What follows belongs to an exercise in optimizing a design on an open flow for small area and a short achievable clock period; a production flow would make more cautious choices. At most, simulation tests tie the RTL to the original design; equivalence was not proved. The series may have gaps, and a smaller design here may also do less where the tests do not look. Only the layout flow was run in runs 5 and 6; the RTL was not checked for function there.

File: flow/config.mk
export PLATFORM = sky130hd
export DESIGN_NAME = FIFO
export DESIGN_NICKNAME = FIFO
export VERILOG_FILES = /design/flow/design.v
export SDC_FILE = /design/flow/constraint.sdc
export NUM_CORES = 4
export LEC_CHECK = 0
export CAP_MARGIN = 20
export CORE_MARGIN = 2
export CORE_UTILIZATION = 40
export SLEW_MARGIN = 20
File: flow/constraint.sdc
create_clock -name core_clock -period 5.0 [get_ports {clk}]
set_input_delay 1.0000 -clock core_clock [delete_from_list [all_inputs] [get_ports {clk}]]
set_output_delay 1.0000 -clock core_clock [all_outputs]
set_load 0.01 [all_outputs]
File: flow/design.v
`timescale 1ns / 1ps
module FIFO(clk, rst, wr_en, rd_en, buf_in, buf_out, buf_empty, buf_full, fifo_counter);
input clk, rst, wr_en, rd_en;
input [7:0] buf_in;
output [7:0] buf_out;
output buf_empty, buf_full;
output [6:0] fifo_counter;
reg [7:0] buf_out;
reg buf_empty, buf_full;
reg [6:0] fifo_counter;
reg [5:0] rd_ptr, wr_ptr;
reg [7:0] buf_mem[63:0];
always@ (fifo_counter) begin
    buf_empty = (fifo_counter == 0);  
    buf_full = (fifo_counter == 64);  
end
always @(posedge clk or posedge rst) begin
    if( rst )  
        fifo_counter <= 0;
    else if((!buf_full && wr_en) && (!buf_empty && rd_en))  
        fifo_counter <= fifo_counter;
    else if (!buf_full && wr_en)  
        fifo_counter <= fifo_counter + 1;
    else if (!buf_empty && rd_en)  
        fifo_counter <= fifo_counter - 1;
    else  
        fifo_counter <= fifo_counter;
end
always @(posedge clk or posedge rst) begin
    if (rst)  
        buf_out <= 0;
    else begin
        if (rd_en && !buf_empty)
            buf_out <= buf_mem[rd_ptr];
        else  
            buf_out <= buf_out;
    end
end
always @(posedge clk) begin
    if (!buf_full && wr_en)
        buf_mem[wr_ptr] <= buf_in;
    else
        buf_mem[wr_ptr] <= buf_mem[wr_ptr];
end
always @(posedge clk or posedge rst) begin
    if(rst) begin
        wr_ptr <= 0;
        rd_ptr <= 0;
    end
    else begin
        if (!buf_full && wr_en)  
            wr_ptr <= wr_ptr + 1;
        else  
            wr_ptr <= wr_ptr;
        if (!buf_empty && rd_en)  
            rd_ptr <= rd_ptr + 1;
        else  
            rd_ptr <= rd_ptr;               
    end
end
endmodule
File: flow/run.sh
#!/bin/bash
# synth_recipe.tcl (not shown) runs the flow's synth.tcl, then flattens the netlist and writes it again
# the make line also repeats each setting of config.mk as NAME=value (left out here)
make -C /OpenROAD-flow-scripts/flow DESIGN_CONFIG=/design/flow/config.mk WORK_HOME=/design/flow/orfs CLKGATE_MAP_FILE= SYNTH_SCRIPT=/design/flow/synth_recipe.tcl finish
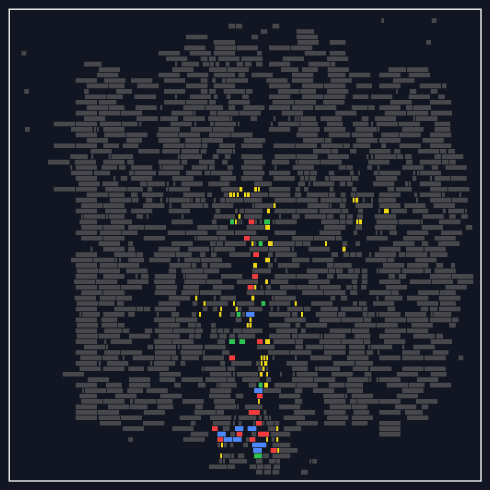
Fig. 1. Gate-type map (run 1).
Scale: 2 px per um.
legend:
  XOR/XNOR gates:
    colour: red
    cells: 16
    most_used: xnor2_1
    where: south
  adder and majority cells:
    colour: blue
    cells: 9
    most_used: ha_1
    where: south
  AND and OR gates:
    colour: green
    cells: 9
  NAND gates:
    colour: yellow
    cells: 56
    most_used: nand2_1
multi-input gate share of the layout cell area: 20.7%
number of cells in the finished layout apart from fillers: 1883
leading cell type in the layout, fill and taps excluded: edfxtp_1

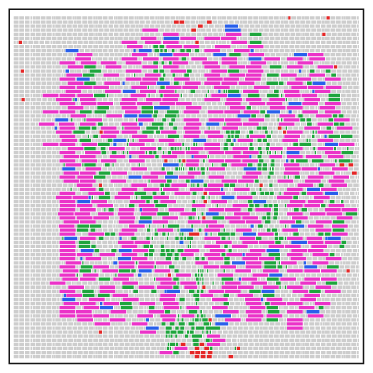
Fig. 2. Cell classes on the final placement (run 1).
Scale: 1.5 px per um. Fill, decap, tap and diode cells in grey.
legend:
  combinational and other logic:
    colour: green
    cells: 512
    share_of_their_area: 22%
  flops:
    colour: magenta
    cells: 539
    share_of_their_area: 69%
  clock drivers and dummy loads:
    colour: blue
    cells: 99
    share_of_their_area: 7.5%
  other buffers and delay cells:
    colour: red
    cells: 45
    share_of_their_area: 1.7%
flip-flop and latch share of the layout cell area: 66.6%
Design Area, Final: 0.0241 mm2
Floorplan Core Area: 0.0527 mm2

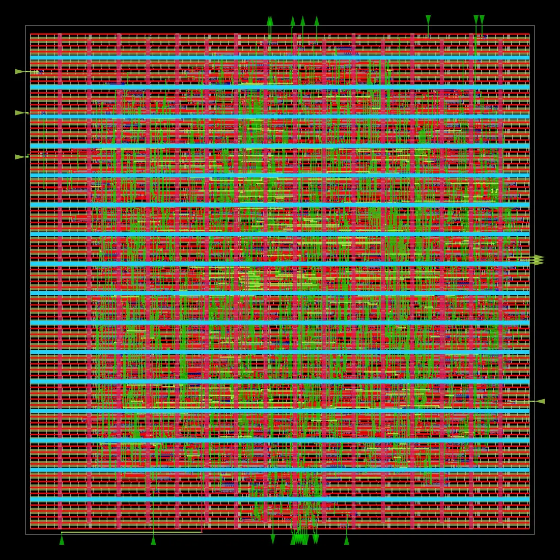
Fig. 3. Full-chip view from the flow's report step (run 1).
Post-Route WL: 49.3 mm
die area: 0.0553 mm2

==> PnR_summary.wiki, run 1 <==
{| class="wikitable"
! Metric !! Value
|-
| Result of the run || finished clean
|-
| Library cell occupying the most area in the post-synthesis netlist || edfxtp_1
|-
| Worst Max-Slew Pin Slew || 0.940 ns
|-
| Total number of vias || 10600
|-
| Number of top-level pins || 29
|-
| Pin count of the biggest net entering global routing || 65
|-
| Root cell of the clock tree || clkbuf_16
|-
| Initial antenna violation count || 0
|-
| F_max || 270 MHz
|-
| Number of clock sinks || 539
|-
| Detailed Route Iter0 Violations || 1077
|-
| Final cycle utilization of the critical path || 74.2%
|-
| CP max-delay cell || clkdlybuf4s50_1
|-
| Count of nets left with antenna violations after detail routing || 0
|-
| Flip-flop and latch area || 0.0161 mm2
|-
| Number of nets produced by synthesis || 1132
|-
| Worst setup path endpoint || buf_full
|-
| Fillers || 4386
|-
| # setup viols final || 0
|-
| Number of H-tree levels || 2
|-
| Hold Path Depth || 1
|-
| Post-Route Hold Slack || 0.546 ns
|-
| Netlist Area Pre-Place || 0.0214 mm2
|-
| Post-route setup TNS || 0 ns
|-
| Start of the worst register-to-register path || fifo_counter[0]$_DFFE_PP0P_
|-
| Setup repair bufs after CTS || 0
|-
| Slowest cell delay on critical path || 0.65 ns
|-
| Most used flip-flop cell after synthesis || edfxtp_1
|-
| Number of antenna repair diodes || 0
|-
| EDFF count, synth || 512
|}
## run 1: routing by layer
metal,global-route usage (%),wire length [um],vias to the layer above
met2,29.1,24100,353
met4,6.35,1560,0
met1,24.0,20900,5544
met5,0,0,-
met3,3.24,2670,98
li1,-,-,4594
## run 1: how the worst min path moves through the flow
stage / from / endpoint
finish: wr_ptr[2]$_DFFE_PP0P_ / wr_ptr[2]$_DFFE_PP0P_
detailed placement: wr_ptr[2]$_DFFE_PP0P_ / wr_ptr[2]$_DFFE_PP0P_
global route: wr_ptr[2]$_DFFE_PP0P_ / wr_ptr[2]$_DFFE_PP0P_
floorplan: wr_ptr[2]$_DFFE_PP0P_ / wr_ptr[2]$_DFFE_PP0P_
CTS: wr_ptr[2]$_DFFE_PP0P_ / wr_ptr[2]$_DFFE_PP0P_
global placement: wr_ptr[2]$_DFFE_PP0P_ / wr_ptr[2]$_DFFE_PP0P_
## run 1: kinds of logic after synthesis
group                    count (synthesis)  synth area share (%)
flip-flops                             539                  75.1
multiplexers                           202                  14.5
XOR/XNOR                                16                 0.726
AND/OR/NAND/NOR                        160                  3.33
adder cells (fa/ha/maj)                  9                 0.562
AO/OA/AOI/OAI                          114                  4.23
buffers and inverters                   71                  1.55
## run 1: Yosys cell counts, types with 4 or more instances
cell and instances:
buf_1 10, buf_4 8, nor2b_1 5, dfrtp_1 27
edfxtp_1 512, a221oi_1 8, o22ai_1 15, a22oi_1 6
a221o_1 6, clkbuf_1 19, mux2_2 32, nand3b_1 5
mux4_2 83, o22a_1 8, mux2i_1 87, a211o_1 13
xnor2_1 12, nand3_1 12, a21oi_1 10, buf_2 22
nor2_1 84, ha_1 8, o2111ai_1 8, o211ai_1 22
inv_1 10, o21ai_0 4, nand2_1 37
## run 1: layout make-up
| cell class | count | area share [%] |
|---|---|---|
| tap | 688 | 3.57 |
| sequential | 539 | 66.6 |
| timing repair buffer | 45 | 1.65 |
| multi-input combinational | 501 | 20.7 |
| clock inverter | 35 | 1.38 |
| inverter | 11 | 0.171 |
| clock buffer | 64 | 5.85 |
## run 1: per-stage QoR
stage               util [%]  setup WS, ns  instances
detailed placement      42.5          1.08       1784
finish                  45.8          1.29       1883
global route            45.8          1.19       1883
global placement        42.5          1.20       1784
floorplan                  -          2.04       1111
CTS                     45.8          1.25       1883
## run 1: state kept, by name, summed over array words and instances (netlist names)
register,flops
buf_mem,512
buf_out,8
fifo_counter,7
rd_ptr,6
wr_ptr,6
## run 1: worst register-to-register path: stages, from the launching register on
cell and delay [ns]:
dfrtp_1 0.45, or4_4 0.56, o41a_1 0.51, inv_1 0.28, ha_1 0.29, a21o_1 0.16
a21oi_1 0.21, o21bai_1 0.11, a2111o_1 0.42, o221a_1 0.12
Fig. 4: run 1, M2 wires
Scale: 2 px per um.
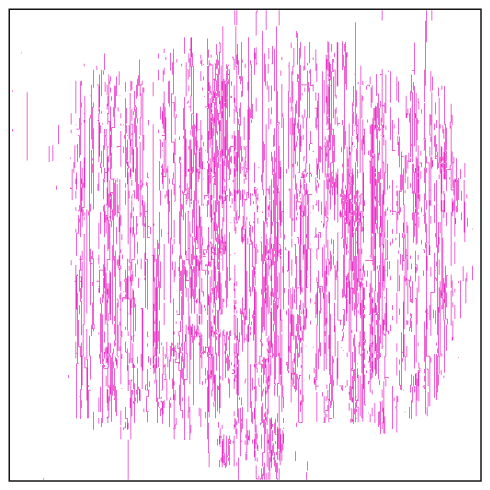

==> run 2: changes to the inputs <==
==> flow/design.v (replaced) <==
`timescale 1ns / 1ps
module FIFO(clk, rst, wr_en, rd_en, buf_in, buf_out, buf_empty, buf_full, fifo_counter);
input clk, rst, wr_en, rd_en;
input [7:0] buf_in;
output [7:0] buf_out;
output buf_empty, buf_full;
output [6:0] fifo_counter;
reg [7:0] buf_out;
reg buf_empty, buf_full;
reg [6:0] fifo_counter;
reg [7:0] mem [0:63];
wire do_wr = wr_en & ~buf_full;
wire do_rd = rd_en & ~buf_empty;
integer i;
always @(posedge clk) begin
    if (do_wr) begin
        mem[0] <= buf_in;
        for (i = 1; i < 64; i = i + 1)
            mem[i] <= mem[i-1];
    end
end
wire [7:0] rsel [0:63];
genvar g;
generate
    for (g = 0; g < 64; g = g + 1) begin : rs
        assign rsel[g] = mem[(g + 63) % 64];
    end
endgenerate
wire [7:0] rdata = rsel[fifo_counter[5:0]];
always @(posedge clk or posedge rst) begin
    if (rst)
        buf_out <= 8'd0;
    else if (do_rd)
        buf_out <= rdata;
end
wire inc = do_wr & ~do_rd;
wire dec = do_rd & ~do_wr;
always @(posedge clk or posedge rst) begin
    if (rst) begin
        fifo_counter <= 7'd0;
        buf_empty <= 1'b1;
        buf_full <= 1'b0;
    end else begin
        if (inc) begin
            fifo_counter <= fifo_counter + 7'd1;
            buf_empty <= 1'b0;
            buf_full <= (fifo_counter == 7'd63);
        end else if (dec) begin
            fifo_counter <= fifo_counter - 7'd1;
            buf_empty <= (fifo_counter == 7'd1);
            buf_full <= 1'b0;
        end
    end
end
endmodule
--- a/flow/config.mk
+++ b/flow/config.mk
@@ -5,7 +5,11 @@
 export SDC_FILE = /design/flow/constraint.sdc
 export NUM_CORES = 4
 export LEC_CHECK = 0
+export ABC_CLOCK_PERIOD_IN_PS = 2000
 export CAP_MARGIN = 20
 export CORE_MARGIN = 2
-export CORE_UTILIZATION = 40
+export CORE_UTILIZATION = 60
+export CTS_BUF_LIST = sky130_fd_sc_hd__clkbuf_8 sky130_fd_sc_hd__clkbuf_16
+export CTS_CLUSTER_SIZE = 40
+export SETUP_SLACK_MARGIN = 3.0
 export SLEW_MARGIN = 20
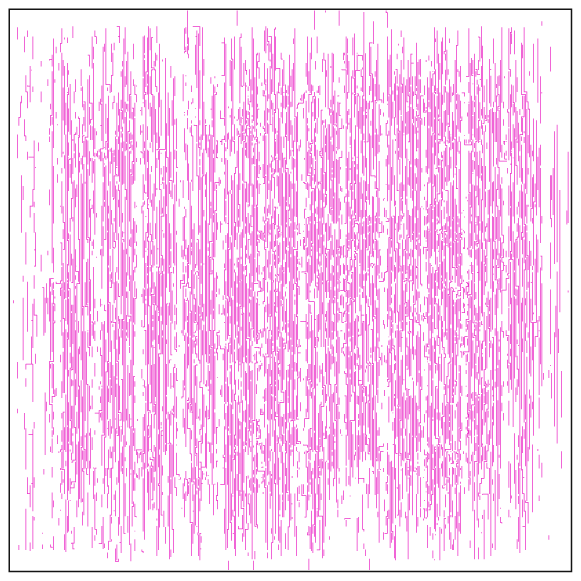
Fig. 5. M2 wires (run 2).
Scale: 3 px per um.
share of all routed wire: 40%
nets with wire on the layer: 1398
longest straight run: 97.1 um
wire length on this layer: 31.0 mm

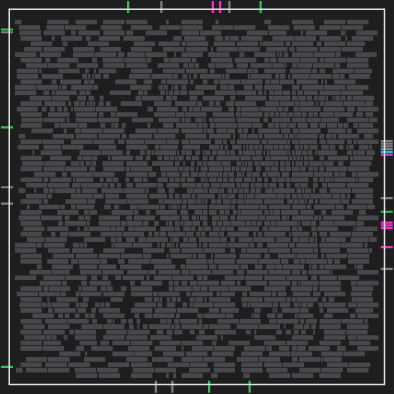
Fig. 6. Pin placement (run 2).
Scale: 2 px per um. Pins as bars across the die edge, other pins in grey.
legend:
  buf_full:
    colour: cyan
    pins: 1
    direction: output
    edge: east
  buf_in:
    colour: green
    pins: 8
    direction: input
    edge: 3 west, 2 south, 2 north, 1 east
  fifo_counter:
    colour: magenta
    pins: 7
    direction: output
    edge: 5 east, 2 north
all pins by edge: 13 east, 6 west, 6 north, 4 south

==> PnR_summary.wiki, run 2 <==
{| class="wikitable"
! Metric !! Value
|-
| F_max || 327 MHz (+21%)
|-
| Register with the most flip-flops || mem
|-
| Post-route setup TNS || 0 ns (unchanged)
|-
| Most instantiated library cell after synthesis || edfxtp_1
|-
| Die area || 0.0349 mm2 (-37%)
|-
| Worst Max-Slew Pin Slew || 1.08 ns (+0.138 ns)
|-
| Number of nets produced by synthesis || 1188 (+4.9%)
|-
| Detailed Route Iter0 Violations || 3112 (+190%)
|-
| Result of the run || finished clean
|-
| Total number of vias || 14800 (+40%)
|-
| Top post-synthesis cells by count || edfxtp_1 (512), a22oi_1 (158), nor2_1 (63)
|-
| Global routing met2 resource utilization || 55.9% (+27 points)
|-
| Start of the worst register-to-register path || fifo_counter[2]$_DFFE_PP0P_
|-
| Number of clock sinks || 529 (-1.9%)
|-
| Initial antenna violation count || 2 (+2)
|-
| Number of top-level pins || 29 (unchanged)
|-
| Setup slack after layout || 1.94 ns (+0.653 ns)
|-
| Number of cells in the finished layout apart from fillers || 1935 (+2.8%)
|-
| CP max-delay cell || or4b_4
|-
| Slowest cell delay on critical path || 0.52 ns (-0.13 ns)
|-
| Pin count of the biggest net entering global routing || 56 (-14%)
|-
| Leading cell type in the layout, fill and taps excluded || edfxtp_1
|-
| Placed Cells || 1629 (-8.7%)
|-
| Most used flip-flop cell after synthesis || edfxtp_1
|-
| Worst slack at placement || 1.17 ns (+0.0918 ns)
|-
| Root cell of the clock tree || clkbuf_16
|-
| Met1 Track Usage GR || 56.7% (+33 points)
|-
| Count of nets left with antenna violations after detail routing || 0 (unchanged)
|-
| Met3 GRT Util || 17.7% (+15 points)
|-
| # setup viols final || 0 (unchanged)
|-
| Number of H-tree levels || 2 (unchanged)
|-
| Worst hold start || mem[35][0]$_DFFE_PP_
|-
| Floorplan Core Area || 0.0327 mm2 (-38%)
|-
| Final cycle utilization of the critical path || 61.1% (-13 points)
|-
| EDFF count, synth || 512 (unchanged)
|-
| Post-Route Hold Slack || 0.419 ns (-0.127 ns)
|-
| Final Core Density || 79.4% (+34 points)
|-
| Max reg flops || 512 (unchanged)
|}
run 2: cell count changes after synthesis, moves of 15 or more:
cell	before	now
nand4_1	2	30
a22oi_1	6	158
nor2_1	84	63
mux2i_1	87	14
o211ai_1	22	1
a32oi_1	1	43
a22o_1	0	15
mux2_2	32	1
mux4_2	83	0
run 2: final timing paths:
path	end	slack, ns	cells past startpoint
max	buf_out[6]$_DFFE_PP0P_	1.94	10
min	mem[36][0]$_DFFE_PP_	0.42	0
max reg2reg	buf_out[6]$_DFFE_PP0P_	1.94	10
min reg2reg	mem[36][0]$_DFFE_PP_	0.42	0
max in group asynchronous	fifo_counter[4]$_DFFE_PP0P_	3.23	2
min in group asynchronous	buf_out[5]$_DFFE_PP0P_	0.97	2
run 2: cell type report:
cell class | instances | area (um2)
antenna | 3 | 7.51
clock buffer | 53 | 1330
clock inverter | 39 | 279
fill | 1759 | 6740
inverter | 9 | 53.8
multi-input combinational | 580 | 5030
sequential | 529 | 15800
tap | 442 | 553
timing repair buffer | 280 | 2900
run 2: kinds of logic (layout without fill, tap and decap cells):
group	count (synthesis)	after routing	share of synthesized area (%)
compound gates	296	296	11.6
xor+xnor	7	7	0.305
fa+ha+maj	6	6	0.374
buf+inv	61	381	1.48
flops	529	529	78.7
mux	16	16	0.810
other cells	0	3	0
simple gates	255	255	6.74
run 2: per-layer routing:
metal	vias up	share of wire, %	wire, um
met5	-	0.13	99
met4	4	8.5	6580
met3	506	19	14300
met2	1664	40	31000
met1	7126	33	25200
li1	5487	-	-
run 2: what timing repair did:
action                     in CTS  in global routing
gates cloned                    8                  0
gates resized for setup       265                 84
buffers inserted              139                 64
pin swaps                      54                 59
setup endpoints to repair     541                296
hold endpoints to repair        0                  0
run 2: worst reg2reg max path, cell delays in order, from the launching register on:
cell and delay, ns:
dfrtp_2 0.51, buf_12 0.18, buf_2 0.22, buf_4 0.17
nor2_2 0.09, buf_6 0.17, a32o_1 0.31, nor4_2 0.24
or4b_4 0.52, nor4_4 0.31, o221ai_1 0.21
run 2: per-stage QoR:
| step | cell area, um2 |
|---|---|
| after floorplan | 20300 |
| after global placement | 21200 |
| after detailed placement | 21200 |
| after CTS | 25100 |
| after global routing | 26000 |
| final | 26000 |
Fig. 7: run 2, the clock tree on the layout
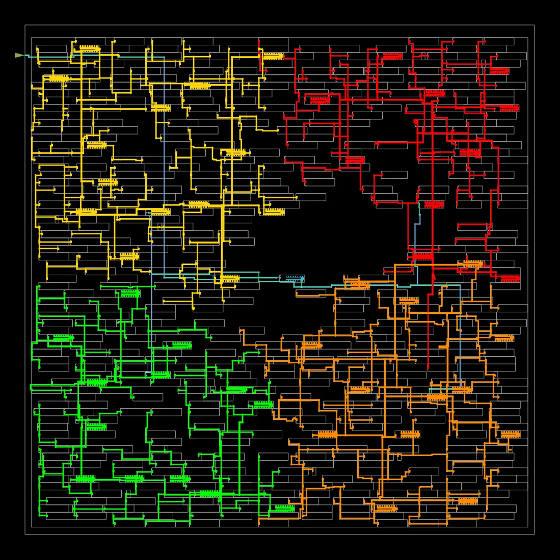

==> run 3: changes to the inputs <==
--- a/flow/config.mk
+++ b/flow/config.mk
@@ -9,7 +9,5 @@
 export CAP_MARGIN = 20
 export CORE_MARGIN = 2
 export CORE_UTILIZATION = 60
-export CTS_BUF_LIST = sky130_fd_sc_hd__clkbuf_8 sky130_fd_sc_hd__clkbuf_16
-export CTS_CLUSTER_SIZE = 40
 export SETUP_SLACK_MARGIN = 3.0
 export SLEW_MARGIN = 20
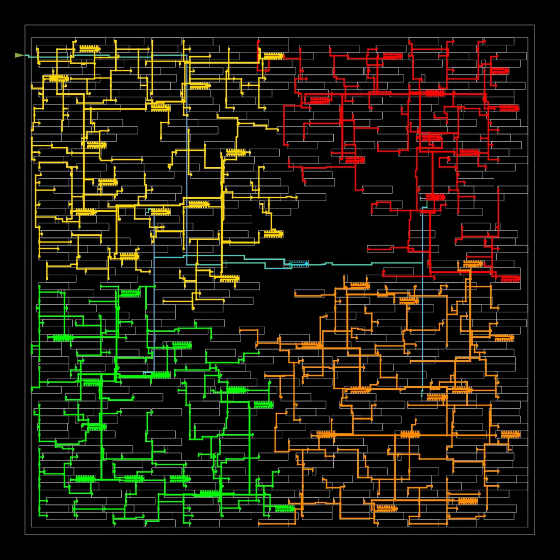
Fig. 8. The clock tree on the layout (run 3).
number of clock sinks: 529
Seq Cell Count: 529
number of H-tree levels: 2

==> PnR_summary.wiki, run 3 <==
{| class="wikitable"
! Metric !! Value
|-
| Slowest cell delay on critical path || 0.45 ns (-0.07 ns)
|-
| Worst Max-Slew Pin Slew || 1.00 ns (-0.0783 ns)
|-
| Final cycle utilization of the critical path || 58.4% (-2.7 points)
|-
| CP max-delay cell || dfrtp_2
|-
| Number of optimization iterations in the first detailed-route pass || 7
|-
| Wire length per cell after detailed routing || 39.4 um
|-
| Final number of hold-violating endpoints || 0
|-
| Root cell of the clock tree || clkbuf_16
|-
| Result of the run || finished clean
|-
| Number of nets produced by synthesis || 1188 (unchanged)
|-
| Placed cell areas || 0.0212 mm2 (unchanged)
|-
| Detailed Route Iter0 Violations || 3342 (+7.4%)
|-
| Final Core Density || 78.3% (-1.1 points)
|-
| Number of vias per cell || 7.70
|-
| EDFF count, synth || 512 (unchanged)
|-
| Number of top-level pins || 29 (unchanged)
|-
| Pin count of the biggest net entering global routing || 110 (+96%)
|-
| Design Area, Final || 0.0256 mm2 (-1.4%)
|-
| Initial antenna violation count || 2 (unchanged)
|-
| Register with the most flip-flops || mem
|-
| Hold WC Path Type || reg -> reg
|-
| Worst clock skew || 0.0289 ns
|-
| Most used flip-flop cell after synthesis || edfxtp_1
|-
| Floorplan Core Area || 0.0327 mm2 (unchanged)
|-
| Leading cell type in the layout, fill and taps excluded || edfxtp_1
|-
| Post-route setup TNS || 0 ns (unchanged)
|-
| Count of nets left with antenna violations after detail routing || 0 (unchanged)
|-
| Clk Latency, worst-skew pair || 0.61 ns
|-
| Top post-synthesis cells by count || edfxtp_1 (512), a22oi_1 (158), nor2_1 (63)
|-
| F_max || 342 MHz (+4.7%)
|-
| Max reg flops || 512 (unchanged)
|-
| Post-Route WL || 75.5 mm
|-
| Number of CTS-inserted buffers || 51
|}
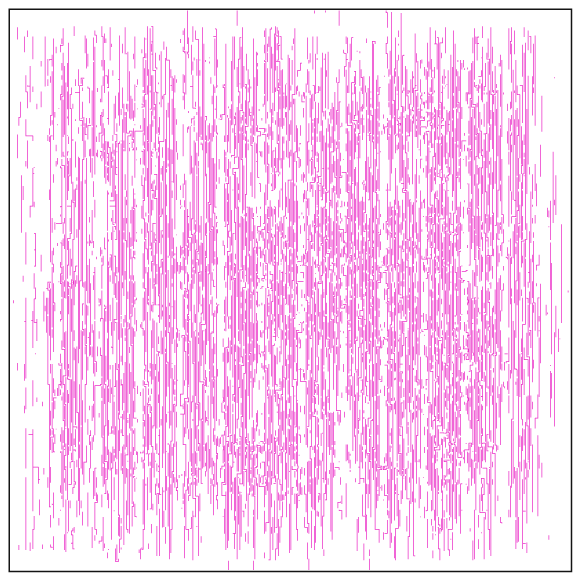
Fig. 9. M2 wires (run 3).
Scale: 3 px per um.
longest straight run: 97.4 um
main direction: vertical
share of all routed wire: 40%
total number of vias: 14800
global routing met2 resource utilization: 55.6%

run 3: cell count changes in the layout (fill, tap and decap cells not counted), moves of 3 or more:
cell and delta:
a22oi_2 -3, buf_4 -10, buf_8 -4, a22oi_1 +3, inv_1 -11, clkbuf_1 +12
buf_12 +3, buf_16 -7
run 3: layer usage:
layer	routed length [um]	track usage, %
met1	25600	56.7
met2	30200	55.6
met3	13000	17.8
met4	6590	25.0
met5	12	2.20
run 3: logic make-up (layout without fill, tap and decap cells):
logic type	after synthesis	after routing	share of synthesized area, %
XOR/XNOR	7	7	0.305
other	0	4	0
buffers and inverters	61	362	1.48
AND/OR/NAND/NOR	255	255	6.74
multiplexers	16	16	0.810
AO/OA/AOI/OAI	296	296	11.6
adder cells (fa/ha/maj)	6	6	0.374
flip-flops	529	529	78.7
run 3: worst paths after layout:
path	from	end	slack, ns	cells past startpoint
worst max register to register	fifo_counter[1]$_DFFE_PP0P_	buf_out[4]$_DFFE_PP0P_	2.08	10
max in group asynchronous	rst	fifo_counter[4]$_DFFE_PP0P_	3.32	2
worst min register to register	mem[35][0]$_DFFE_PP_	mem[36][0]$_DFFE_PP_	0.43	0
worst max-delay path	fifo_counter[1]$_DFFE_PP0P_	buf_out[4]$_DFFE_PP0P_	2.08	10
min in group asynchronous	rst	buf_out[5]$_DFFE_PP0P_	0.93	2
worst min-delay path	mem[35][0]$_DFFE_PP_	mem[36][0]$_DFFE_PP_	0.43	0
run 3: worst reg2reg max path, stage by stage, from the launching register on:
cell and delay [ns]:
dfrtp_2 0.45, inv_4 0.07, ha_4 0.22, nand3_1 0.31, nor2_2 0.23, buf_4 0.24
a22oi_1 0.19, nand2_1 0.11, or3_1 0.43, nor4_4 0.39, o221ai_2 0.14
run 3: metrics by stage:
step	worst slack, ns	std cells
final	2.08	1917
after global routing	2.09	1913
after CTS	2.29	1860
after detailed placement	1.17	1629
after global placement	1.27	1629
after floorplan	-5.14	1170
run 3: what timing repair did:
| action | in CTS | in global routing |
|---|---|---|
| endpoints found under the setup margin | 541 | 32 |
| pin swaps | 53 | 51 |
| hold endpoints to repair | 0 | 0 |
| setup buffers | 134 | 52 |
| gates resized for setup | 243 | 76 |
| cloned | 4 | 1 |
run 3: area by class of cell:
class,count,area [um2]
Antenna cell,4,10.0
Clock buffer,65,1370
Clock inverter,28,213
Fill cell,1819,7100
Inverter,9,53.8
Multi-Input combinational cell,580,4960
Sequential cell,529,15800
Tap cell,442,553
Timing Repair Buffer,260,2620
Fig. 10: run 3, full-chip view from the flow's report step
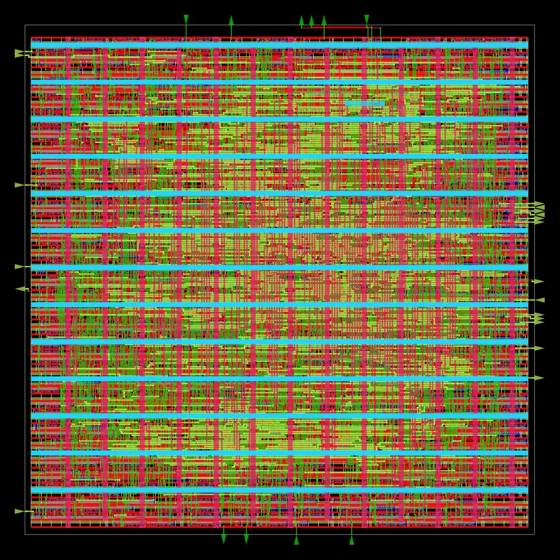

==> run 4: changes to the inputs <==
==> flow/config.mk (replaced) <==
export PLATFORM = sky130hd
export DESIGN_NAME = FIFO
export DESIGN_NICKNAME = FIFO
export VERILOG_FILES = /design/flow/design.v
export SDC_FILE = /design/flow/constraint.sdc
export NUM_CORES = 4
export LEC_CHECK = 0
export CAP_MARGIN = 20
export CORE_MARGIN = 2
export CORE_UTILIZATION = 40
export SLEW_MARGIN = 20
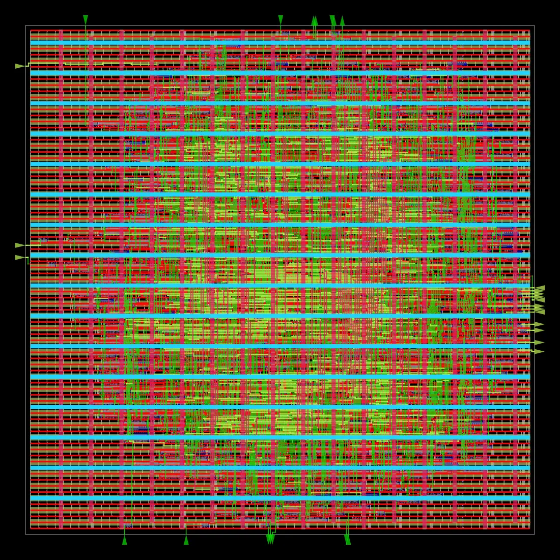
Fig. 11. Full-chip view from the flow's report step (run 4).
number of top-level pins: 29
y dimension of the die: 228 um

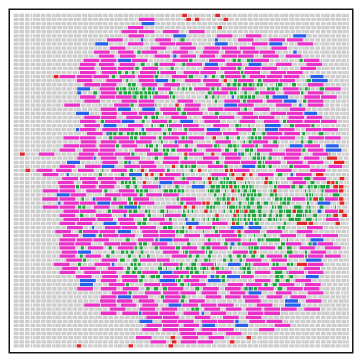
Fig. 12. Cell classes on the final placement (run 4).
Scale: 1.5 px per um. Fill, decap, tap and diode cells in grey.
legend:
  clock drivers and dummy loads:
    colour: blue
    cells: 101
    share_of_their_area: 8.3%
  other buffers and delay cells:
    colour: red
    cells: 78
    share_of_their_area: 3.2%
  combinational and other logic:
    colour: green
    cells: 589
    share_of_their_area: 18%
  flops:
    colour: magenta
    cells: 529
    share_of_their_area: 70%

==> PnR_summary.wiki, run 4 <==
{| class="wikitable"
! Metric !! Value
|-
| Worst-case reg-to-reg path depth || 8 (-2)
|-
| Max reg flops || 512 (unchanged)
|-
| Number of H-tree levels || 2 (unchanged)
|-
| Result of the run || finished clean
|-
| Number of nets produced by synthesis || 1188 (unchanged)
|-
| Routed wl met3 || 9.25 mm (-29%)
|-
| Number of cells in the finished layout apart from fillers || 1970 (+2.8%)
|-
| Floorplan Core Area || 0.0499 mm2 (+52%)
|-
| Wire length per cell after detailed routing || 33.9 um (-14%)
|-
| Top Layer Used || met4
|-
| Pin count of the biggest net entering global routing || 158 (+44%)
|-
| Post-Route WL || 66.9 mm (-11%)
|-
| Count of nets left with antenna violations after detail routing || 0 (unchanged)
|-
| Footprint of the multi-input gates || 0.00402 mm2 (-19%)
|-
| Worst Max-Slew Pin Slew || 1.24 ns (+0.241 ns)
|-
| Setup slack after layout || 1.30 ns (-0.776 ns)
|-
| Final number of hold-violating endpoints || 0 (unchanged)
|-
| Fillers || 4277 (+140%)
|-
| Hold WC Path Type || reg -> reg
|-
| Detailed Route Iter0 Violations || 2609 (-22%)
|-
| Placed Cells || 1867 (+15%)
|-
| Leading cell type in the layout, fill and taps excluded || edfxtp_1
|-
| CP max-delay cell || and3_1
|-
| Most used flip-flop cell after synthesis || edfxtp_1
|-
| EDFF count, synth || 512 (unchanged)
|-
| Total number of vias || 12900 (-13%)
|-
| Setup repair bufs after CTS || 0 (-100%)
|-
| Hold Path Depth || 0 (unchanged)
|}
[run 4: cell counts after synthesis]
No cell type changed its count.
[run 4: worst paths after layout]
| check | start | to |
|---|---|---|
| max | fifo_counter[4]$_DFFE_PP0P_ | buf_out[2]$_DFFE_PP0P_ |
| min in group asynchronous | rst | fifo_counter[1]$_DFFE_PP0P_ |
| min | mem[18][1]$_DFFE_PP_ | mem[19][1]$_DFFE_PP_ |
| max in group asynchronous | rst | fifo_counter[3]$_DFFE_PP0P_ |
| min reg2reg | mem[18][1]$_DFFE_PP_ | mem[19][1]$_DFFE_PP_ |
| max reg2reg | fifo_counter[4]$_DFFE_PP0P_ | buf_out[2]$_DFFE_PP0P_ |
[run 4: area by class of cell]
type                       count  share of cell area, %
antenna                        1                 0.0107
clock buffer                  65                   6.26
clock inverter                36                   1.73
inverter                       9                  0.145
multi-input combinational    580                   17.3
sequential                   529                   67.9
tap                          672                   3.61
timing repair buffer          78                   3.10
[run 4: metrics by stage]
step	hold slack, ns	utilization [%]	area (um2)
floorplan	0.417	-	20100
global placement	0.424	42.9	21400
detailed placement	0.430	42.9	21400
CTS	0.433	46.7	23300
global route	0.439	46.7	23300
finish	0.444	46.7	23300
[run 4: cell families (layout without fill, tap and decap cells)]
logic type | Yosys count | in the layout | share of synthesized area (%)
AO/OA/AOI/OAI | 296 | 296 | 11.6
XOR/XNOR | 7 | 7 | 0.305
adder cells (fa/ha/maj) | 6 | 6 | 0.374
buffers and inverters | 61 | 188 | 1.48
flip-flops | 529 | 529 | 78.7
multiplexers | 16 | 16 | 0.810
other | 0 | 1 | 0
AND/OR/NAND/NOR | 255 | 255 | 6.74
[run 4: routing by layer]
metal	track usage (%)	up-vias
li1	-	5065
met1	34.6	6453
met2	35.9	1113
met3	8.18	275
met4	13.2	0
met5	0	-
[run 4: critical path, delay by kind of cell (launching register included)]
kind	cells	cell delay [ns]
AO/OA/AOI/OAI	2	0.40
flip-flops	1	0.64
buffers and inverters	1	0.44
AND/OR/NAND/NOR	5	2.12
Fig. 13: run 4, pin placement
Scale: 2 px per um. Pins as bars across the die edge, other pins in grey.
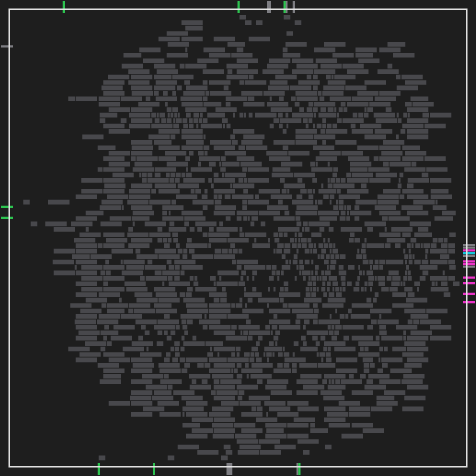

==> run 5: changes to the inputs <==
--- a/flow/design.v
+++ b/flow/design.v
@@ -9,24 +9,27 @@
 reg buf_empty, buf_full;
 reg [6:0] fifo_counter;
 reg [7:0] mem [0:63];
+reg       pw;         
+reg [7:0] pd;         
+reg [5:0] ridx;       
+reg       hp;         
 wire do_wr = wr_en & ~buf_full;
 wire do_rd = rd_en & ~buf_empty;
+always @(posedge clk) begin
+    pw <= do_wr;
+    pd <= buf_in;
+    ridx <= fifo_counter[5:0] - 6'd1 - {5'd0, do_rd};
+    hp <= do_wr & (buf_empty | (fifo_counter == 7'd1 & do_rd));
+end
 integer i;
 always @(posedge clk) begin
-    if (do_wr) begin
-        mem[0] <= buf_in;
+    if (pw) begin
+        mem[0] <= pd;
         for (i = 1; i < 64; i = i + 1)
             mem[i] <= mem[i-1];
     end
 end
-wire [7:0] rsel [0:63];
-genvar g;
-generate
-    for (g = 0; g < 64; g = g + 1) begin : rs
-        assign rsel[g] = mem[(g + 63) % 64];
-    end
-endgenerate
-wire [7:0] rdata = rsel[fifo_counter[5:0]];
+wire [7:0] rdata = hp ? pd : mem[ridx];
 always @(posedge clk or posedge rst) begin
     if (rst)
         buf_out <= 8'd0;
--- a/flow/config.mk
+++ b/flow/config.mk
@@ -5,7 +5,9 @@
 export SDC_FILE = /design/flow/constraint.sdc
 export NUM_CORES = 4
 export LEC_CHECK = 0
+export ABC_CLOCK_PERIOD_IN_PS = 2200
 export CAP_MARGIN = 20
 export CORE_MARGIN = 2
-export CORE_UTILIZATION = 40
+export CORE_UTILIZATION = 55
+export SETUP_SLACK_MARGIN = 2.8
 export SLEW_MARGIN = 20
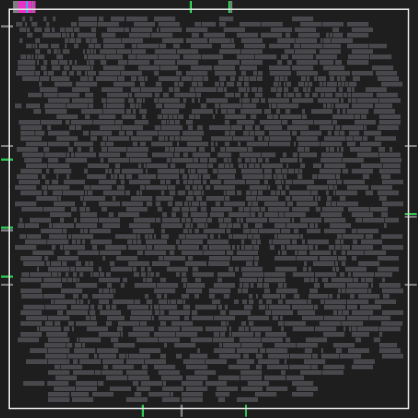
Fig. 14. Pin placement (run 5).
Scale: 2 px per um. Pins as bars across the die edge, other pins in grey.
legend:
  buf_in:
    colour: green
    pins: 8
    direction: input
    edge: 3 west, 2 south, 2 north, 1 east
  fifo_counter:
    colour: magenta
    pins: 7
    direction: output
    edge: north
  buf_full:
    colour: cyan
    pins: 1
    direction: output
    edge: north
all pins by edge: 15 north, 7 west, 4 east, 3 south
count of buffers from port buffering: 28
y dimension of the die: 199 um

==> PnR_summary.wiki, run 5 <==
{| class="wikitable"
! Metric !! Value
|-
| Result of the run || finished clean
|-
| Area share of fa/ha/maj cells after synthesis || 0.359% (-0.015 points)
|-
| Leading cell type in the layout, fill and taps excluded || edfxtp_1
|-
| CTS tree || built
|-
| Post-Route WL || 70.8 mm (+5.9%)
|-
| Wire length per cell after detailed routing || 35.6 um (+4.9%)
|-
| Delay-heaviest family, CP || simple AND/OR/NAND/NOR gates
|-
| CP max-delay cell || or4_4
|-
| Logic depth of the worst setup path including buffers || 8 (unchanged)
|-
| Area share of and/or/nand/nor cells after synthesis || 8.29% (+1.5 points)
|-
| Multiplexer area fraction after synthesis || 1.67% (+0.86 points)
|-
| Crit path launch || ridx[0]$_DFF_P_
|-
| Routed wl met3 || 10.0 mm (+8.6%)
|-
| Number of top-level pins || 29 (unchanged)
|-
| Placed Cells || 1779 (-4.7%)
|-
| Number of nets produced by synthesis || 1288 (+8.4%)
|-
| Required time worst endpoint || 5.47 ns
|-
| Max reg flops || 512 (unchanged)
|-
| Worst Max-Slew Pin Slew || 1.08 ns (-0.159 ns)
|-
| Worst reg2reg path endpoint || buf_out[5]$_DFFE_PP0P_
|-
| Commonest cells after routing, fill and taps aside || edfxtp_1 (512), buf_4 (122), a22oi_1 (71), a32oi_1 (65), nand3_1 (60)
|-
| Worst-case reg-to-reg path depth || 8 (unchanged)
|-
| Number of buffer and inverter instances along the worst setup path || 2 (+1)
|-
| Number of cells in the finished layout apart from fillers || 1990 (+1.0%)
|-
| Library cell occupying the most area in the post-synthesis netlist || edfxtp_1
|-
| Fraction of synthesized cell area in xor and xnor cells || 0.461% (+0.16 points)
|-
| EDFF count, synth || 512 (unchanged)
|-
| Number of vias per cell || 7.12
|-
| Start of the worst register-to-register path || ridx[0]$_DFF_P_
|-
| Pin count of the biggest net entering global routing || 146 (-7.6%)
|-
| Top Layer Used || met4
|-
| Compound-cell area share of the yosys netlist || 10.1% (-1.4 points)
|-
| Worst setup path endpoint || buf_out[5]$_DFFE_PP0P_
|-
| Floorplan Core Area || 0.0376 mm2 (-25%)
|-
| Combinational family with the most area after synthesis || compound AO/OA/AOI/OAI gates
|-
| Most used flip-flop cell after synthesis || edfxtp_1
|-
| Count of yosys warnings during synthesis || 2
|-
| Total number of vias || 14200 (+9.8%)
|-
| Final number of hold-violating endpoints || 0 (unchanged)
|-
| Count of nets left with antenna violations after detail routing || 0 (unchanged)
|-
| Detailed Route Iter0 Violations || 2164 (-17%)
|-
| Root cell of the clock tree || clkbuf_16
|-
| Critical Path End Type || flip-flop
|-
| Number of H-tree levels || 2 (unchanged)
|-
| Hold WC Path Type || reg -> reg
|-
| Maximum Capacitance Violations || 0
|-
| Post-route setup TNS || 0 ns
|}
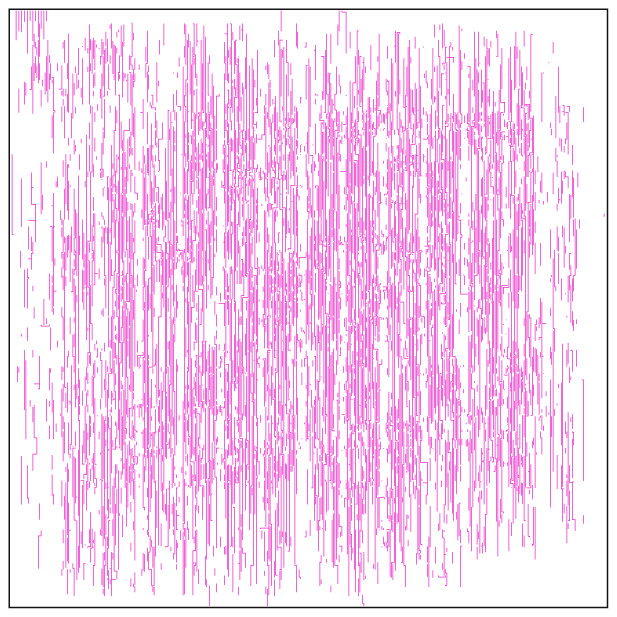
Fig. 15. M2 wires (run 5).
Scale: 3 px per um.
share of all routed wire: 43%
nets with wire on the layer: 1311
longest straight run: 86.2 um
wire length on this layer: 30.5 mm
main direction: vertical

## run 5: cells by family (layout without fill, tap and decap cells)
| family | after synthesis | in the layout |
|---|---|---|
| flops | 545 | 545 |
| other cells | 0 | 1 |
| simple gates | 308 | 309 |
| xor+xnor | 11 | 11 |
| compound gates | 272 | 272 |
| mux | 32 | 32 |
| fa+ha+maj | 6 | 6 |
| buf+inv | 96 | 303 |
## run 5: area by class of cell
class | instances | area (um2)
fill | 2610 | 12200
clock buffer | 71 | 1510
timing repair buffer | 193 | 1800
sequential | 545 | 16200
inverter | 10 | 46.3
tap | 511 | 639
multi-input combinational | 630 | 4920
clock inverter | 29 | 307
antenna | 1 | 2.50
## run 5: stage by stage
| stage | instance area, um2 | setup WS (ns) | hold WS, ns | utilization [%] |
|---|---|---|---|---|
| after detailed placement | 22100 | 1.28 | 0.421 | 58.8 |
| final | 25400 | 2.41 | 0.433 | 67.5 |
| after global placement | 22100 | 1.40 | 0.412 | 58.8 |
| after floorplan | 21000 | 0.800 | 0.401 | - |
| after global routing | 25400 | 2.38 | 0.440 | 67.5 |
| after CTS | 25000 | 2.48 | 0.436 | 66.4 |
## run 5: worst min path at each step
| stage | start | end | slack [ns] | cells past startpoint |
|---|---|---|---|---|
| 6_report | pd[0]$_DFF_P_ | mem[0][0]$_DFFE_PP_ | 0.43 | 0 |
| 5_1_grt | mem[34][4]$_DFFE_PP_ | mem[35][4]$_DFFE_PP_ | 0.44 | 0 |
| 4_1_cts | pd[4]$_DFF_P_ | mem[0][4]$_DFFE_PP_ | 0.44 | 0 |
| 3_5_place_dp | pd[4]$_DFF_P_ | mem[0][4]$_DFFE_PP_ | 0.42 | 0 |
| 3_3_place_gp | pd[0]$_DFF_P_ | mem[0][0]$_DFFE_PP_ | 0.41 | 0 |
| 2_1_floorplan | pd[0]$_DFF_P_ | mem[0][0]$_DFFE_PP_ | 0.40 | 0 |
## run 5: per-layer routing
metal	GRT usage [%]	vias to the layer above
li1	-	5583
met2	52.8	1299
met1	49.0	6987
met5	0	-
met3	10.7	301
met4	19.4	0
## run 5: what timing repair did
item,4_1_cts,5_1_grt
gates resized for setup,192,46
gates cloned,1,1
endpoints found under the setup margin,40,14
pin swaps,16,17
setup buffers,88,20
endpoints found under the hold margin,0,0
## run 5: worst reg2reg max path, cell delays in order, from the launching register on
cell	delay, ns
dfxtp_4	0.38
buf_4	0.18
and4b_1	0.23
buf_6	0.14
nand3_1	0.08
nand4_1	0.11
or4_4	0.50
or4_1	0.49
o41a_1	0.34
Fig. 16: run 5, the clock tree on the layout
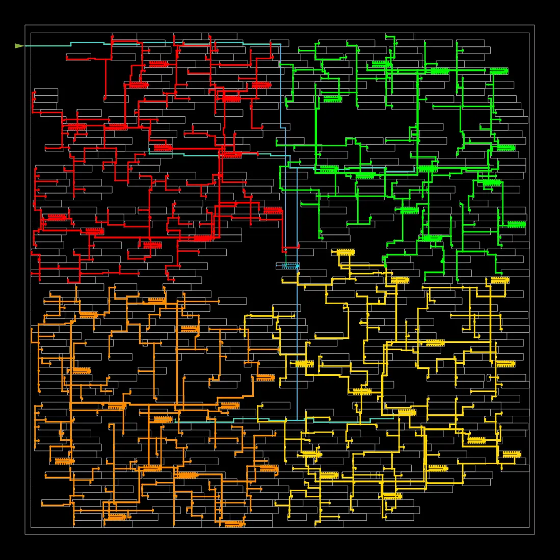

==> run 6: changes to the inputs <==
==> flow/config.mk (replaced) <==
export PLATFORM = sky130hd
export DESIGN_NAME = FIFO
export DESIGN_NICKNAME = FIFO
export VERILOG_FILES = /design/flow/design.v
export SDC_FILE = /design/flow/constraint.sdc
export NUM_CORES = 4
export LEC_CHECK = 0
export CAP_MARGIN = 20
export CORE_MARGIN = 2
export CORE_UTILIZATION = 50
export SETUP_SLACK_MARGIN = 2.4
export SLEW_MARGIN = 20
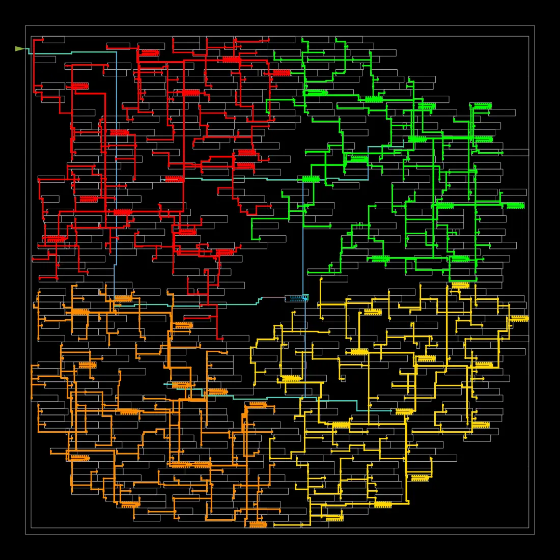
Fig. 17. The clock tree on the layout (run 6).
Seq Cell Count: 545
number of CTS-inserted buffers: 53
number of clock sinks: 545
root cell of the clock tree: clkbuf_16

==> PnR_summary.wiki, run 6 <==
{| class="wikitable"
! Metric !! Value
|-
| Count of nets left with antenna violations after detail routing || 0 (unchanged)
|-
| Most used flip-flop cell after synthesis || edfxtp_1
|-
| Final number of hold-violating endpoints || 0 (unchanged)
|-
| Start of the worst register-to-register path || ridx[0]$_DFF_P_
|-
| Y dimension of the die || 208 um (+4.8%)
|-
| Required time worst endpoint || 5.52 ns (+0.05 ns)
|-
| Library cell occupying the most area in the post-synthesis netlist || edfxtp_1
|-
| Count of yosys warnings during synthesis || 2 (unchanged)
|-
| Result of the run || finished clean
|-
| Number of antenna repair diodes || 0 (-1)
|-
| Number of top-level pins || 29 (unchanged)
|-
| Final Core Density || 59.9% (-7.6 points)
|-
| Total number of vias || 14000 (-0.96%)
|-
| Number of H-tree levels || 2 (unchanged)
|-
| Worst reg2reg path endpoint || buf_out[4]$_DFFE_PP0P_
|-
| Post-Route Hold Slack || 0.444 ns (+0.0103 ns)
|-
| Fillers || 3052 (+17%)
|-
| Count of buffers from port buffering || 28 (unchanged)
|-
| Max reg flops || 512 (unchanged)
|-
| Number of vias per cell || 7.15 (+0.40%)
|-
| Floorplan Core Area || 0.0410 mm2 (+9.2%)
|-
| Wire length per cell after detailed routing || 35.8 um (+0.51%)
|-
| End point of the most critical hold path || mem[18][6]$_DFFE_PP_
|-
| Leading cell type in the layout, fill and taps excluded || edfxtp_1
|}
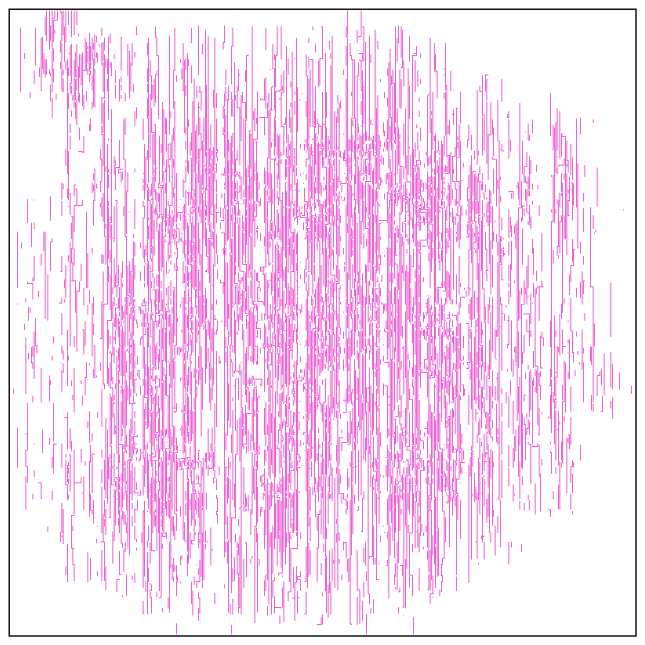
Fig. 18. M2 wires (run 6).
Scale: 3 px per um.
share of all routed wire: 41%
longest straight run: 108 um

-- run 6: cell types whose count changed in the layout (fill, tap and decap cells not counted), moves of 5 or more --
cell and delta:
a2111oi_0 +5, buf_12 -9, buf_2 -14, buf_4 -27, buf_6 -15, clkbuf_1 +6, clkdlybuf4s50_1 +8, dlygate4sd2_1 +7
nor2_1 +5, nor2_2 +5, nor2_4 -9, nor3_1 +5
-- run 6: final cells by class --
cell class	count	area (um2)	area share [%]
Clock buffer	73	1470	6.00
Clock inverter	25	273	1.11
Inverter	10	41.3	0.168
Tap cell	532	666	2.71
Timing Repair Buffer	146	1370	5.56
Sequential cell	545	16200	65.7
Multi-Input combinational cell	632	4600	18.7
-- run 6: critical path, delay by kind of cell, from the launching register on --
kind            cells  cell delay, ns
simple gates        4            1.61
flops               1            0.41
compound gates      2            0.39
buf+inv             1            0.16
-- run 6: cell families after synthesis --
| group | Yosys count | synth area share [%] |
|---|---|---|
| buffers and inverters | 96 | 1.95 |
| DFF | 545 | 77.2 |
| muxes | 32 | 1.67 |
| xor gates and xnor gates | 11 | 0.461 |
| AOI/OAI and AO/OA | 272 | 10.1 |
| and+or+nand+nor | 308 | 8.29 |
| adders and majority gates | 6 | 0.359 |
-- run 6: worst max path at each step --
stage / from / to / slack (ns) / depth (start not counted)
after global routing: ridx[0]$_DFF_P_ / buf_out[6]$_DFFE_PP0P_ / 2.38 / 7
final: ridx[0]$_DFF_P_ / buf_out[4]$_DFFE_PP0P_ / 2.35 / 7
after CTS: ridx[0]$_DFF_P_ / buf_out[6]$_DFFE_PP0P_ / 2.39 / 7
after global placement: rd_en / buf_out[2]$_DFFE_PP0P_ / 1.31 / 9
after floorplan: pw$_DFF_P_ / mem[0][0]$_DFFE_PP_ / 0.80 / 0
after detailed placement: rd_en / buf_out[2]$_DFFE_PP0P_ / 1.28 / 9
-- run 6: stage by stage --
stage                     setup WS [ns]  instance area, um2  cells
final                              2.35               24600   1963
after global routing               2.38               24600   1963
after CTS                          2.39               24300   1933
after detailed placement           1.28               22000   1793
after global placement             1.31               22000   1793
after floorplan                   0.800               20900   1270
-- run 6: metal layers --
layer	GRT usage, %	vias up	routed length [um]
met1	44.4	6897	25600
met3	10.7	348	10700
met2	45.1	1298	29000
li1	-	5485	-
met4	17.1	6	4900
met5	0	-	46
-- run 6: what timing repair did --
item,4_1_cts,5_1_grt
endpoints found under the setup margin,27,12
buffers inserted,40,29
pin swaps,4,5
resized for setup,69,22
endpoints found under the hold margin,0,0
gates cloned,2,1
Fig. 19: run 6, pin placement
Scale: 2 px per um. Pins as bars across the die edge, other pins in grey.
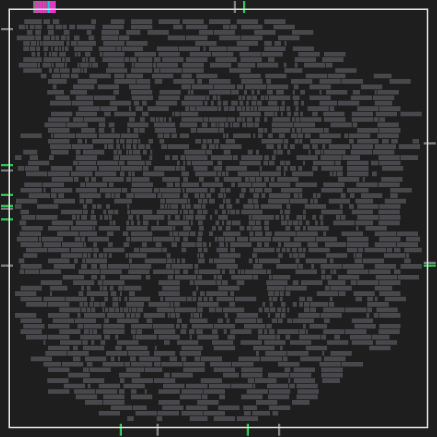

==> run 7: changes to the inputs <==
--- a/flow/design.v
+++ b/flow/design.v
@@ -9,35 +9,42 @@
 reg buf_empty, buf_full;
 reg [6:0] fifo_counter;
 reg [7:0] mem [0:63];
-reg       pw;         
-reg [7:0] pd;         
-reg [5:0] ridx;       
-reg       hp;         
 wire do_wr = wr_en & ~buf_full;
 wire do_rd = rd_en & ~buf_empty;
-always @(posedge clk) begin
-    pw <= do_wr;
-    pd <= buf_in;
-    ridx <= fifo_counter[5:0] - 6'd1 - {5'd0, do_rd};
-    hp <= do_wr & (buf_empty | (fifo_counter == 7'd1 & do_rd));
-end
+wire inc = do_wr & ~do_rd;
+wire dec = do_rd & ~do_wr;
 integer i;
 always @(posedge clk) begin
-    if (pw) begin
-        mem[0] <= pd;
+    if (do_wr) begin
+        mem[0] <= buf_in;
         for (i = 1; i < 64; i = i + 1)
             mem[i] <= mem[i-1];
     end
 end
-wire [7:0] rdata = hp ? pd : mem[ridx];
+wire [7:0] sel_lo, sel_hi;
+fifo_dec3 u_dlo (.a(fifo_counter[2:0]), .y(sel_lo));
+fifo_dec3 u_dhi (.a(fifo_counter[5:3]), .y(sel_hi));
+wire [7:0] grp [0:7];
+genvar g;
+generate
+    for (g = 0; g < 8; g = g + 1) begin : gm
+        fifo_mux8 u_m (.sel(sel_lo),
+            .d0(mem[(g*8+0+63)%64]), .d1(mem[(g*8+1+63)%64]), .d2(mem[(g*8+2+63)%64]), .d3(mem[(g*8+3+63)%64]),
+            .d4(mem[(g*8+4+63)%64]), .d5(mem[(g*8+5+63)%64]), .d6(mem[(g*8+6+63)%64]), .d7(mem[(g*8+7+63)%64]),
+            .y(grp[g]));
+    end
+endgenerate
+wire [7:0] rdata;
+fifo_mux8 u_mt (.sel(sel_hi),
+    .d0(grp[0]), .d1(grp[1]), .d2(grp[2]), .d3(grp[3]),
+    .d4(grp[4]), .d5(grp[5]), .d6(grp[6]), .d7(grp[7]),
+    .y(rdata));
 always @(posedge clk or posedge rst) begin
     if (rst)
         buf_out <= 8'd0;
     else if (do_rd)
         buf_out <= rdata;
 end
-wire inc = do_wr & ~do_rd;
-wire dec = do_rd & ~do_wr;
 always @(posedge clk or posedge rst) begin
     if (rst) begin
         fifo_counter <= 7'd0;
@@ -56,3 +63,15 @@
     end
 end
 endmodule
+module fifo_dec3(a, y);
+input [2:0] a;
+output [7:0] y;
+assign y = 8'd1 << a;
+endmodule
+module fifo_mux8(sel, d0, d1, d2, d3, d4, d5, d6, d7, y);
+input [7:0] sel;
+input [7:0] d0, d1, d2, d3, d4, d5, d6, d7;
+output [7:0] y;
+assign y = ({8{sel[0]}} & d0) | ({8{sel[1]}} & d1) | ({8{sel[2]}} & d2) | ({8{sel[3]}} & d3)
+         | ({8{sel[4]}} & d4) | ({8{sel[5]}} & d5) | ({8{sel[6]}} & d6) | ({8{sel[7]}} & d7);
+endmodule
--- a/flow/config.mk
+++ b/flow/config.mk
@@ -7,6 +7,11 @@
 export LEC_CHECK = 0
 export CAP_MARGIN = 20
 export CORE_MARGIN = 2
-export CORE_UTILIZATION = 50
-export SETUP_SLACK_MARGIN = 2.4
+export CORE_UTILIZATION = 55
+export CTS_BUF_LIST = sky130_fd_sc_hd__clkbuf_8
+export CTS_CLUSTER_DIAMETER = 80
+export CTS_CLUSTER_SIZE = 18
+export SETUP_SLACK_MARGIN = 2.8
 export SLEW_MARGIN = 20
+export SYNTH_HIERARCHICAL = 1
+export SYNTH_MINIMUM_KEEP_SIZE = 0
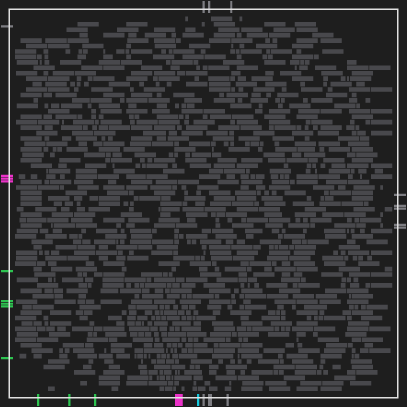
Fig. 20. Pin placement (run 7).
Scale: 2 px per um. Pins as bars across the die edge, other pins in grey.
legend:
  buf_in:
    colour: green
    pins: 8
    direction: input
    edge: 5 west, 3 south
  buf_full:
    colour: cyan
    pins: 1
    direction: output
    edge: south
  fifo_counter:
    colour: magenta
    pins: 7
    direction: output
    edge: 4 south, 3 west
all pins by edge: 12 south, 9 west, 5 east, 3 north
y dimension of the die: 193 um
chip width: 193 um

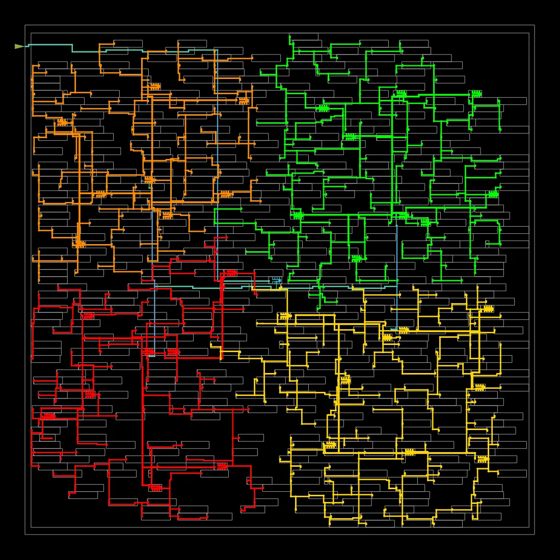
Fig. 21. The clock tree on the layout (run 7).
number of clock sinks: 529
root cell of the clock tree: clkbuf_8
number of CTS-inserted buffers: 35
Seq Cell Count: 529

==> PnR_summary.wiki, run 7 <==
{| class="wikitable"
! Metric !! Value
|-
| Result of the run || finished clean
|-
| Final number of hold-violating endpoints || 0 (unchanged)
|-
| Fillers || 2463 (-19%)
|-
| Flip-flop and latch area || 0.0158 mm2 (-2.1%)
|-
| F_max || 421 MHz
|-
| Area share of fa/ha/maj cells after synthesis || 0.254% (-0.11 points)
|-
| Met1 Track Usage GR || 36.9% (-7.5 points)
|-
| Count of buffers from port buffering || 28 (unchanged)
|-
| Number of antenna repair diodes || 0 (unchanged)
|-
| Multiplexer area fraction after synthesis || 0.507% (-1.2 points)
|-
| Final Core Density || 62.7% (+2.7 points)
|-
| Most used flip-flop cell after synthesis || edfxtp_1
|-
| Wire length per cell after detailed routing || 29.3 um (-18%)
|-
| Total number of vias || 10500 (-25%)
|-
| Global routing met2 resource utilization || 37.0% (-8.1 points)
|-
| Start of the worst register-to-register path || fifo_counter[1]$_DFFE_PP0P_
|-
| Combinational family with the most area after synthesis || compound AO/OA/AOI/OAI gates
|-
| Fraction of synthesized cell area in xor and xnor cells || 0.311% (-0.15 points)
|-
| Number of top-level pins || 29 (unchanged)
|-
| Leading cell type in the layout, fill and taps excluded || edfxtp_1
|-
| Count of yosys warnings during synthesis || 9 (+7)
|-
| Wire length of the first global-routing pass || 67.9 mm
|-
| Footprint of the multi-input gates || 0.00368 mm2 (-20%)
|-
| Design Area, Final || 0.0222 mm2 (-9.5%)
|-
| Delay-heaviest family, CP || flip-flops
|-
| Worst reg2reg path endpoint || buf_out[6]$_DFFE_PP0P_
|-
| Number of H-tree levels || 2 (unchanged)
|-
| Count of nets left with antenna violations after detail routing || 0 (unchanged)
|-
| Number of buffer and inverter instances along the worst setup path || 2 (+1)
|-
| Placed Cells || 1468 (-18%)
|-
| GRT Max-Usage Layer || met2
|-
| Floorplan Core Area || 0.0355 mm2 (-13%)
|-
| Number of cells in the finished layout apart from fillers || 1596 (-19%)
|-
| Required time worst endpoint || 4.00 ns (-1.52 ns)
|-
| Max reg flops || 512 (unchanged)
|-
| Worst-case reg-to-reg path depth || 9
|-
| Final cycle utilization of the critical path || 47.5%
|-
| Library cell occupying the most area in the post-synthesis netlist || edfxtp_1
|-
| Logic depth of the worst setup path including buffers || 2 (-5)
|-
| Area share of and/or/nand/nor cells after synthesis || 3.57% (-4.7 points)
|-
| Placed cell areas || 0.0202 mm2 (-8.0%)
|-
| Crit path launch || fifo_counter[2]$_DFFE_PP0P_
|-
| RSZ-0062 raised after global routing || true
|-
| Worst Max-Slew Pin Slew || 1.20 ns
|-
| Maximum Capacitance Violations || 0
|-
| Worst setup path endpoint || fifo_counter[2]
|-
| Met3 GRT Util || 4.13% (-6.6 points)
|-
| Top post-synthesis cells by count || edfxtp_1 (512), a22oi_1 (261), nand4_1 (74)
|-
| Compound-cell area share of the yosys netlist || 11.8% (+1.7 points)
|-
| Share of post-route cells with drive strength above 1 || 23.7%
|}
## run 7: cell count changes after synthesis, sizes merged, moves of 36 or more
cell,previous run,this run
buf,31,74
nand3,65,1
a22oi,75,288
nand4,37,74
nor2,37,1
clkbuf,55,1
a32oi,65,0
## run 7: modules after synthesis, one instance, submodules excluded
module,cell area [um2],cells
FIFO,16200,581
fifo_dec3,65.1,8
fifo_mux8,379,48
## run 7: area by class of cell
| type | instances | area share (%) |
|---|---|---|
| Clock inverter | 24 | 0.461 |
| Clock buffer | 37 | 2.29 |
| Sequential cell | 529 | 71.1 |
| Inverter | 4 | 0.0675 |
| Tap cell | 461 | 2.59 |
| Timing Repair Buffer | 117 | 6.90 |
| Multi-Input combinational cell | 424 | 16.5 |
## run 7: cell families after synthesis
logic type	Yosys count
AO/OA/AOI/OAI	294
XOR/XNOR	7
adder cells (fa/ha/maj)	4
buffers and inverters	79
flip-flops	529
multiplexers	9
AND/OR/NAND/NOR	107
## run 7: repair_timing
action,4_1_cts,5_1_grt
gates resized for setup,175,54
hold buffers,0,0
setup buffers,46,3
pin swaps,40,35
cloned,11,7
setup endpoints to repair,372,333
## run 7: stage by stage
step,hold WS (ns),setup WS (ns)
2_1_floorplan,0.427,-5.29
3_5_place_dp,0.434,1.51
6_report,0.447,2.62
4_1_cts,0.450,2.66
5_1_grt,0.453,2.57
3_3_place_gp,0.430,1.54
## run 7: how the worst min path moves through the flow
stage / start / endpoint
CTS: mem[10][2]$_DFFE_PP_ / mem[11][2]$_DFFE_PP_
global placement: mem[4][0]$_DFFE_PP_ / mem[5][0]$_DFFE_PP_
detailed placement: mem[20][7]$_DFFE_PP_ / mem[21][7]$_DFFE_PP_
global route: mem[2][3]$_DFFE_PP_ / mem[3][3]$_DFFE_PP_
finish: mem[2][3]$_DFFE_PP_ / mem[3][3]$_DFFE_PP_
floorplan: mem[9][6]$_DFFE_PP_ / mem[10][6]$_DFFE_PP_
## run 7: routing by layer
layer | vias up | share of wire [%] | wire, um
li1 | 4518 | - | -
met1 | 5507 | 45 | 21000
met2 | 404 | 45 | 21000
met3 | 71 | 7.4 | 3450
met4 | 0 | 2.8 | 1300
met5 | - | 0 | 0
Fig. 22: run 7, M2 wires
Scale: 3 px per um.
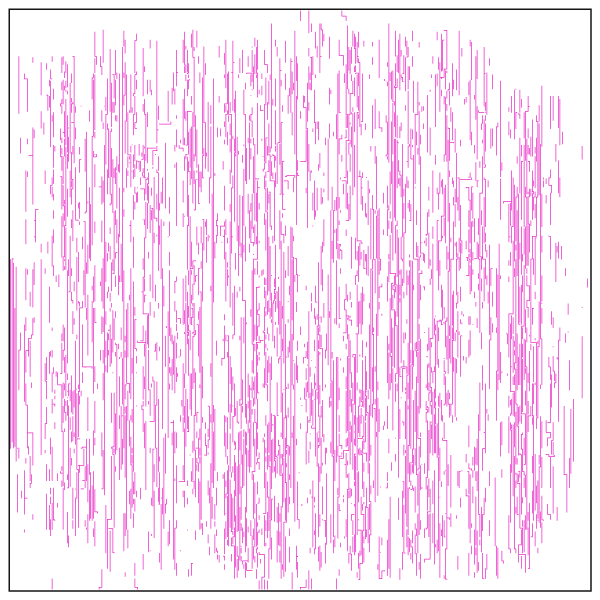

==> run 8: changes to the inputs <==
--- a/flow/config.mk
+++ b/flow/config.mk
@@ -8,9 +8,6 @@
 export CAP_MARGIN = 20
 export CORE_MARGIN = 2
 export CORE_UTILIZATION = 55
-export CTS_BUF_LIST = sky130_fd_sc_hd__clkbuf_8
-export CTS_CLUSTER_DIAMETER = 80
-export CTS_CLUSTER_SIZE = 18
 export SETUP_SLACK_MARGIN = 2.8
 export SLEW_MARGIN = 20
 export SYNTH_HIERARCHICAL = 1
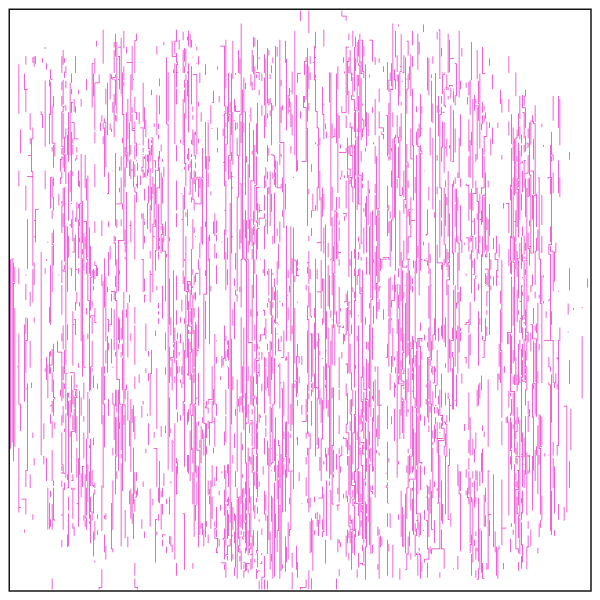
Fig. 23. M2 wires (run 8).
Scale: 3 px per um.
wire length on this layer: 20.8 mm
share of all routed wire: 46%
Post-Route WL: 45.7 mm
global routing met2 resource utilization: 36.0%
total number of vias: 10700

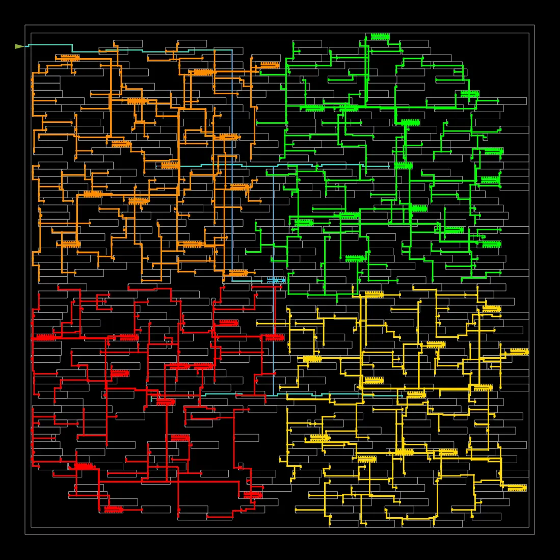
Fig. 24. The clock tree on the layout (run 8).
number of CTS-inserted buffers: 53
root cell of the clock tree: clkbuf_16

==> PnR_summary.wiki, run 8 <==
{| class="wikitable"
! Metric !! Value
|-
| Result of the run || finished clean
|-
| Floorplan Core Area || 0.0355 mm2 (unchanged)
|-
| Worst Max-Slew Pin Slew || 1.15 ns (-0.0498 ns)
|-
| F_max || 437 MHz (+3.8%)
|-
| Max reg flops || 512 (unchanged)
|-
| Share of post-route cells with drive strength above 1 || 24.4% (+0.72 points)
|-
| Delay-heaviest family, CP || simple AND/OR/NAND/NOR gates
|-
| Library cell occupying the most area in the post-synthesis netlist || edfxtp_1
|-
| Wire length of the first global-routing pass || 68.5 mm (+0.77%)
|-
| Final cycle utilization of the critical path || 45.8% (-1.7 points)
|-
| Y dimension of the die || 193 um (unchanged)
|-
| Maximum Capacitance Violations || 0 (unchanged)
|-
| Wire length per cell after detailed routing || 28.2 um (-3.8%)
|-
| Top post-synthesis cells by count || edfxtp_1 (512), a22oi_1 (261), nand4_1 (74)
|-
| Clk Latency, worst-skew pair || 0.58 ns
|-
| Leading cell type in the layout, fill and taps excluded || edfxtp_1
|-
| Flip-flop and latch area || 0.0158 mm2 (unchanged)
|-
| Most used flip-flop cell after synthesis || edfxtp_1
|-
| Number of buffer and inverter instances along the worst setup path || 3 (+1)
|-
| Footprint of the multi-input gates || 0.00366 mm2 (-0.54%)
|-
| Chip width || 193 um (unchanged)
|-
| Count of nets left with antenna violations after detail routing || 0 (unchanged)
|-
| Post-Route Hold Slack || 0.444 ns (-0.00369 ns)
|-
| Number of H-tree levels || 2 (unchanged)
|}
run 8: cell counts after synthesis:
Identical to the previous run, type by type.
run 8: metal layers:
| metal | wire, um | track usage (%) | part of all wire (%) | up-vias |
|---|---|---|---|---|
| met2 | 20800 | 36.0 | 46 | 441 |
| met1 | 20600 | 37.3 | 45 | 5576 |
| met3 | 3180 | 4.79 | 7.0 | 75 |
| met5 | 0 | 0 | 0 | - |
| met4 | 1100 | 7.18 | 2.4 | 0 |
| li1 | - | - | - | 4568 |
run 8: what timing repair did:
action,in CTS,in global routing
hold buffers,0,0
buffers inserted,45,1
setup endpoints to repair,389,293
pin swaps,44,55
cloned,10,2
gates resized for setup,171,36
endpoints found under the hold margin,0,0
run 8: path summary, 6_finish.rpt:
check / slack [ns] / cells after the start / startpoint / to
setup / recovery: 2.71 / 9 / fifo_counter[2]$_DFFE_PP0P_ / buf_out[6]$_DFFE_PP0P_
hold / removal: 0.44 / 0 / mem[31][1]$_DFFE_PP_ / mem[32][1]$_DFFE_PP_
setup reg to reg: 2.71 / 9 / fifo_counter[2]$_DFFE_PP0P_ / buf_out[6]$_DFFE_PP0P_
hold reg to reg: 0.44 / 0 / mem[31][1]$_DFFE_PP_ / mem[32][1]$_DFFE_PP_
max in group asynchronous: 3.31 / 2 / rst / fifo_counter[2]$_DFFE_PP0P_
min in group asynchronous: 0.96 / 2 / rst / buf_out[5]$_DFFE_PP0P_
run 8: through the flow:
step / std cells / cell area (um2) / util, % / setup slack (ns)
global route: 1620 / 23000 / 64.7 / 2.63
CTS: 1617 / 22800 / 64.2 / 2.68
global placement: 1468 / 20200 / 57.0 / 1.54
floorplan: 1029 / 19800 / - / -5.29
detailed placement: 1468 / 20200 / 57.0 / 1.51
finish: 1620 / 23000 / 64.7 / 2.71
run 8: per-module statistics from Yosys (local to each module, per instance):
module     cells  cell area (um2)  flip-flops and latches  copies in the design
fifo_mux8     48              379                       0                     9
fifo_dec3      8             65.1                       0                     2
FIFO         581            16200                     529                     1
run 8: logic make-up (layout without fill, tap and decap cells):
logic type / after synthesis / in the layout / share of synthesized area [%]
AOI/OAI and AO/OA: 294 / 294 / 11.8
xor gates and xnor gates: 7 / 7 / 0.311
adders and majority gates: 4 / 4 / 0.254
buffers and inverters: 79 / 206 / 3.51
DFF: 529 / 529 / 80.0
muxes: 9 / 9 / 0.507
and+or+nand+nor: 107 / 110 / 3.57
run 8: worst register-to-register path: stages (launching register included):
cell and delay (ns):
dfrtp_4 0.53, buf_6 0.16, and3b_4 0.22, buf_12 0.16, buf_16 0.15, a22oi_2 0.13
nand4_1 0.14, a22oi_2 0.21, nand4_1 0.18, mux2_4 0.30
run 8: final cells by class:
cell class                 count  area share (%)
clock buffer                  82            6.61
clock inverter                12           0.387
inverter                       4          0.0654
multi-input combinational    424            15.9
sequential                   529            68.9
tap                          461            2.51
timing repair buffer         108            5.62
Fig. 25: run 8, gate-type map
Scale: 2 px per um.
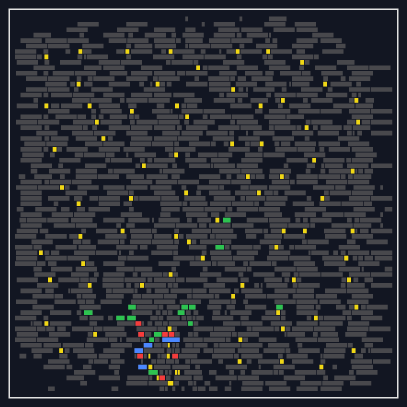

==> run 9: changes to the inputs <==
--- a/flow/design.v
+++ b/flow/design.v
@@ -9,6 +9,7 @@
 reg buf_empty, buf_full;
 reg [6:0] fifo_counter;
 reg [7:0] mem [0:63];
+reg [7:0] sel_lo, sel_hi;
 wire do_wr = wr_en & ~buf_full;
 wire do_rd = rd_en & ~buf_empty;
 wire inc = do_wr & ~do_rd;
@@ -21,9 +22,17 @@
             mem[i] <= mem[i-1];
     end
 end
-wire [7:0] sel_lo, sel_hi;
-fifo_dec3 u_dlo (.a(fifo_counter[2:0]), .y(sel_lo));
-fifo_dec3 u_dhi (.a(fifo_counter[5:3]), .y(sel_hi));
+wire [7:0] lo0, hi0;
+fifo_dec3 u_dlo (.a(fifo_counter[2:0]), .y(lo0));
+fifo_dec3 u_dhi (.a(fifo_counter[5:3]), .y(hi0));
+wire [7:0] lo_up = {lo0[6:0], lo0[7]};
+wire [7:0] lo_dn = {lo0[0], lo0[7:1]};
+wire [7:0] hi_up = lo0[7] ? {hi0[6:0], hi0[7]} : hi0;
+wire [7:0] hi_dn = lo0[0] ? {hi0[0], hi0[7:1]} : hi0;
+always @(posedge clk) begin
+    sel_lo <= inc ? lo_up : dec ? lo_dn : lo0;
+    sel_hi <= inc ? hi_up : dec ? hi_dn : hi0;
+end
 wire [7:0] grp [0:7];
 genvar g;
 generate
@@ -34,16 +43,16 @@
             .y(grp[g]));
     end
 endgenerate
-wire [7:0] rdata;
-fifo_mux8 u_mt (.sel(sel_hi),
+wire [7:0] out_next;
+fifo_mux9 u_mt (.sel(sel_hi & {8{do_rd}}), .hold(~do_rd),
     .d0(grp[0]), .d1(grp[1]), .d2(grp[2]), .d3(grp[3]),
-    .d4(grp[4]), .d5(grp[5]), .d6(grp[6]), .d7(grp[7]),
-    .y(rdata));
+    .d4(grp[4]), .d5(grp[5]), .d6(grp[6]), .d7(grp[7]), .d8(buf_out),
+    .y(out_next));
 always @(posedge clk or posedge rst) begin
     if (rst)
         buf_out <= 8'd0;
-    else if (do_rd)
-        buf_out <= rdata;
+    else
+        buf_out <= out_next;
 end
 always @(posedge clk or posedge rst) begin
     if (rst) begin
@@ -75,3 +84,12 @@
 assign y = ({8{sel[0]}} & d0) | ({8{sel[1]}} & d1) | ({8{sel[2]}} & d2) | ({8{sel[3]}} & d3)
          | ({8{sel[4]}} & d4) | ({8{sel[5]}} & d5) | ({8{sel[6]}} & d6) | ({8{sel[7]}} & d7);
 endmodule
+module fifo_mux9(sel, hold, d0, d1, d2, d3, d4, d5, d6, d7, d8, y);
+input [7:0] sel;
+input hold;
+input [7:0] d0, d1, d2, d3, d4, d5, d6, d7, d8;
+output [7:0] y;
+assign y = ({8{sel[0]}} & d0) | ({8{sel[1]}} & d1) | ({8{sel[2]}} & d2) | ({8{sel[3]}} & d3)
+         | ({8{sel[4]}} & d4) | ({8{sel[5]}} & d5) | ({8{sel[6]}} & d6) | ({8{sel[7]}} & d7)
+         | ({8{hold}} & d8);
+endmodule
--- a/flow/config.mk
+++ b/flow/config.mk
@@ -8,7 +8,7 @@
 export CAP_MARGIN = 20
 export CORE_MARGIN = 2
 export CORE_UTILIZATION = 55
-export SETUP_SLACK_MARGIN = 2.8
+export SETUP_SLACK_MARGIN = 2.9
 export SLEW_MARGIN = 20
 export SYNTH_HIERARCHICAL = 1
 export SYNTH_MINIMUM_KEEP_SIZE = 0
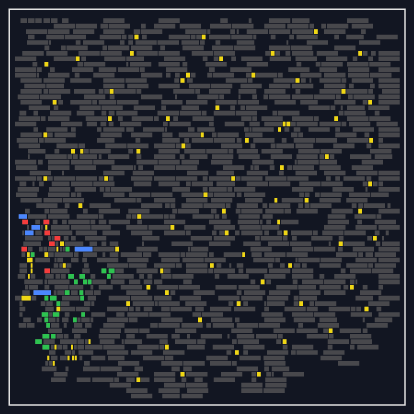
Fig. 26. Gate-type map (run 9).
Scale: 2 px per um.
legend:
  AND and OR gates:
    colour: green
    cells: 26
    most_used: and3_1
    where: south-west
  XOR/XNOR gates:
    colour: red
    cells: 7
    most_used: xor2_1
    where: west
  adder and majority cells:
    colour: blue
    cells: 5
    most_used: ha_1
    where: west
  NAND gates:
    colour: yellow
    cells: 92
    most_used: nand4_1
    where: all over the die
multi-input gate share of the layout cell area: 16.5%
number of cells in the finished layout apart from fillers: 1673

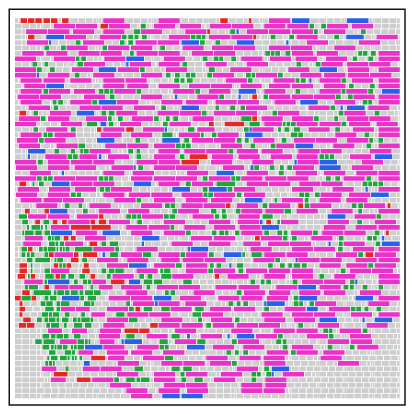
Fig. 27. Cell classes on the final placement (run 9).
Scale: 2 px per um. Fill, decap, tap and diode cells in grey.
legend:
  clock drivers and dummy loads:
    colour: blue
    cells: 96
    share_of_their_area: 7.4%
  flops:
    colour: magenta
    cells: 545
    share_of_their_area: 72%
  other buffers and delay cells:
    colour: red
    cells: 76
    share_of_their_area: 3.6%
  combinational and other logic:
    colour: green
    cells: 488
    share_of_their_area: 17%
cell row count: 70
flip-flop and latch share of the layout cell area: 70.1%
Design Area, Final: 0.0230 mm2
Floorplan Core Area: 0.0367 mm2

==> PnR_summary.wiki, run 9 <==
{| class="wikitable"
! Metric !! Value
|-
| Result of the run || finished clean
|-
| Wire length per cell after detailed routing || 26.6 um (-5.6%)
|-
| Worst hold start || mem[52][5]$_DFFE_PP_
|-
| Most used flip-flop cell after synthesis || edfxtp_1
|-
| Library cell occupying the most area in the post-synthesis netlist || edfxtp_1
|-
| Flip-flop and latch area || 0.0161 mm2 (+2.1%)
|-
| Leading cell type in the layout, fill and taps excluded || edfxtp_1
|-
| Met3 GRT Util || 4.49% (-0.30 points)
|-
| Global routing met2 resource utilization || 34.4% (-1.6 points)
|-
| Worst setup path endpoint || buf_empty
|-
| F_max || 448 MHz (+2.5%)
|-
| Chip width || 197 um (+1.9%)
|-
| Worst reg2reg path endpoint || mem[20][5]$_DFFE_PP_
|-
| Post-cts hold buffer count || 0 (unchanged)
|-
| Total number of vias || 10900 (+2.5%)
|-
| GRT Max-Usage Layer || met1
|-
| Post-Route WL || 44.5 mm (-2.5%)
|-
| Final Core Density || 62.8% (-1.9 points)
|-
| Share of post-route cells with drive strength above 1 || 17.8% (-6.7 points)
|-
| Met1 Track Usage GR || 34.7% (-2.6 points)
|-
| Footprint of the multi-input gates || 0.00380 mm2 (+3.7%)
|-
| Number of buffer and inverter instances along the worst setup path || 1 (-2)
|}
run 9: changes by cell type in the layout (fill, tap and decap cells not counted), moves of 9 or more:
cell / before / now
mux2i_1: 1 / 17
clkinv_1: 3 / 18
and3_1: 0 / 10
a22oi_1: 213 / 240
clkbuf_1: 23 / 10
nand3_1: 1 / 10
buf_4: 44 / 30
a22oi_2: 75 / 24
run 9: layout make-up:
class                   instances  share of cell area [%]
clock inverters                33                    1.29
inverters                       6                   0.130
clock buffers                  63                    5.92
repair buffers                 76                    3.54
well taps                     468                    2.54
multi-input cells             482                    16.5
flip-flops and latches        545                    70.1
run 9: worst min path at each step:
stage                                       to  slack (ns)  depth (start not counted)
after detailed placement  mem[22][0]$_DFFE_PP_        0.43                          0
after CTS                 mem[53][5]$_DFFE_PP_        0.44                          0
after floorplan           mem[10][6]$_DFFE_PP_        0.43                          0
final                     mem[53][5]$_DFFE_PP_        0.44                          0
after global routing      mem[53][5]$_DFFE_PP_        0.45                          0
after global placement    mem[32][0]$_DFFE_PP_        0.43                          0
run 9: Yosys stat by module, one instance, submodules excluded:
module     cells inside  flops+latches  copies in the design  cell area, um2
FIFO                667            545                     1           16900
fifo_mux9            49              0                     1             423
fifo_mux8            48              0                     8             379
fifo_dec3             8              0                     2            65.1
run 9: cells by family (layout without fill, tap and decap cells):
kind of cell               count (synthesis)  in the layout  synth area share [%]
and+or+nand+nor                          134            134                  3.97
xor gates and xnor gates                   7              7                 0.299
adders and majority gates                  5              5                 0.305
DFF                                      545            545                  78.6
AOI/OAI and AO/OA                        319            319                  12.5
muxes                                     17             17                 0.830
buffers and inverters                     89            178                  3.54
run 9: what timing repair did:
| item | in CTS | in global routing |
|---|---|---|
| pin swaps | 4 | 0 |
| gates resized for setup | 114 | 9 |
| gates cloned | 0 | 2 |
| setup buffers | 22 | 8 |
| endpoints found under the setup margin | 562 | 211 |
run 9: per-stage QoR:
stage,area [um2],cells
floorplan,20600,1116
global placement,21000,1545
detailed placement,21000,1545
CTS,22900,1663
global route,23000,1673
finish,23000,1673
run 9: layer usage:
metal | wire [um] | part of all wire [%]
met3 | 3270 | 7.3
met4 | 1060 | 2.4
met1 | 19900 | 45
met2 | 20300 | 46
met5 | 0 | 0
Fig. 28: run 9, M2 wires
Scale: 3 px per um.
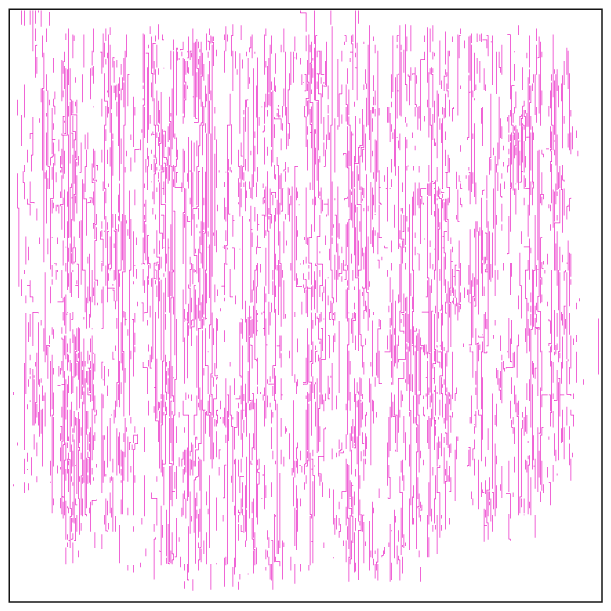

==> run 10: changes to the inputs <==
--- a/flow/config.mk
+++ b/flow/config.mk
@@ -8,6 +8,9 @@
 export CAP_MARGIN = 20
 export CORE_MARGIN = 2
 export CORE_UTILIZATION = 55
+export CTS_BUF_LIST = sky130_fd_sc_hd__clkbuf_8
+export CTS_CLUSTER_DIAMETER = 60
+export CTS_CLUSTER_SIZE = 14
 export SETUP_SLACK_MARGIN = 2.9
 export SLEW_MARGIN = 20
 export SYNTH_HIERARCHICAL = 1
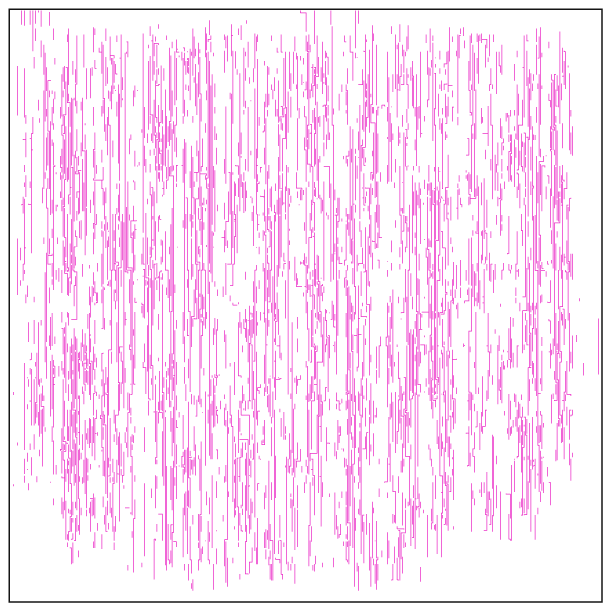
Fig. 29. M2 wires (run 10).
Scale: 3 px per um.
longest straight run: 72.9 um
nets with wire on the layer: 1041
share of all routed wire: 45%
main direction: vertical
wire length on this layer: 20.3 mm

==> PnR_summary.wiki, run 10 <==
{| class="wikitable"
! Metric !! Value
|-
| Result of the run || finished clean
|-
| Period minus WS final || 2.27 ns
|-
| Cells taking the most area after synthesis || edfxtp_1 (75%), a22oi_1 (8.8%), buf_6 (2.4%)
|-
| Total number of vias || 10800 (-0.99%)
|-
| Flop and latch count out of synthesis || 545
|-
| Number of H-tree levels || 2
|-
| F_max || 441 MHz (-1.5%)
|-
| Count of nets left with antenna violations after detail routing || 0
|-
| Post-Route WL || 44.7 mm (+0.32%)
|-
| Design Area, Final || 0.0222 mm2 (-3.7%)
|-
| Chip width || 197 um (unchanged)
|-
| Commonest cells after routing, fill and taps aside || edfxtp_1 (512), a22oi_1 (240), nand4_1 (66), clkbuf_8 (45), inv_1 (34)
|-
| Dpl hpwl || 22.4 mm
|-
| Share of post-route cells with drive strength above 1 || 16.4% (-1.4 points)
|-
| DRC violations left || 0
|-
| Final Core Density || 60.5% (-2.3 points)
|-
| Leading cell type in the layout, fill and taps excluded || edfxtp_1
|-
| Slowest cell delay on critical path || 0.55 ns
|-
| Number of nets produced by synthesis || 1133
|-
| Arrival @ worst endpoint || 1.27 ns
|-
| Cells after synthesis || 1116
|-
| Worst reg2reg path endpoint || mem[17][2]$_DFFE_PP_
|-
| Gp weighted congestion || 0.757
|-
| Placed cell areas || 0.0210 mm2 (unchanged)
|-
| GRT Total Usage || 23.2%
|-
| Floorplan Core Area || 0.0367 mm2 (unchanged)
|-
| Maximum Capacitance Violations || 0
|-
| Count of pins over their slew limit || 0
|-
| Top post-synthesis cells by count || edfxtp_1 (512), a22oi_1 (240), nand4_1 (66)
|-
| Most used flip-flop cell after synthesis || edfxtp_1
|-
| CP max-delay cell || dfstp_2
|-
| Number of vias per cell || 6.54
|-
| Worst setup path endpoint || buf_empty
|-
| Wire length per cell after detailed routing || 27.0 um (+1.5%)
|-
| Cell row count || 70 (unchanged)
|-
| Library cell occupying the most area in the post-synthesis netlist || edfxtp_1
|-
| Number of buffer and inverter instances along the worst setup path || 1 (unchanged)
|}
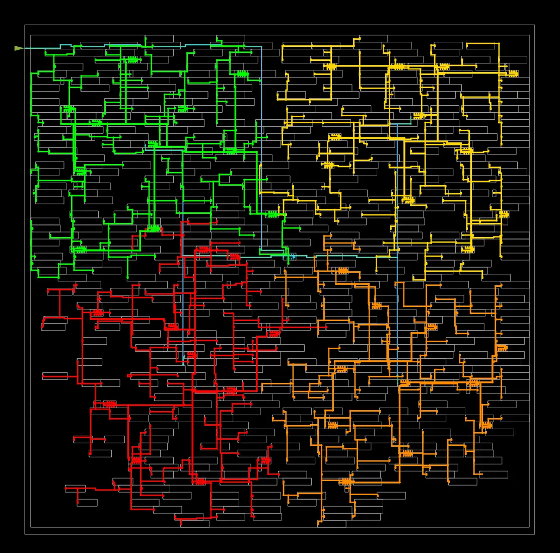
Fig. 30. The clock tree on the layout (run 10).
root cell of the clock tree: clkbuf_8
number of CTS-inserted buffers: 45

## run 10: stage by stage
stage               worst slack, ns  instances
finish                         2.73       1653
global route                   2.68       1653
CTS                            2.68       1640
detailed placement             1.30       1545
global placement               1.40       1545
floorplan                     -4.93       1116
## run 10: how the worst min path moves through the flow
| stage | depth (start not counted) | slack [ns] | startpoint | to |
|---|---|---|---|---|
| 2_1_floorplan | 0 | 0.43 | mem[9][6]$_DFFE_PP_ | mem[10][6]$_DFFE_PP_ |
| 3_3_place_gp | 0 | 0.43 | mem[31][0]$_DFFE_PP_ | mem[32][0]$_DFFE_PP_ |
| 3_5_place_dp | 0 | 0.43 | mem[21][0]$_DFFE_PP_ | mem[22][0]$_DFFE_PP_ |
| 4_1_cts | 0 | 0.44 | mem[21][0]$_DFFE_PP_ | mem[22][0]$_DFFE_PP_ |
| 5_1_grt | 0 | 0.46 | mem[24][7]$_DFFE_PP_ | mem[25][7]$_DFFE_PP_ |
| 6_report | 0 | 0.45 | mem[24][7]$_DFFE_PP_ | mem[25][7]$_DFFE_PP_ |
## run 10: final cells by class
class                   count  area, um2
fillers                  2691      14500
inverters                   6       30.0
repair buffers             73        852
clock inverters            34        159
clock buffers              45        619
multi-input cells         482       3790
well taps                 468        586
flip-flops and latches    545      16100
## run 10: cell families after synthesis
logic type	count (synthesis)	synth area share, %
and+or+nand+nor	134	3.97
muxes	17	0.830
DFF	545	78.6
xor gates and xnor gates	7	0.299
adders and majority gates	5	0.305
buffers and inverters	89	3.54
AOI/OAI and AO/OA	319	12.5
## run 10: worst reg2reg max path: stages (launching register included)
cell and delay [ns]:
dfrtp_1 0.43, buf_4 0.15, nand2b_4 0.16, clkinvlp_4 0.14
buf_4 0.25, buf_4 0.17, buf_16 0.30
## run 10: what timing repair did
item | CTS | global route
endpoints found under the setup margin | 554 | 480
pin swaps | 0 | 5
gates resized for setup | 112 | 15
buffers inserted | 14 | 10
hold buffers | 0 | 0
gates cloned | 2 | 3
## run 10: routing by layer
| layer | vias up | global-route usage, % | part of all wire [%] | wire (um) |
|---|---|---|---|---|
| li1 | 4738 | - | - | - |
| met1 | 5615 | 35.4 | 45 | 20200 |
| met2 | 393 | 34.6 | 45 | 20300 |
| met3 | 68 | 4.10 | 7.3 | 3250 |
| met4 | 0 | 6.68 | 2.1 | 934 |
| met5 | - | 0 | 0 | 0 |
## run 10: Yosys stat by module (local to each module, per instance)
module,copies in the design,flops+latches
FIFO,1,545
fifo_dec3,2,0
fifo_mux8,8,0
fifo_mux9,1,0
Fig. 31: run 10, pin placement
Scale: 2 px per um. Pins as bars across the die edge, other pins in grey.
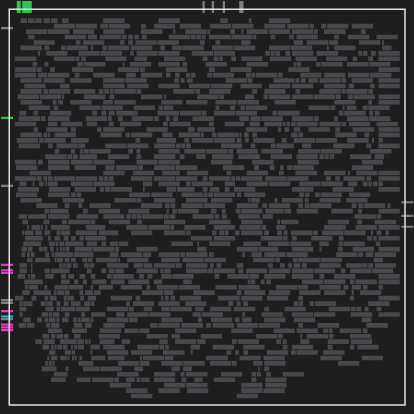

==> run 11: changes to the inputs <==
--- a/flow/config.mk
+++ b/flow/config.mk
@@ -8,9 +8,9 @@
 export CAP_MARGIN = 20
 export CORE_MARGIN = 2
 export CORE_UTILIZATION = 55
-export CTS_BUF_LIST = sky130_fd_sc_hd__clkbuf_8
-export CTS_CLUSTER_DIAMETER = 60
-export CTS_CLUSTER_SIZE = 14
+export CTS_BUF_LIST = sky130_fd_sc_hd__clkbuf_16
+export CTS_CLUSTER_DIAMETER = 100
+export CTS_CLUSTER_SIZE = 30
 export SETUP_SLACK_MARGIN = 2.9
 export SLEW_MARGIN = 20
 export SYNTH_HIERARCHICAL = 1
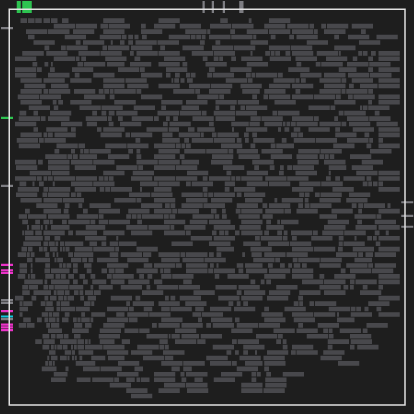
Fig. 32. Pin placement (run 11).
Scale: 2 px per um. Pins as bars across the die edge, other pins in grey.
legend:
  fifo_counter:
    colour: magenta
    pins: 7
    direction: output
    edge: west
  buf_in:
    colour: green
    pins: 8
    direction: input
    edge: 7 north, 1 west
  buf_full:
    colour: cyan
    pins: 1
    direction: output
    edge: west
all pins by edge: 14 west, 12 north, 3 east
y dimension of the die: 197 um
chip width: 197 um

==> PnR_summary.wiki, run 11 <==
{| class="wikitable"
! Metric !! Value
|-
| Wire length per cell after detailed routing || 27.5 um (+1.6%)
|-
| Period minus WS final || 2.21 ns (-0.0543 ns)
|-
| Cells after synthesis || 1116 (unchanged)
|-
| Fillers || 2639 (-1.9%)
|-
| Number of buffer and inverter instances along the worst setup path || 1 (unchanged)
|-
| Flop and latch count out of synthesis || 545 (unchanged)
|-
| Total number of vias || 10800 (-0.092%)
|-
| Design Area, Final || 0.0222 mm2 (about the same)
|-
| Commonest cells after routing, fill and taps aside || edfxtp_1 (512), a22oi_1 (240), nand4_1 (66), buf_4 (37), clkbuf_16 (28)
|-
| Number of H-tree levels || 1 (-1)
|-
| DRC violations left || 0 (unchanged)
|-
| Gp weighted congestion || 0.757 (unchanged)
|-
| Count of pins over their slew limit || 0 (unchanged)
|-
| Number of CTS-inserted buffers || 22 (-51%)
|-
| Result of the run || finished clean
|-
| Library cell occupying the most area in the post-synthesis netlist || edfxtp_1
|-
| Post-cts hold buffer count || 0 (unchanged)
|-
| Share of post-route cells with drive strength above 1 || 15.9% (-0.48 points)
|-
| CP max-delay cell || dfstp_2
|-
| Placed cell areas || 0.0210 mm2 (unchanged)
|-
| GRT Total Usage || 22.3% (-0.84 points)
|-
| Root cell of the clock tree || clkbuf_16
|-
| Number of vias per cell || 6.64 (+1.6%)
|-
| Leading cell type in the layout, fill and taps excluded || edfxtp_1
|-
| Flip-flop and latch area || 0.0162 mm2 (about the same)
|}
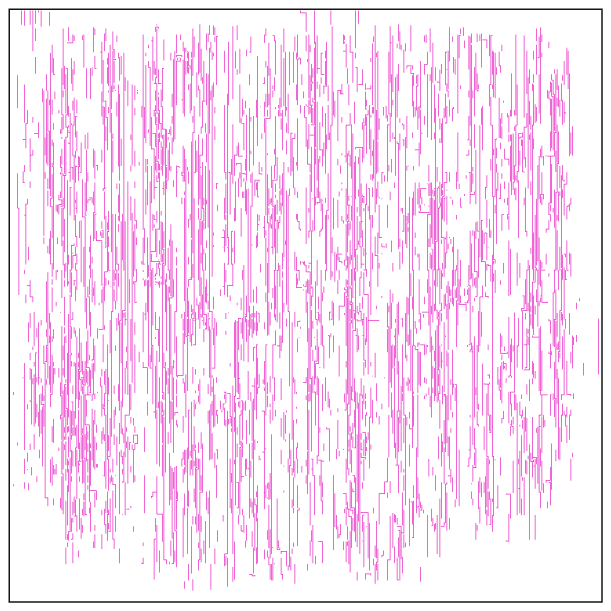
Fig. 33. M2 wires (run 11).
Scale: 3 px per um.
wire length on this layer: 20.8 mm
share of all routed wire: 47%
longest straight run: 72.4 um
nets with wire on the layer: 1031

run 11: final timing paths:
path                                        from                          end  slack (ns)
min reg2reg                 mem[60][5]$_DFFE_PP_         mem[61][5]$_DFFE_PP_        0.45
max                        buf_empty$_DFFE_PP1P_                    buf_empty        2.79
min                         mem[60][5]$_DFFE_PP_         mem[61][5]$_DFFE_PP_        0.45
min in group asynchronous                    rst  fifo_counter[2]$_DFFE_PP0P_        0.98
max reg2reg                    sel_lo[0]$_DFF_P_         buf_out[0]$_DFF_PP0_        3.01
max in group asynchronous                    rst  fifo_counter[4]$_DFFE_PP0P_        3.30
run 11: per-stage QoR:
stage | setup slack (ns) | std cells | util, %
CTS | 2.70 | 1604 | 59.5
detailed placement | 1.30 | 1545 | 57.1
global placement | 1.40 | 1545 | 57.1
global route | 2.73 | 1626 | 60.5
floorplan | -4.93 | 1116 | -
finish | 2.79 | 1626 | 60.5
run 11: area by class of cell:
| class | instances | area share, % |
|---|---|---|
| Multi-Input combinational cell | 482 | 17.1 |
| Sequential cell | 545 | 72.8 |
| Tap cell | 468 | 2.64 |
| Clock buffer | 23 | 2.59 |
| Timing Repair Buffer | 85 | 4.31 |
| Inverter | 6 | 0.135 |
| Clock inverter | 17 | 0.406 |
run 11: what timing repair did:
action	in CTS	in global routing
setup endpoints to repair	562	556
pin swaps	0	7
setup buffers	19	16
gates resized for setup	114	19
hold endpoints to repair	0	0
gates cloned	0	6
run 11: cell families after synthesis:
family                     after synthesis  share of synthesized area [%]
AOI/OAI and AO/OA                      319                           12.5
xor gates and xnor gates                 7                          0.299
adders and majority gates                5                          0.305
buffers and inverters                   89                           3.54
DFF                                    545                           78.6
muxes                                   17                          0.830
and+or+nand+nor                        134                           3.97
run 11: modules after synthesis (local to each module, per instance):
| module | cells | area, um2 | flops+latches |
|---|---|---|---|
| fifo_mux8 | 48 | 379 | 0 |
| FIFO | 667 | 16900 | 545 |
| fifo_mux9 | 49 | 423 | 0 |
| fifo_dec3 | 8 | 65.1 | 0 |
run 11: metal layers:
layer / vias to the layer above / track usage, % / part of all wire (%)
met5: - / 0 / 0
met4: 0 / 4.76 / 1.5
met3: 40 / 2.65 / 6.7
met2: 407 / 34.2 / 47
met1: 5652 / 34.9 / 45
li1: 4705 / - / -
Fig. 34: run 11, gate-type map
Scale: 2 px per um.
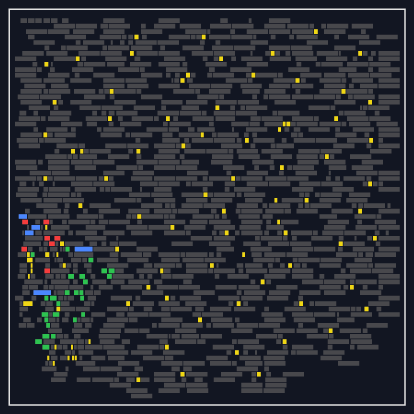

==> run 12: changes to the inputs <==
--- a/flow/config.mk
+++ b/flow/config.mk
@@ -10,8 +10,8 @@
 export CORE_UTILIZATION = 55
 export CTS_BUF_LIST = sky130_fd_sc_hd__clkbuf_16
 export CTS_CLUSTER_DIAMETER = 100
-export CTS_CLUSTER_SIZE = 30
-export SETUP_SLACK_MARGIN = 2.9
+export CTS_CLUSTER_SIZE = 24
+export SETUP_SLACK_MARGIN = 3.1
 export SLEW_MARGIN = 20
 export SYNTH_HIERARCHICAL = 1
 export SYNTH_MINIMUM_KEEP_SIZE = 0
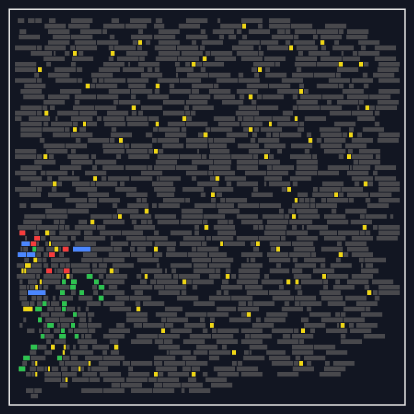
Fig. 35. Gate-type map (run 12).
Scale: 2 px per um.
legend:
  AND and OR gates:
    colour: green
    cells: 26
    most_used: and3_1
    where: south-west
  XOR/XNOR gates:
    colour: red
    cells: 7
    most_used: xor2_1
    where: west
  adder and majority cells:
    colour: blue
    cells: 5
    most_used: ha_1
  NAND gates:
    colour: yellow
    cells: 92
    most_used: nand4_1
    where: all over the die

==> PnR_summary.wiki, run 12 <==
{| class="wikitable"
! Metric !! Value
|-
| Result of the run || finished clean
|-
| Placed Cells || 1547 (+0.13%)
|-
| Clock transition at the register clock pins on the worst setup and hold paths after CTS || 0.10 ns
|-
| Final number of hold-violating endpoints || 0
|-
| Library cell occupying the most area in the post-synthesis netlist || edfxtp_1
|-
| Number of H-tree levels || 1 (unchanged)
|-
| Die area || 0.0389 mm2
|-
| Vias in the first global route || 10500
|-
| Maximum Capacitance Violations || 0
|-
| Post-cts hold buffer count || 0 (unchanged)
|-
| Count of buffers from port buffering || 28
|-
| Period minus WS final || 2.22 ns (+0.00140 ns)
|-
| Worst Max-Slew Pin Slew || 0.662 ns
|-
| Wire length per cell after detailed routing || 27.4 um (-0.14%)
|-
| Critical Path End Type || output pin
|-
| Leading cell type in the layout, fill and taps excluded || edfxtp_1
|-
| Cells after synthesis || 1116 (unchanged)
|-
| Post-Synthesis Mean Instance Area || 18.4 um2
|-
| Register with the most flip-flops || mem
|-
| Share of post-route cells with drive strength above 1 || 17.2% (+1.3 points)
|-
| Hold WC Path Type || reg -> reg
|-
| GRT Total Usage || 23.0% (+0.68 points)
|-
| Y dimension of the die || 197 um (unchanged)
|-
| Post-Route Hold Slack || 0.455 ns
|-
| Max reg flops || 512
|-
| Number of cells in the finished layout apart from fillers || 1644 (+1.1%)
|-
| Worst slew slack as a fraction of its limit || 55.6%
|-
| DRC violations left || 0 (unchanged)
|-
| Flop and latch count out of synthesis || 545 (unchanged)
|-
| Most used flip-flop cell after synthesis || edfxtp_1
|-
| Largest fanout on the critical path || 2
|-
| Initial antenna violation count || 0
|-
| Number of nets produced by synthesis || 1133
|-
| Count of pins over their slew limit || 0 (unchanged)
|-
| Fillers || 2640 (+0.038%)
|-
| Number of vias per cell || 6.56 (-1.3%)
|-
| Final cycle utilization of the critical path || 44.3%
|-
| Gp weighted congestion || 0.744 (-1.7%)
|-
| Critical path class || reg -> out
|-
| Dpl hpwl || 22.4 mm
|-
| Total number of vias || 10800 (-0.23%)
|-
| Slowest cell delay on critical path || 0.55 ns
|-
| Required time worst endpoint || 4.00 ns
|-
| CP max-delay cell || dfstp_2
|-
| Floorplan Core Area || 0.0367 mm2
|-
| Count of nets left with antenna violations after detail routing || 0
|-
| Number of clock sinks || 545
|-
| Number of antenna repair diodes || 0
|-
| Commonest cells after routing, fill and taps aside || edfxtp_1 (512), a22oi_1 (239), nand4_1 (66), buf_4 (37), clkbuf_16 (26)
|-
| Netlist Area Pre-Place || 0.0205 mm2
|-
| Detailed Route Iter0 Violations || 966
|-
| Proportion of synthesized flip-flops having asynchronous set or reset || 3.12%
|-
| CTS tree || built
|-
| Post-Route WL || 45.1 mm
|-
| Top post-synthesis cells by count || edfxtp_1 (512), a22oi_1 (240), nand4_1 (66)
|-
| Number of buffer and inverter instances along the worst setup path || 1 (unchanged)
|-
| Chip width || 197 um (unchanged)
|}
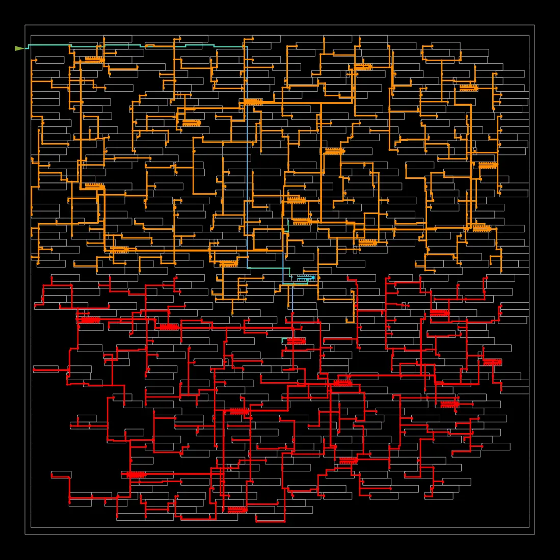
Fig. 36. The clock tree on the layout (run 12).
number of CTS-inserted buffers: 26
root cell of the clock tree: clkbuf_16

## run 12: cell counts after synthesis
Identical to the previous run, type by type.
## run 12: final cells by class
| class | instances | area (um2) | area share (%) |
|---|---|---|---|
| sequential | 545 | 16200 | 71.8 |
| multi-input combinational | 482 | 3810 | 16.9 |
| timing repair buffer | 94 | 1160 | 5.17 |
| clock buffer | 26 | 651 | 2.89 |
| tap | 468 | 586 | 2.60 |
| clock inverter | 22 | 100 | 0.445 |
| inverter | 6 | 30.0 | 0.133 |
| timing repair inverter | 1 | 5.00 | 0.0222 |
## run 12: kinds of logic (layout without fill, tap and decap cells)
| logic type | count (synthesis) | count (layout) | synth area share [%] |
|---|---|---|---|
| flops | 545 | 545 | 78.6 |
| compound gates | 319 | 319 | 12.5 |
| simple gates | 134 | 134 | 3.97 |
| fa+ha+maj | 5 | 5 | 0.305 |
| buf+inv | 89 | 149 | 3.54 |
| mux | 17 | 17 | 0.830 |
| xor+xnor | 7 | 7 | 0.299 |
## run 12: routing by layer
metal,part of all wire [%],vias up,global-route usage [%]
met3,7.4,54,3.00
met5,0,-,0
met4,2.2,0,5.12
met1,45,5578,36.0
li1,-,4752,-
met2,45,395,34.9
## run 12: path summary, 6_finish.rpt
path | start | to | slack, ns | cells past startpoint
hold reg to reg | mem[40][3]$_DFFE_PP_ | mem[41][3]$_DFFE_PP_ | 0.45 | 0
min in group asynchronous | rst | buf_out[2]$_DFF_PP0_ | 0.76 | 2
hold / removal | mem[40][3]$_DFFE_PP_ | mem[41][3]$_DFFE_PP_ | 0.45 | 0
max in group asynchronous | rst | buf_empty$_DFFE_PP1P_ | 3.64 | 3
setup reg to reg | buf_empty$_DFFE_PP1P_ | buf_out[7]$_DFF_PP0_ | 3.13 | 6
setup / recovery | buf_empty$_DFFE_PP1P_ | buf_empty | 2.78 | 1
## run 12: what timing repair did
action | in CTS | in global routing
gates cloned | 8 | 0
setup buffers | 30 | 10
pin swaps | 4 | 5
gates resized for setup | 139 | 16
endpoints found under the setup margin | 562 | 145
## run 12: modules after synthesis (local to each module, per instance)
| module | cell area, um2 | copies in the design | flops+latches |
|---|---|---|---|
| FIFO | 16900 | 1 | 545 |
| fifo_dec3 | 65.1 | 2 | 0 |
| fifo_mux9 | 423 | 1 | 0 |
| fifo_mux8 | 379 | 8 | 0 |
## run 12: per-stage QoR
| step | setup WS (ns) | util, % | cell area, um2 |
|---|---|---|---|
| after floorplan | -4.93 | - | 20600 |
| after global placement | 1.20 | 57.1 | 20900 |
| after detailed placement | 1.11 | 57.1 | 20900 |
| after CTS | 2.76 | 60.8 | 22300 |
| after global routing | 2.75 | 61.3 | 22500 |
| final | 2.78 | 61.3 | 22500 |
Fig. 37: run 12, pin placement
Scale: 2 px per um. Pins as bars across the die edge, other pins in grey.
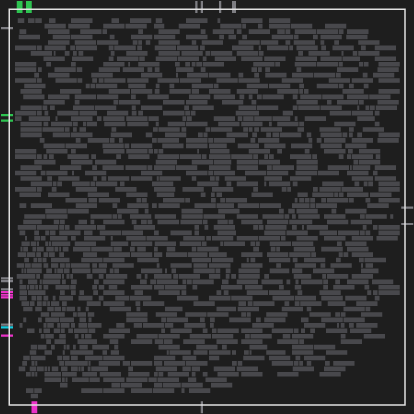

==> run 13: changes to the inputs <==
--- a/flow/design.v
+++ b/flow/design.v
@@ -6,12 +6,14 @@
 output buf_empty, buf_full;
 output [6:0] fifo_counter;
 reg [7:0] buf_out;
-reg buf_empty, buf_full;
+reg buf_full;
+reg not_empty;             
+wire buf_empty = ~not_empty;
 reg [6:0] fifo_counter;
 reg [7:0] mem [0:63];
 reg [7:0] sel_lo, sel_hi;
 wire do_wr = wr_en & ~buf_full;
-wire do_rd = rd_en & ~buf_empty;
+wire do_rd = rd_en & not_empty;
 wire inc = do_wr & ~do_rd;
 wire dec = do_rd & ~do_wr;
 integer i;
@@ -57,16 +59,16 @@
 always @(posedge clk or posedge rst) begin
     if (rst) begin
         fifo_counter <= 7'd0;
-        buf_empty <= 1'b1;
+        not_empty <= 1'b0;
         buf_full <= 1'b0;
     end else begin
         if (inc) begin
             fifo_counter <= fifo_counter + 7'd1;
-            buf_empty <= 1'b0;
+            not_empty <= 1'b1;
             buf_full <= (fifo_counter == 7'd63);
         end else if (dec) begin
             fifo_counter <= fifo_counter - 7'd1;
-            buf_empty <= (fifo_counter == 7'd1);
+            not_empty <= (fifo_counter != 7'd1);
             buf_full <= 1'b0;
         end
     end
--- a/flow/config.mk
+++ b/flow/config.mk
@@ -10,8 +10,8 @@
 export CORE_UTILIZATION = 55
 export CTS_BUF_LIST = sky130_fd_sc_hd__clkbuf_16
 export CTS_CLUSTER_DIAMETER = 100
-export CTS_CLUSTER_SIZE = 24
-export SETUP_SLACK_MARGIN = 3.1
+export CTS_CLUSTER_SIZE = 30
+export SETUP_SLACK_MARGIN = 2.9
 export SLEW_MARGIN = 20
 export SYNTH_HIERARCHICAL = 1
 export SYNTH_MINIMUM_KEEP_SIZE = 0
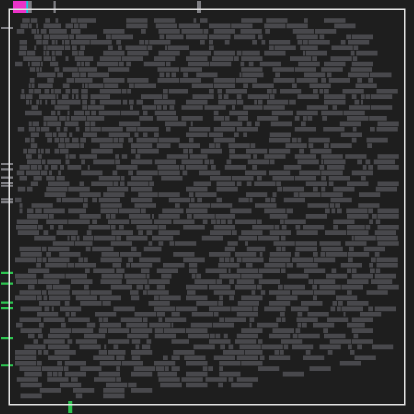
Fig. 38. Pin placement (run 13).
Scale: 2 px per um. Pins as bars across the die edge, other pins in grey.
legend:
  buf_in:
    colour: green
    pins: 8
    direction: input
    edge: 6 west, 2 south
  buf_full:
    colour: cyan
    pins: 1
    direction: output
    edge: north
  fifo_counter:
    colour: magenta
    pins: 7
    direction: output
    edge: north
all pins by edge: 14 west, 13 north, 2 south
chip width: 197 um
y dimension of the die: 197 um

==> PnR_summary.wiki, run 13 <==
{| class="wikitable"
! Metric !! Value
|-
| Top Layer Used || met4
|-
| Critical path class || reg -> out
|-
| Number of vias per cell || 6.69 (+2.0%)
|-
| Area share of and/or/nand/nor cells after synthesis || 3.87% (-0.11 points)
|-
| Worst Max-Slew Pin Slew || 0.962 ns (+0.300 ns)
|-
| GRT Total Usage || 22.5% (-0.46 points)
|-
| Met2 wirelength from detailed routing || 19.9 mm (-2.3%)
|-
| Number of antenna repair diodes || 0 (unchanged)
|-
| Wire length per cell after detailed routing || 27.3 um (-0.61%)
|-
| CTS tree || built
|-
| Floorplan Core Area || 0.0366 mm2 (-0.24%)
|-
| Maximum Capacitance Violations || 0 (unchanged)
|-
| Detailed Route Iter0 Violations || 1225 (+27%)
|-
| Footprint of the multi-input gates || 0.00374 mm2 (-1.9%)
|-
| Post-Route WL || 44.0 mm (-2.3%)
|-
| Final Core Density || 60.5% (-0.82 points)
|-
| Count of buffers from port buffering || 28 (unchanged)
|-
| Initial antenna violation count || 0 (unchanged)
|-
| Number of clock sinks || 545 (unchanged)
|-
| Library cell occupying the most area in the post-synthesis netlist || edfxtp_1
|-
| DRC violations left || 0 (unchanged)
|-
| Routed metal-1 wirelength || 20.3 mm (-0.67%)
|-
| Flop and latch count out of synthesis || 545 (unchanged)
|-
| Post-Synthesis Mean Instance Area || 18.5 um2 (+0.44%)
|-
| Count of pins over their slew limit || 0 (unchanged)
|-
| Total number of vias || 10800 (+0.26%)
|-
| Fillers || 2695 (+2.1%)
|-
| Compound-cell area share of the yosys netlist || 12.5% (+0.037 points)
|-
| Leading cell type in the layout, fill and taps excluded || edfxtp_1
|-
| Most used flip-flop cell after synthesis || edfxtp_1
|-
| Design Area, Final || 0.0221 mm2 (-1.6%)
|-
| Area share of fa/ha/maj cells after synthesis || 0.305% (about the same)
|-
| Vias in the first global route || 10500 (-0.23%)
|-
| Critical Path End Type || output pin
|-
| Hold WC Path Type || reg -> reg
|-
| Dpl hpwl || 22.5 mm (+0.57%)
|-
| Number of nets produced by synthesis || 1127 (-0.53%)
|-
| Multiplexer area fraction after synthesis || 0.830% (about the same)
|-
| Combinational family with the most area after synthesis || compound AO/OA/AOI/OAI gates
|-
| Period minus WS final || 2.22 ns (+0.00488 ns)
|-
| Max reg flops || 512 (unchanged)
|-
| Proportion of synthesized flip-flops having asynchronous set or reset || 3.12% (unchanged)
|-
| Gp weighted congestion || 0.741 (-0.43%)
|-
| Routed wl met3 || 3.13 mm (-6.2%)
|-
| Result of the run || finished clean
|-
| Final cycle utilization of the critical path || 44.4% (+0.098 points)
|-
| Number of CTS-inserted buffers || 22 (-15%)
|-
| Largest fanout on the critical path || 2 (unchanged)
|-
| Count of nets left with antenna violations after detail routing || 0 (unchanged)
|-
| Placed cell areas || 0.0210 mm2 (+0.20%)
|-
| Register with the most flip-flops || mem
|}
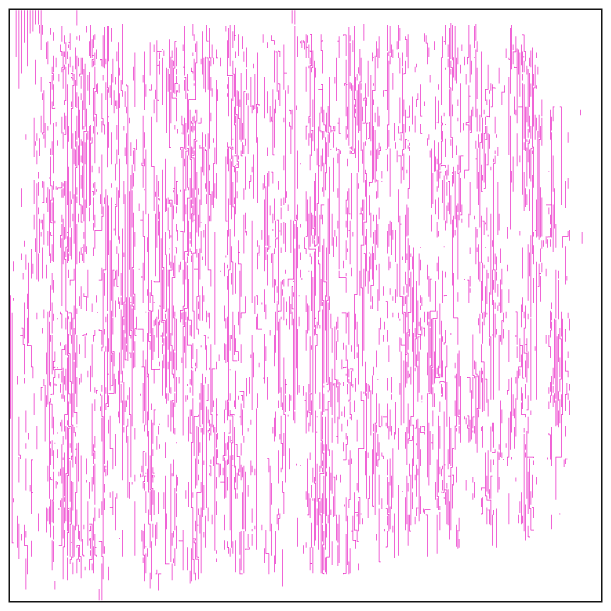
Fig. 39. M2 wires (run 13).
Scale: 3 px per um.
share of all routed wire: 45%
main direction: vertical
nets with wire on the layer: 1022

## run 13: layout make-up
class / count / share of cell area [%]
clock buffer: 23 / 2.60
tap: 468 / 2.64
inverter: 7 / 0.153
timing repair buffer: 80 / 4.38
sequential: 545 / 72.9
clock inverter: 17 / 0.407
multi-input combinational: 476 / 16.9
## run 13: per-stage QoR
| stage | TNS (ns) | std cells | setup WS (ns) | hold slack (ns) |
|---|---|---|---|---|
| CTS | 0 | 1608 | 2.76 | 0.428 |
| detailed placement | 0 | 1545 | 1.17 | 0.434 |
| global route | 0 | 1616 | 2.71 | 0.434 |
| finish | 0 | 1616 | 2.78 | 0.427 |
| floorplan | -2252.24 | 1110 | -5.36 | 0.427 |
| global placement | 0 | 1545 | 1.18 | 0.428 |
## run 13: worst paths after layout
| path | startpoint | endpoint | slack [ns] | cells past startpoint |
|---|---|---|---|---|
| max | buf_full$_DFFE_PP0P_ | buf_full | 2.78 | 2 |
| min | mem[60][7]$_DFFE_PP_ | mem[61][7]$_DFFE_PP_ | 0.43 | 0 |
| max reg2reg | not_empty$_DFFE_PP0P_ | fifo_counter[5]$_DFFE_PP0P_ | 2.83 | 9 |
| min reg2reg | mem[60][7]$_DFFE_PP_ | mem[61][7]$_DFFE_PP_ | 0.43 | 0 |
| max in group asynchronous | rst | buf_out[1]$_DFF_PP0_ | 3.41 | 2 |
| min in group asynchronous | rst | fifo_counter[6]$_DFFE_PP0P_ | 0.93 | 2 |
## run 13: repair_timing
action / CTS / global route
resized for setup: 125 / 11
pin swaps: 4 / 2
buffers inserted: 19 / 6
cloned: 4 / 2
setup endpoints to repair: 450 / 320
## run 13: Yosys stat by module (local to each module, per instance)
module,flip-flops and latches,copies in the design,cell area (um2),cells
fifo_mux9,0,1,423,49
FIFO,545,1,16900,661
fifo_dec3,0,2,65.1,8
fifo_mux8,0,8,379,48
## run 13: metal layers
metal,vias up,track usage [%]
met5,-,0
li1,4688,-
met4,0,4.23
met2,398,34.0
met3,45,3.35
met1,5676,35.6
## run 13: worst max-delay path, cell delays in order, from the launching register on
cell	delay, ns
dfrtp_1	0.42
buf_6	0.13
buf_6	0.11
## run 13: kinds of logic (layout without fill, tap and decap cells)
| kind of cell | count (synthesis) | in the layout |
|---|---|---|
| compound gates | 319 | 319 |
| xor+xnor | 7 | 7 |
| fa+ha+maj | 5 | 5 |
| buf+inv | 89 | 127 |
| flops | 545 | 545 |
| mux | 17 | 17 |
| simple gates | 128 | 128 |

==> notes/layouts.md <==
Pictures saved along the way, in no particular order.

Full-chip view from the flow's report step.
shot_01.png
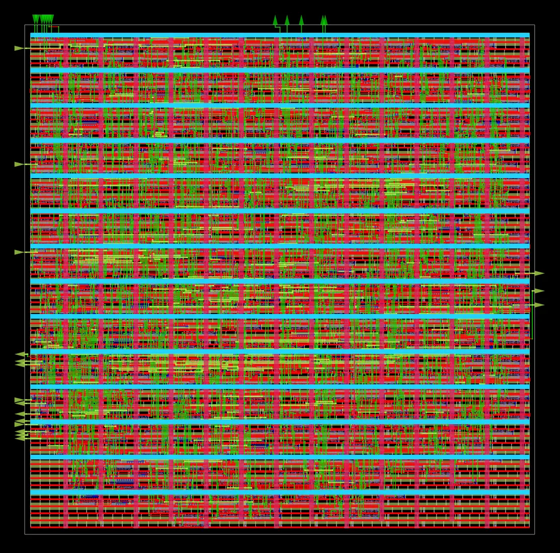
shot_02.png
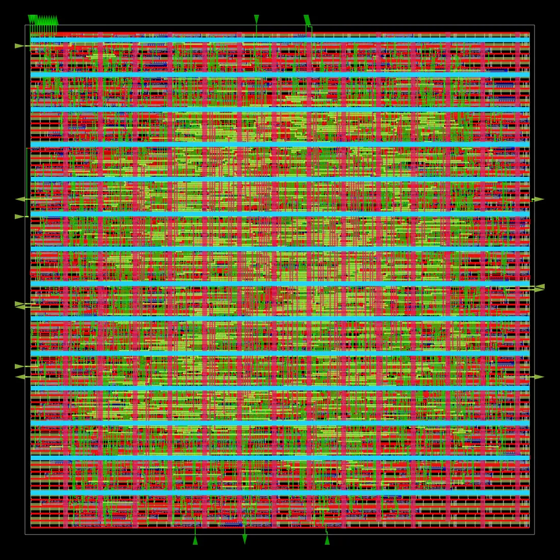
shot_03.png
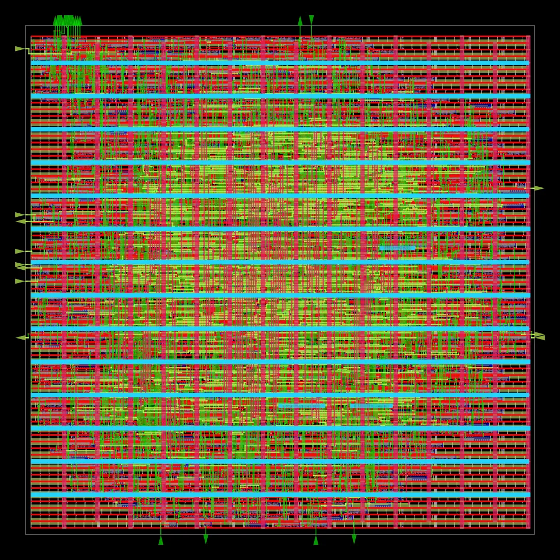
shot_04.png
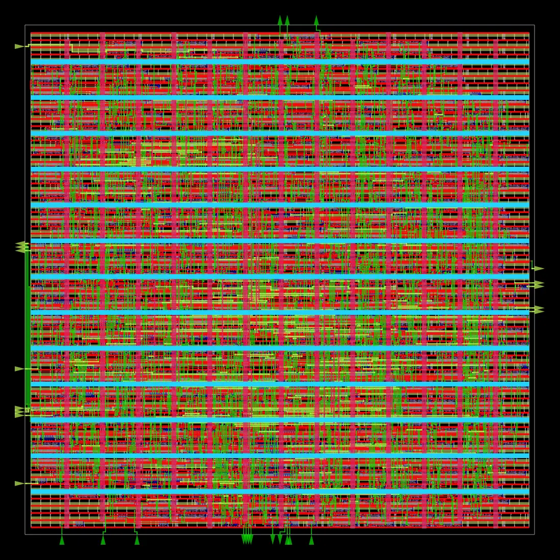
shot_05.png
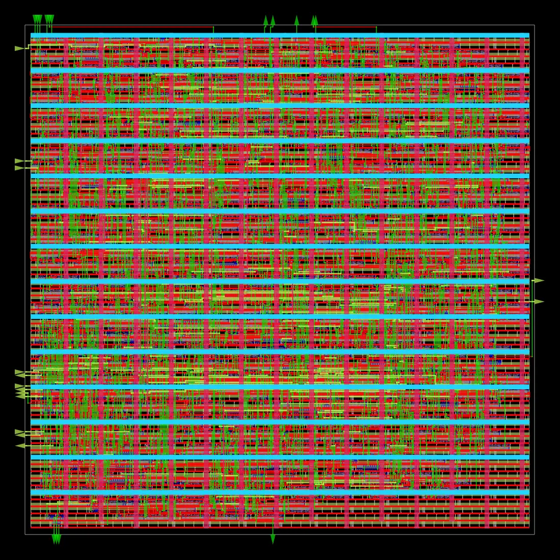
shot_06.png
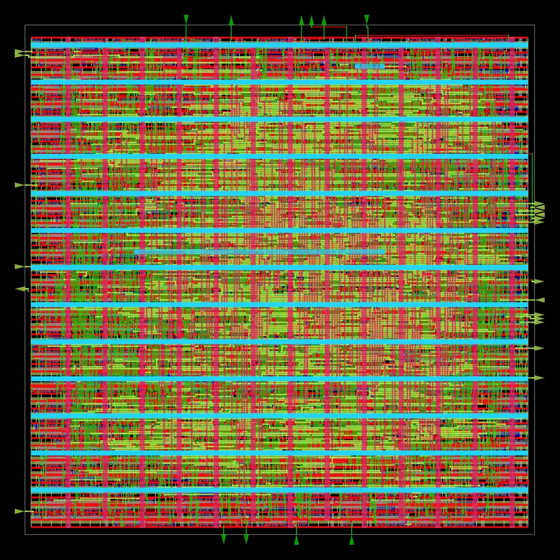
shot_02.png is run 5.
shot_05.png is run 12.
shot_06.png is run 2.
shot_01.png is run 11.
shot_03.png is run 6.
shot_04.png is run 7.
- highest utilization: shot_06.png


==> layout pictures side by side <==
The clock tree on the layout.
(a)
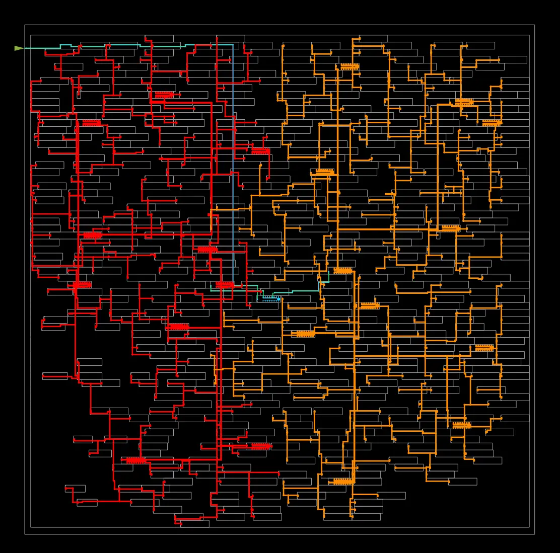
(b)
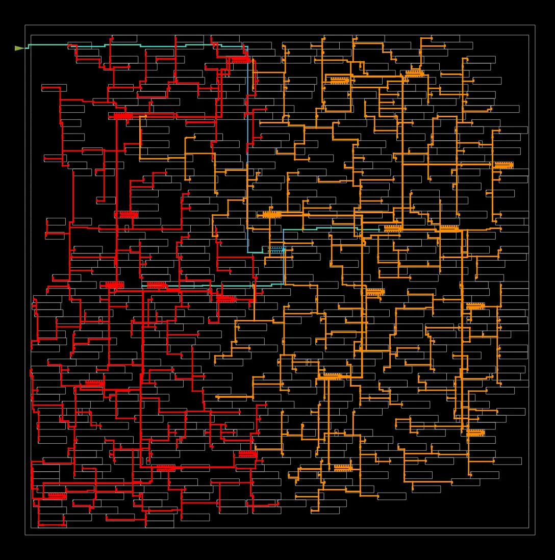
(c)
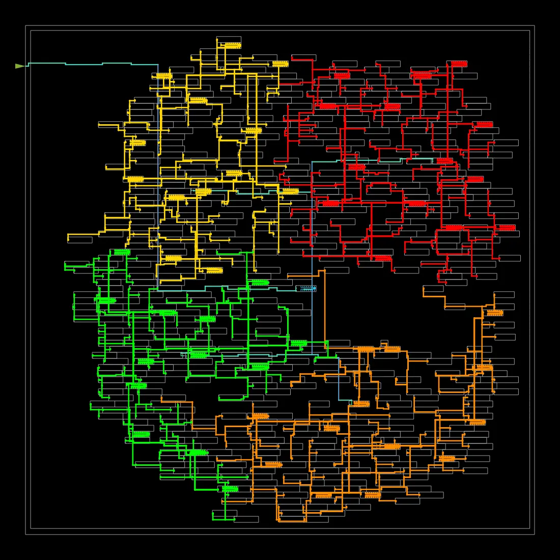
(d)
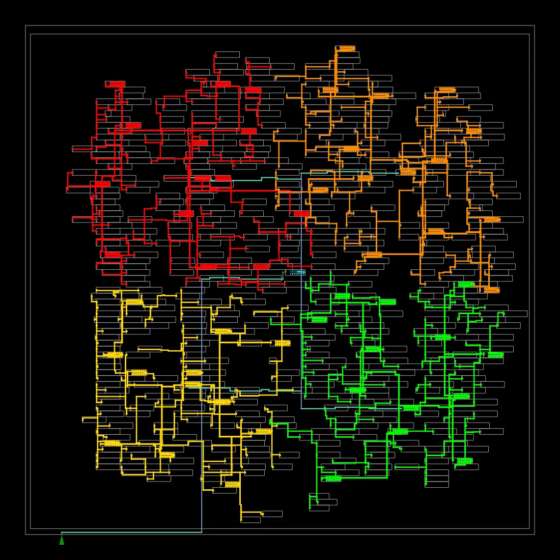
run 4 -> (c)
run 13 -> (b)
run 11 -> (a)
run 1 -> (d)

afterwards: timing with drivers on the ports:
How much do the figures lean on ideal ports? The routed layouts below were timed once more, with nothing changed but the port constraints.
Step 1 (the two cells are an assumption about what drives the block):
set clk [get_ports {clk}]
set_driving_cell -lib_cell sky130_fd_sc_hd__clkbuf_16 $clk
set_driving_cell -lib_cell sky130_fd_sc_hd__buf_2 [delete_from_list [all_inputs] $clk]
Step 2, shift: input delay + t, output delay - t, t = (earliest + latest rising clock arrival at the registers) / 2. This alone moves slack from input paths to output paths.
Slacks: ideal ports / drivers / drivers and shift; pairs: ideal ports / drivers.
run | t (ns) | setup slack, ns | worst slew at a driven data input, ns
run 1 | 0.648 | 1.289 / 1.234 / 1.118 | 0.03
run 2 | 0.655 | 1.943 / 1.943 / 1.943 | 0.03
run 3 | 0.653 | 2.079 / 2.079 / 2.079 | 0.03
run 4 | 0.661 | 1.304 / 1.304 / 1.304 | 0.04
run 5 | 0.658 | 2.413 / 2.413 / 2.058 | 0.04
run 6 | 0.667 | 2.346 / 2.346 / 1.914 | 0.04
run 7 | 0.629 | 2.623 / 2.573 / 2.314 | 0.06
run 8 | 0.627 | 2.710 / 2.669 / 2.301 | 0.06
run 9 | 0.645 | 2.766 / 2.713 / 2.325 | 0.04
run 10 | 0.669 | 2.731 / 2.682 / 2.101 | 0.04
run 11 | 0.605 | 2.785 / 2.732 / 2.543 | 0.04
run 12 | 0.629 | 2.784 / 2.728 / 2.546 | 0.05
run 13 | 0.611 | 2.779 / 2.726 / 2.191 | 0.07
After both steps every run listed still meets setup and hold. The setup slack of run 10, which loses most, moves by -0.049 ns with the drivers and by -0.630 ns with both steps.
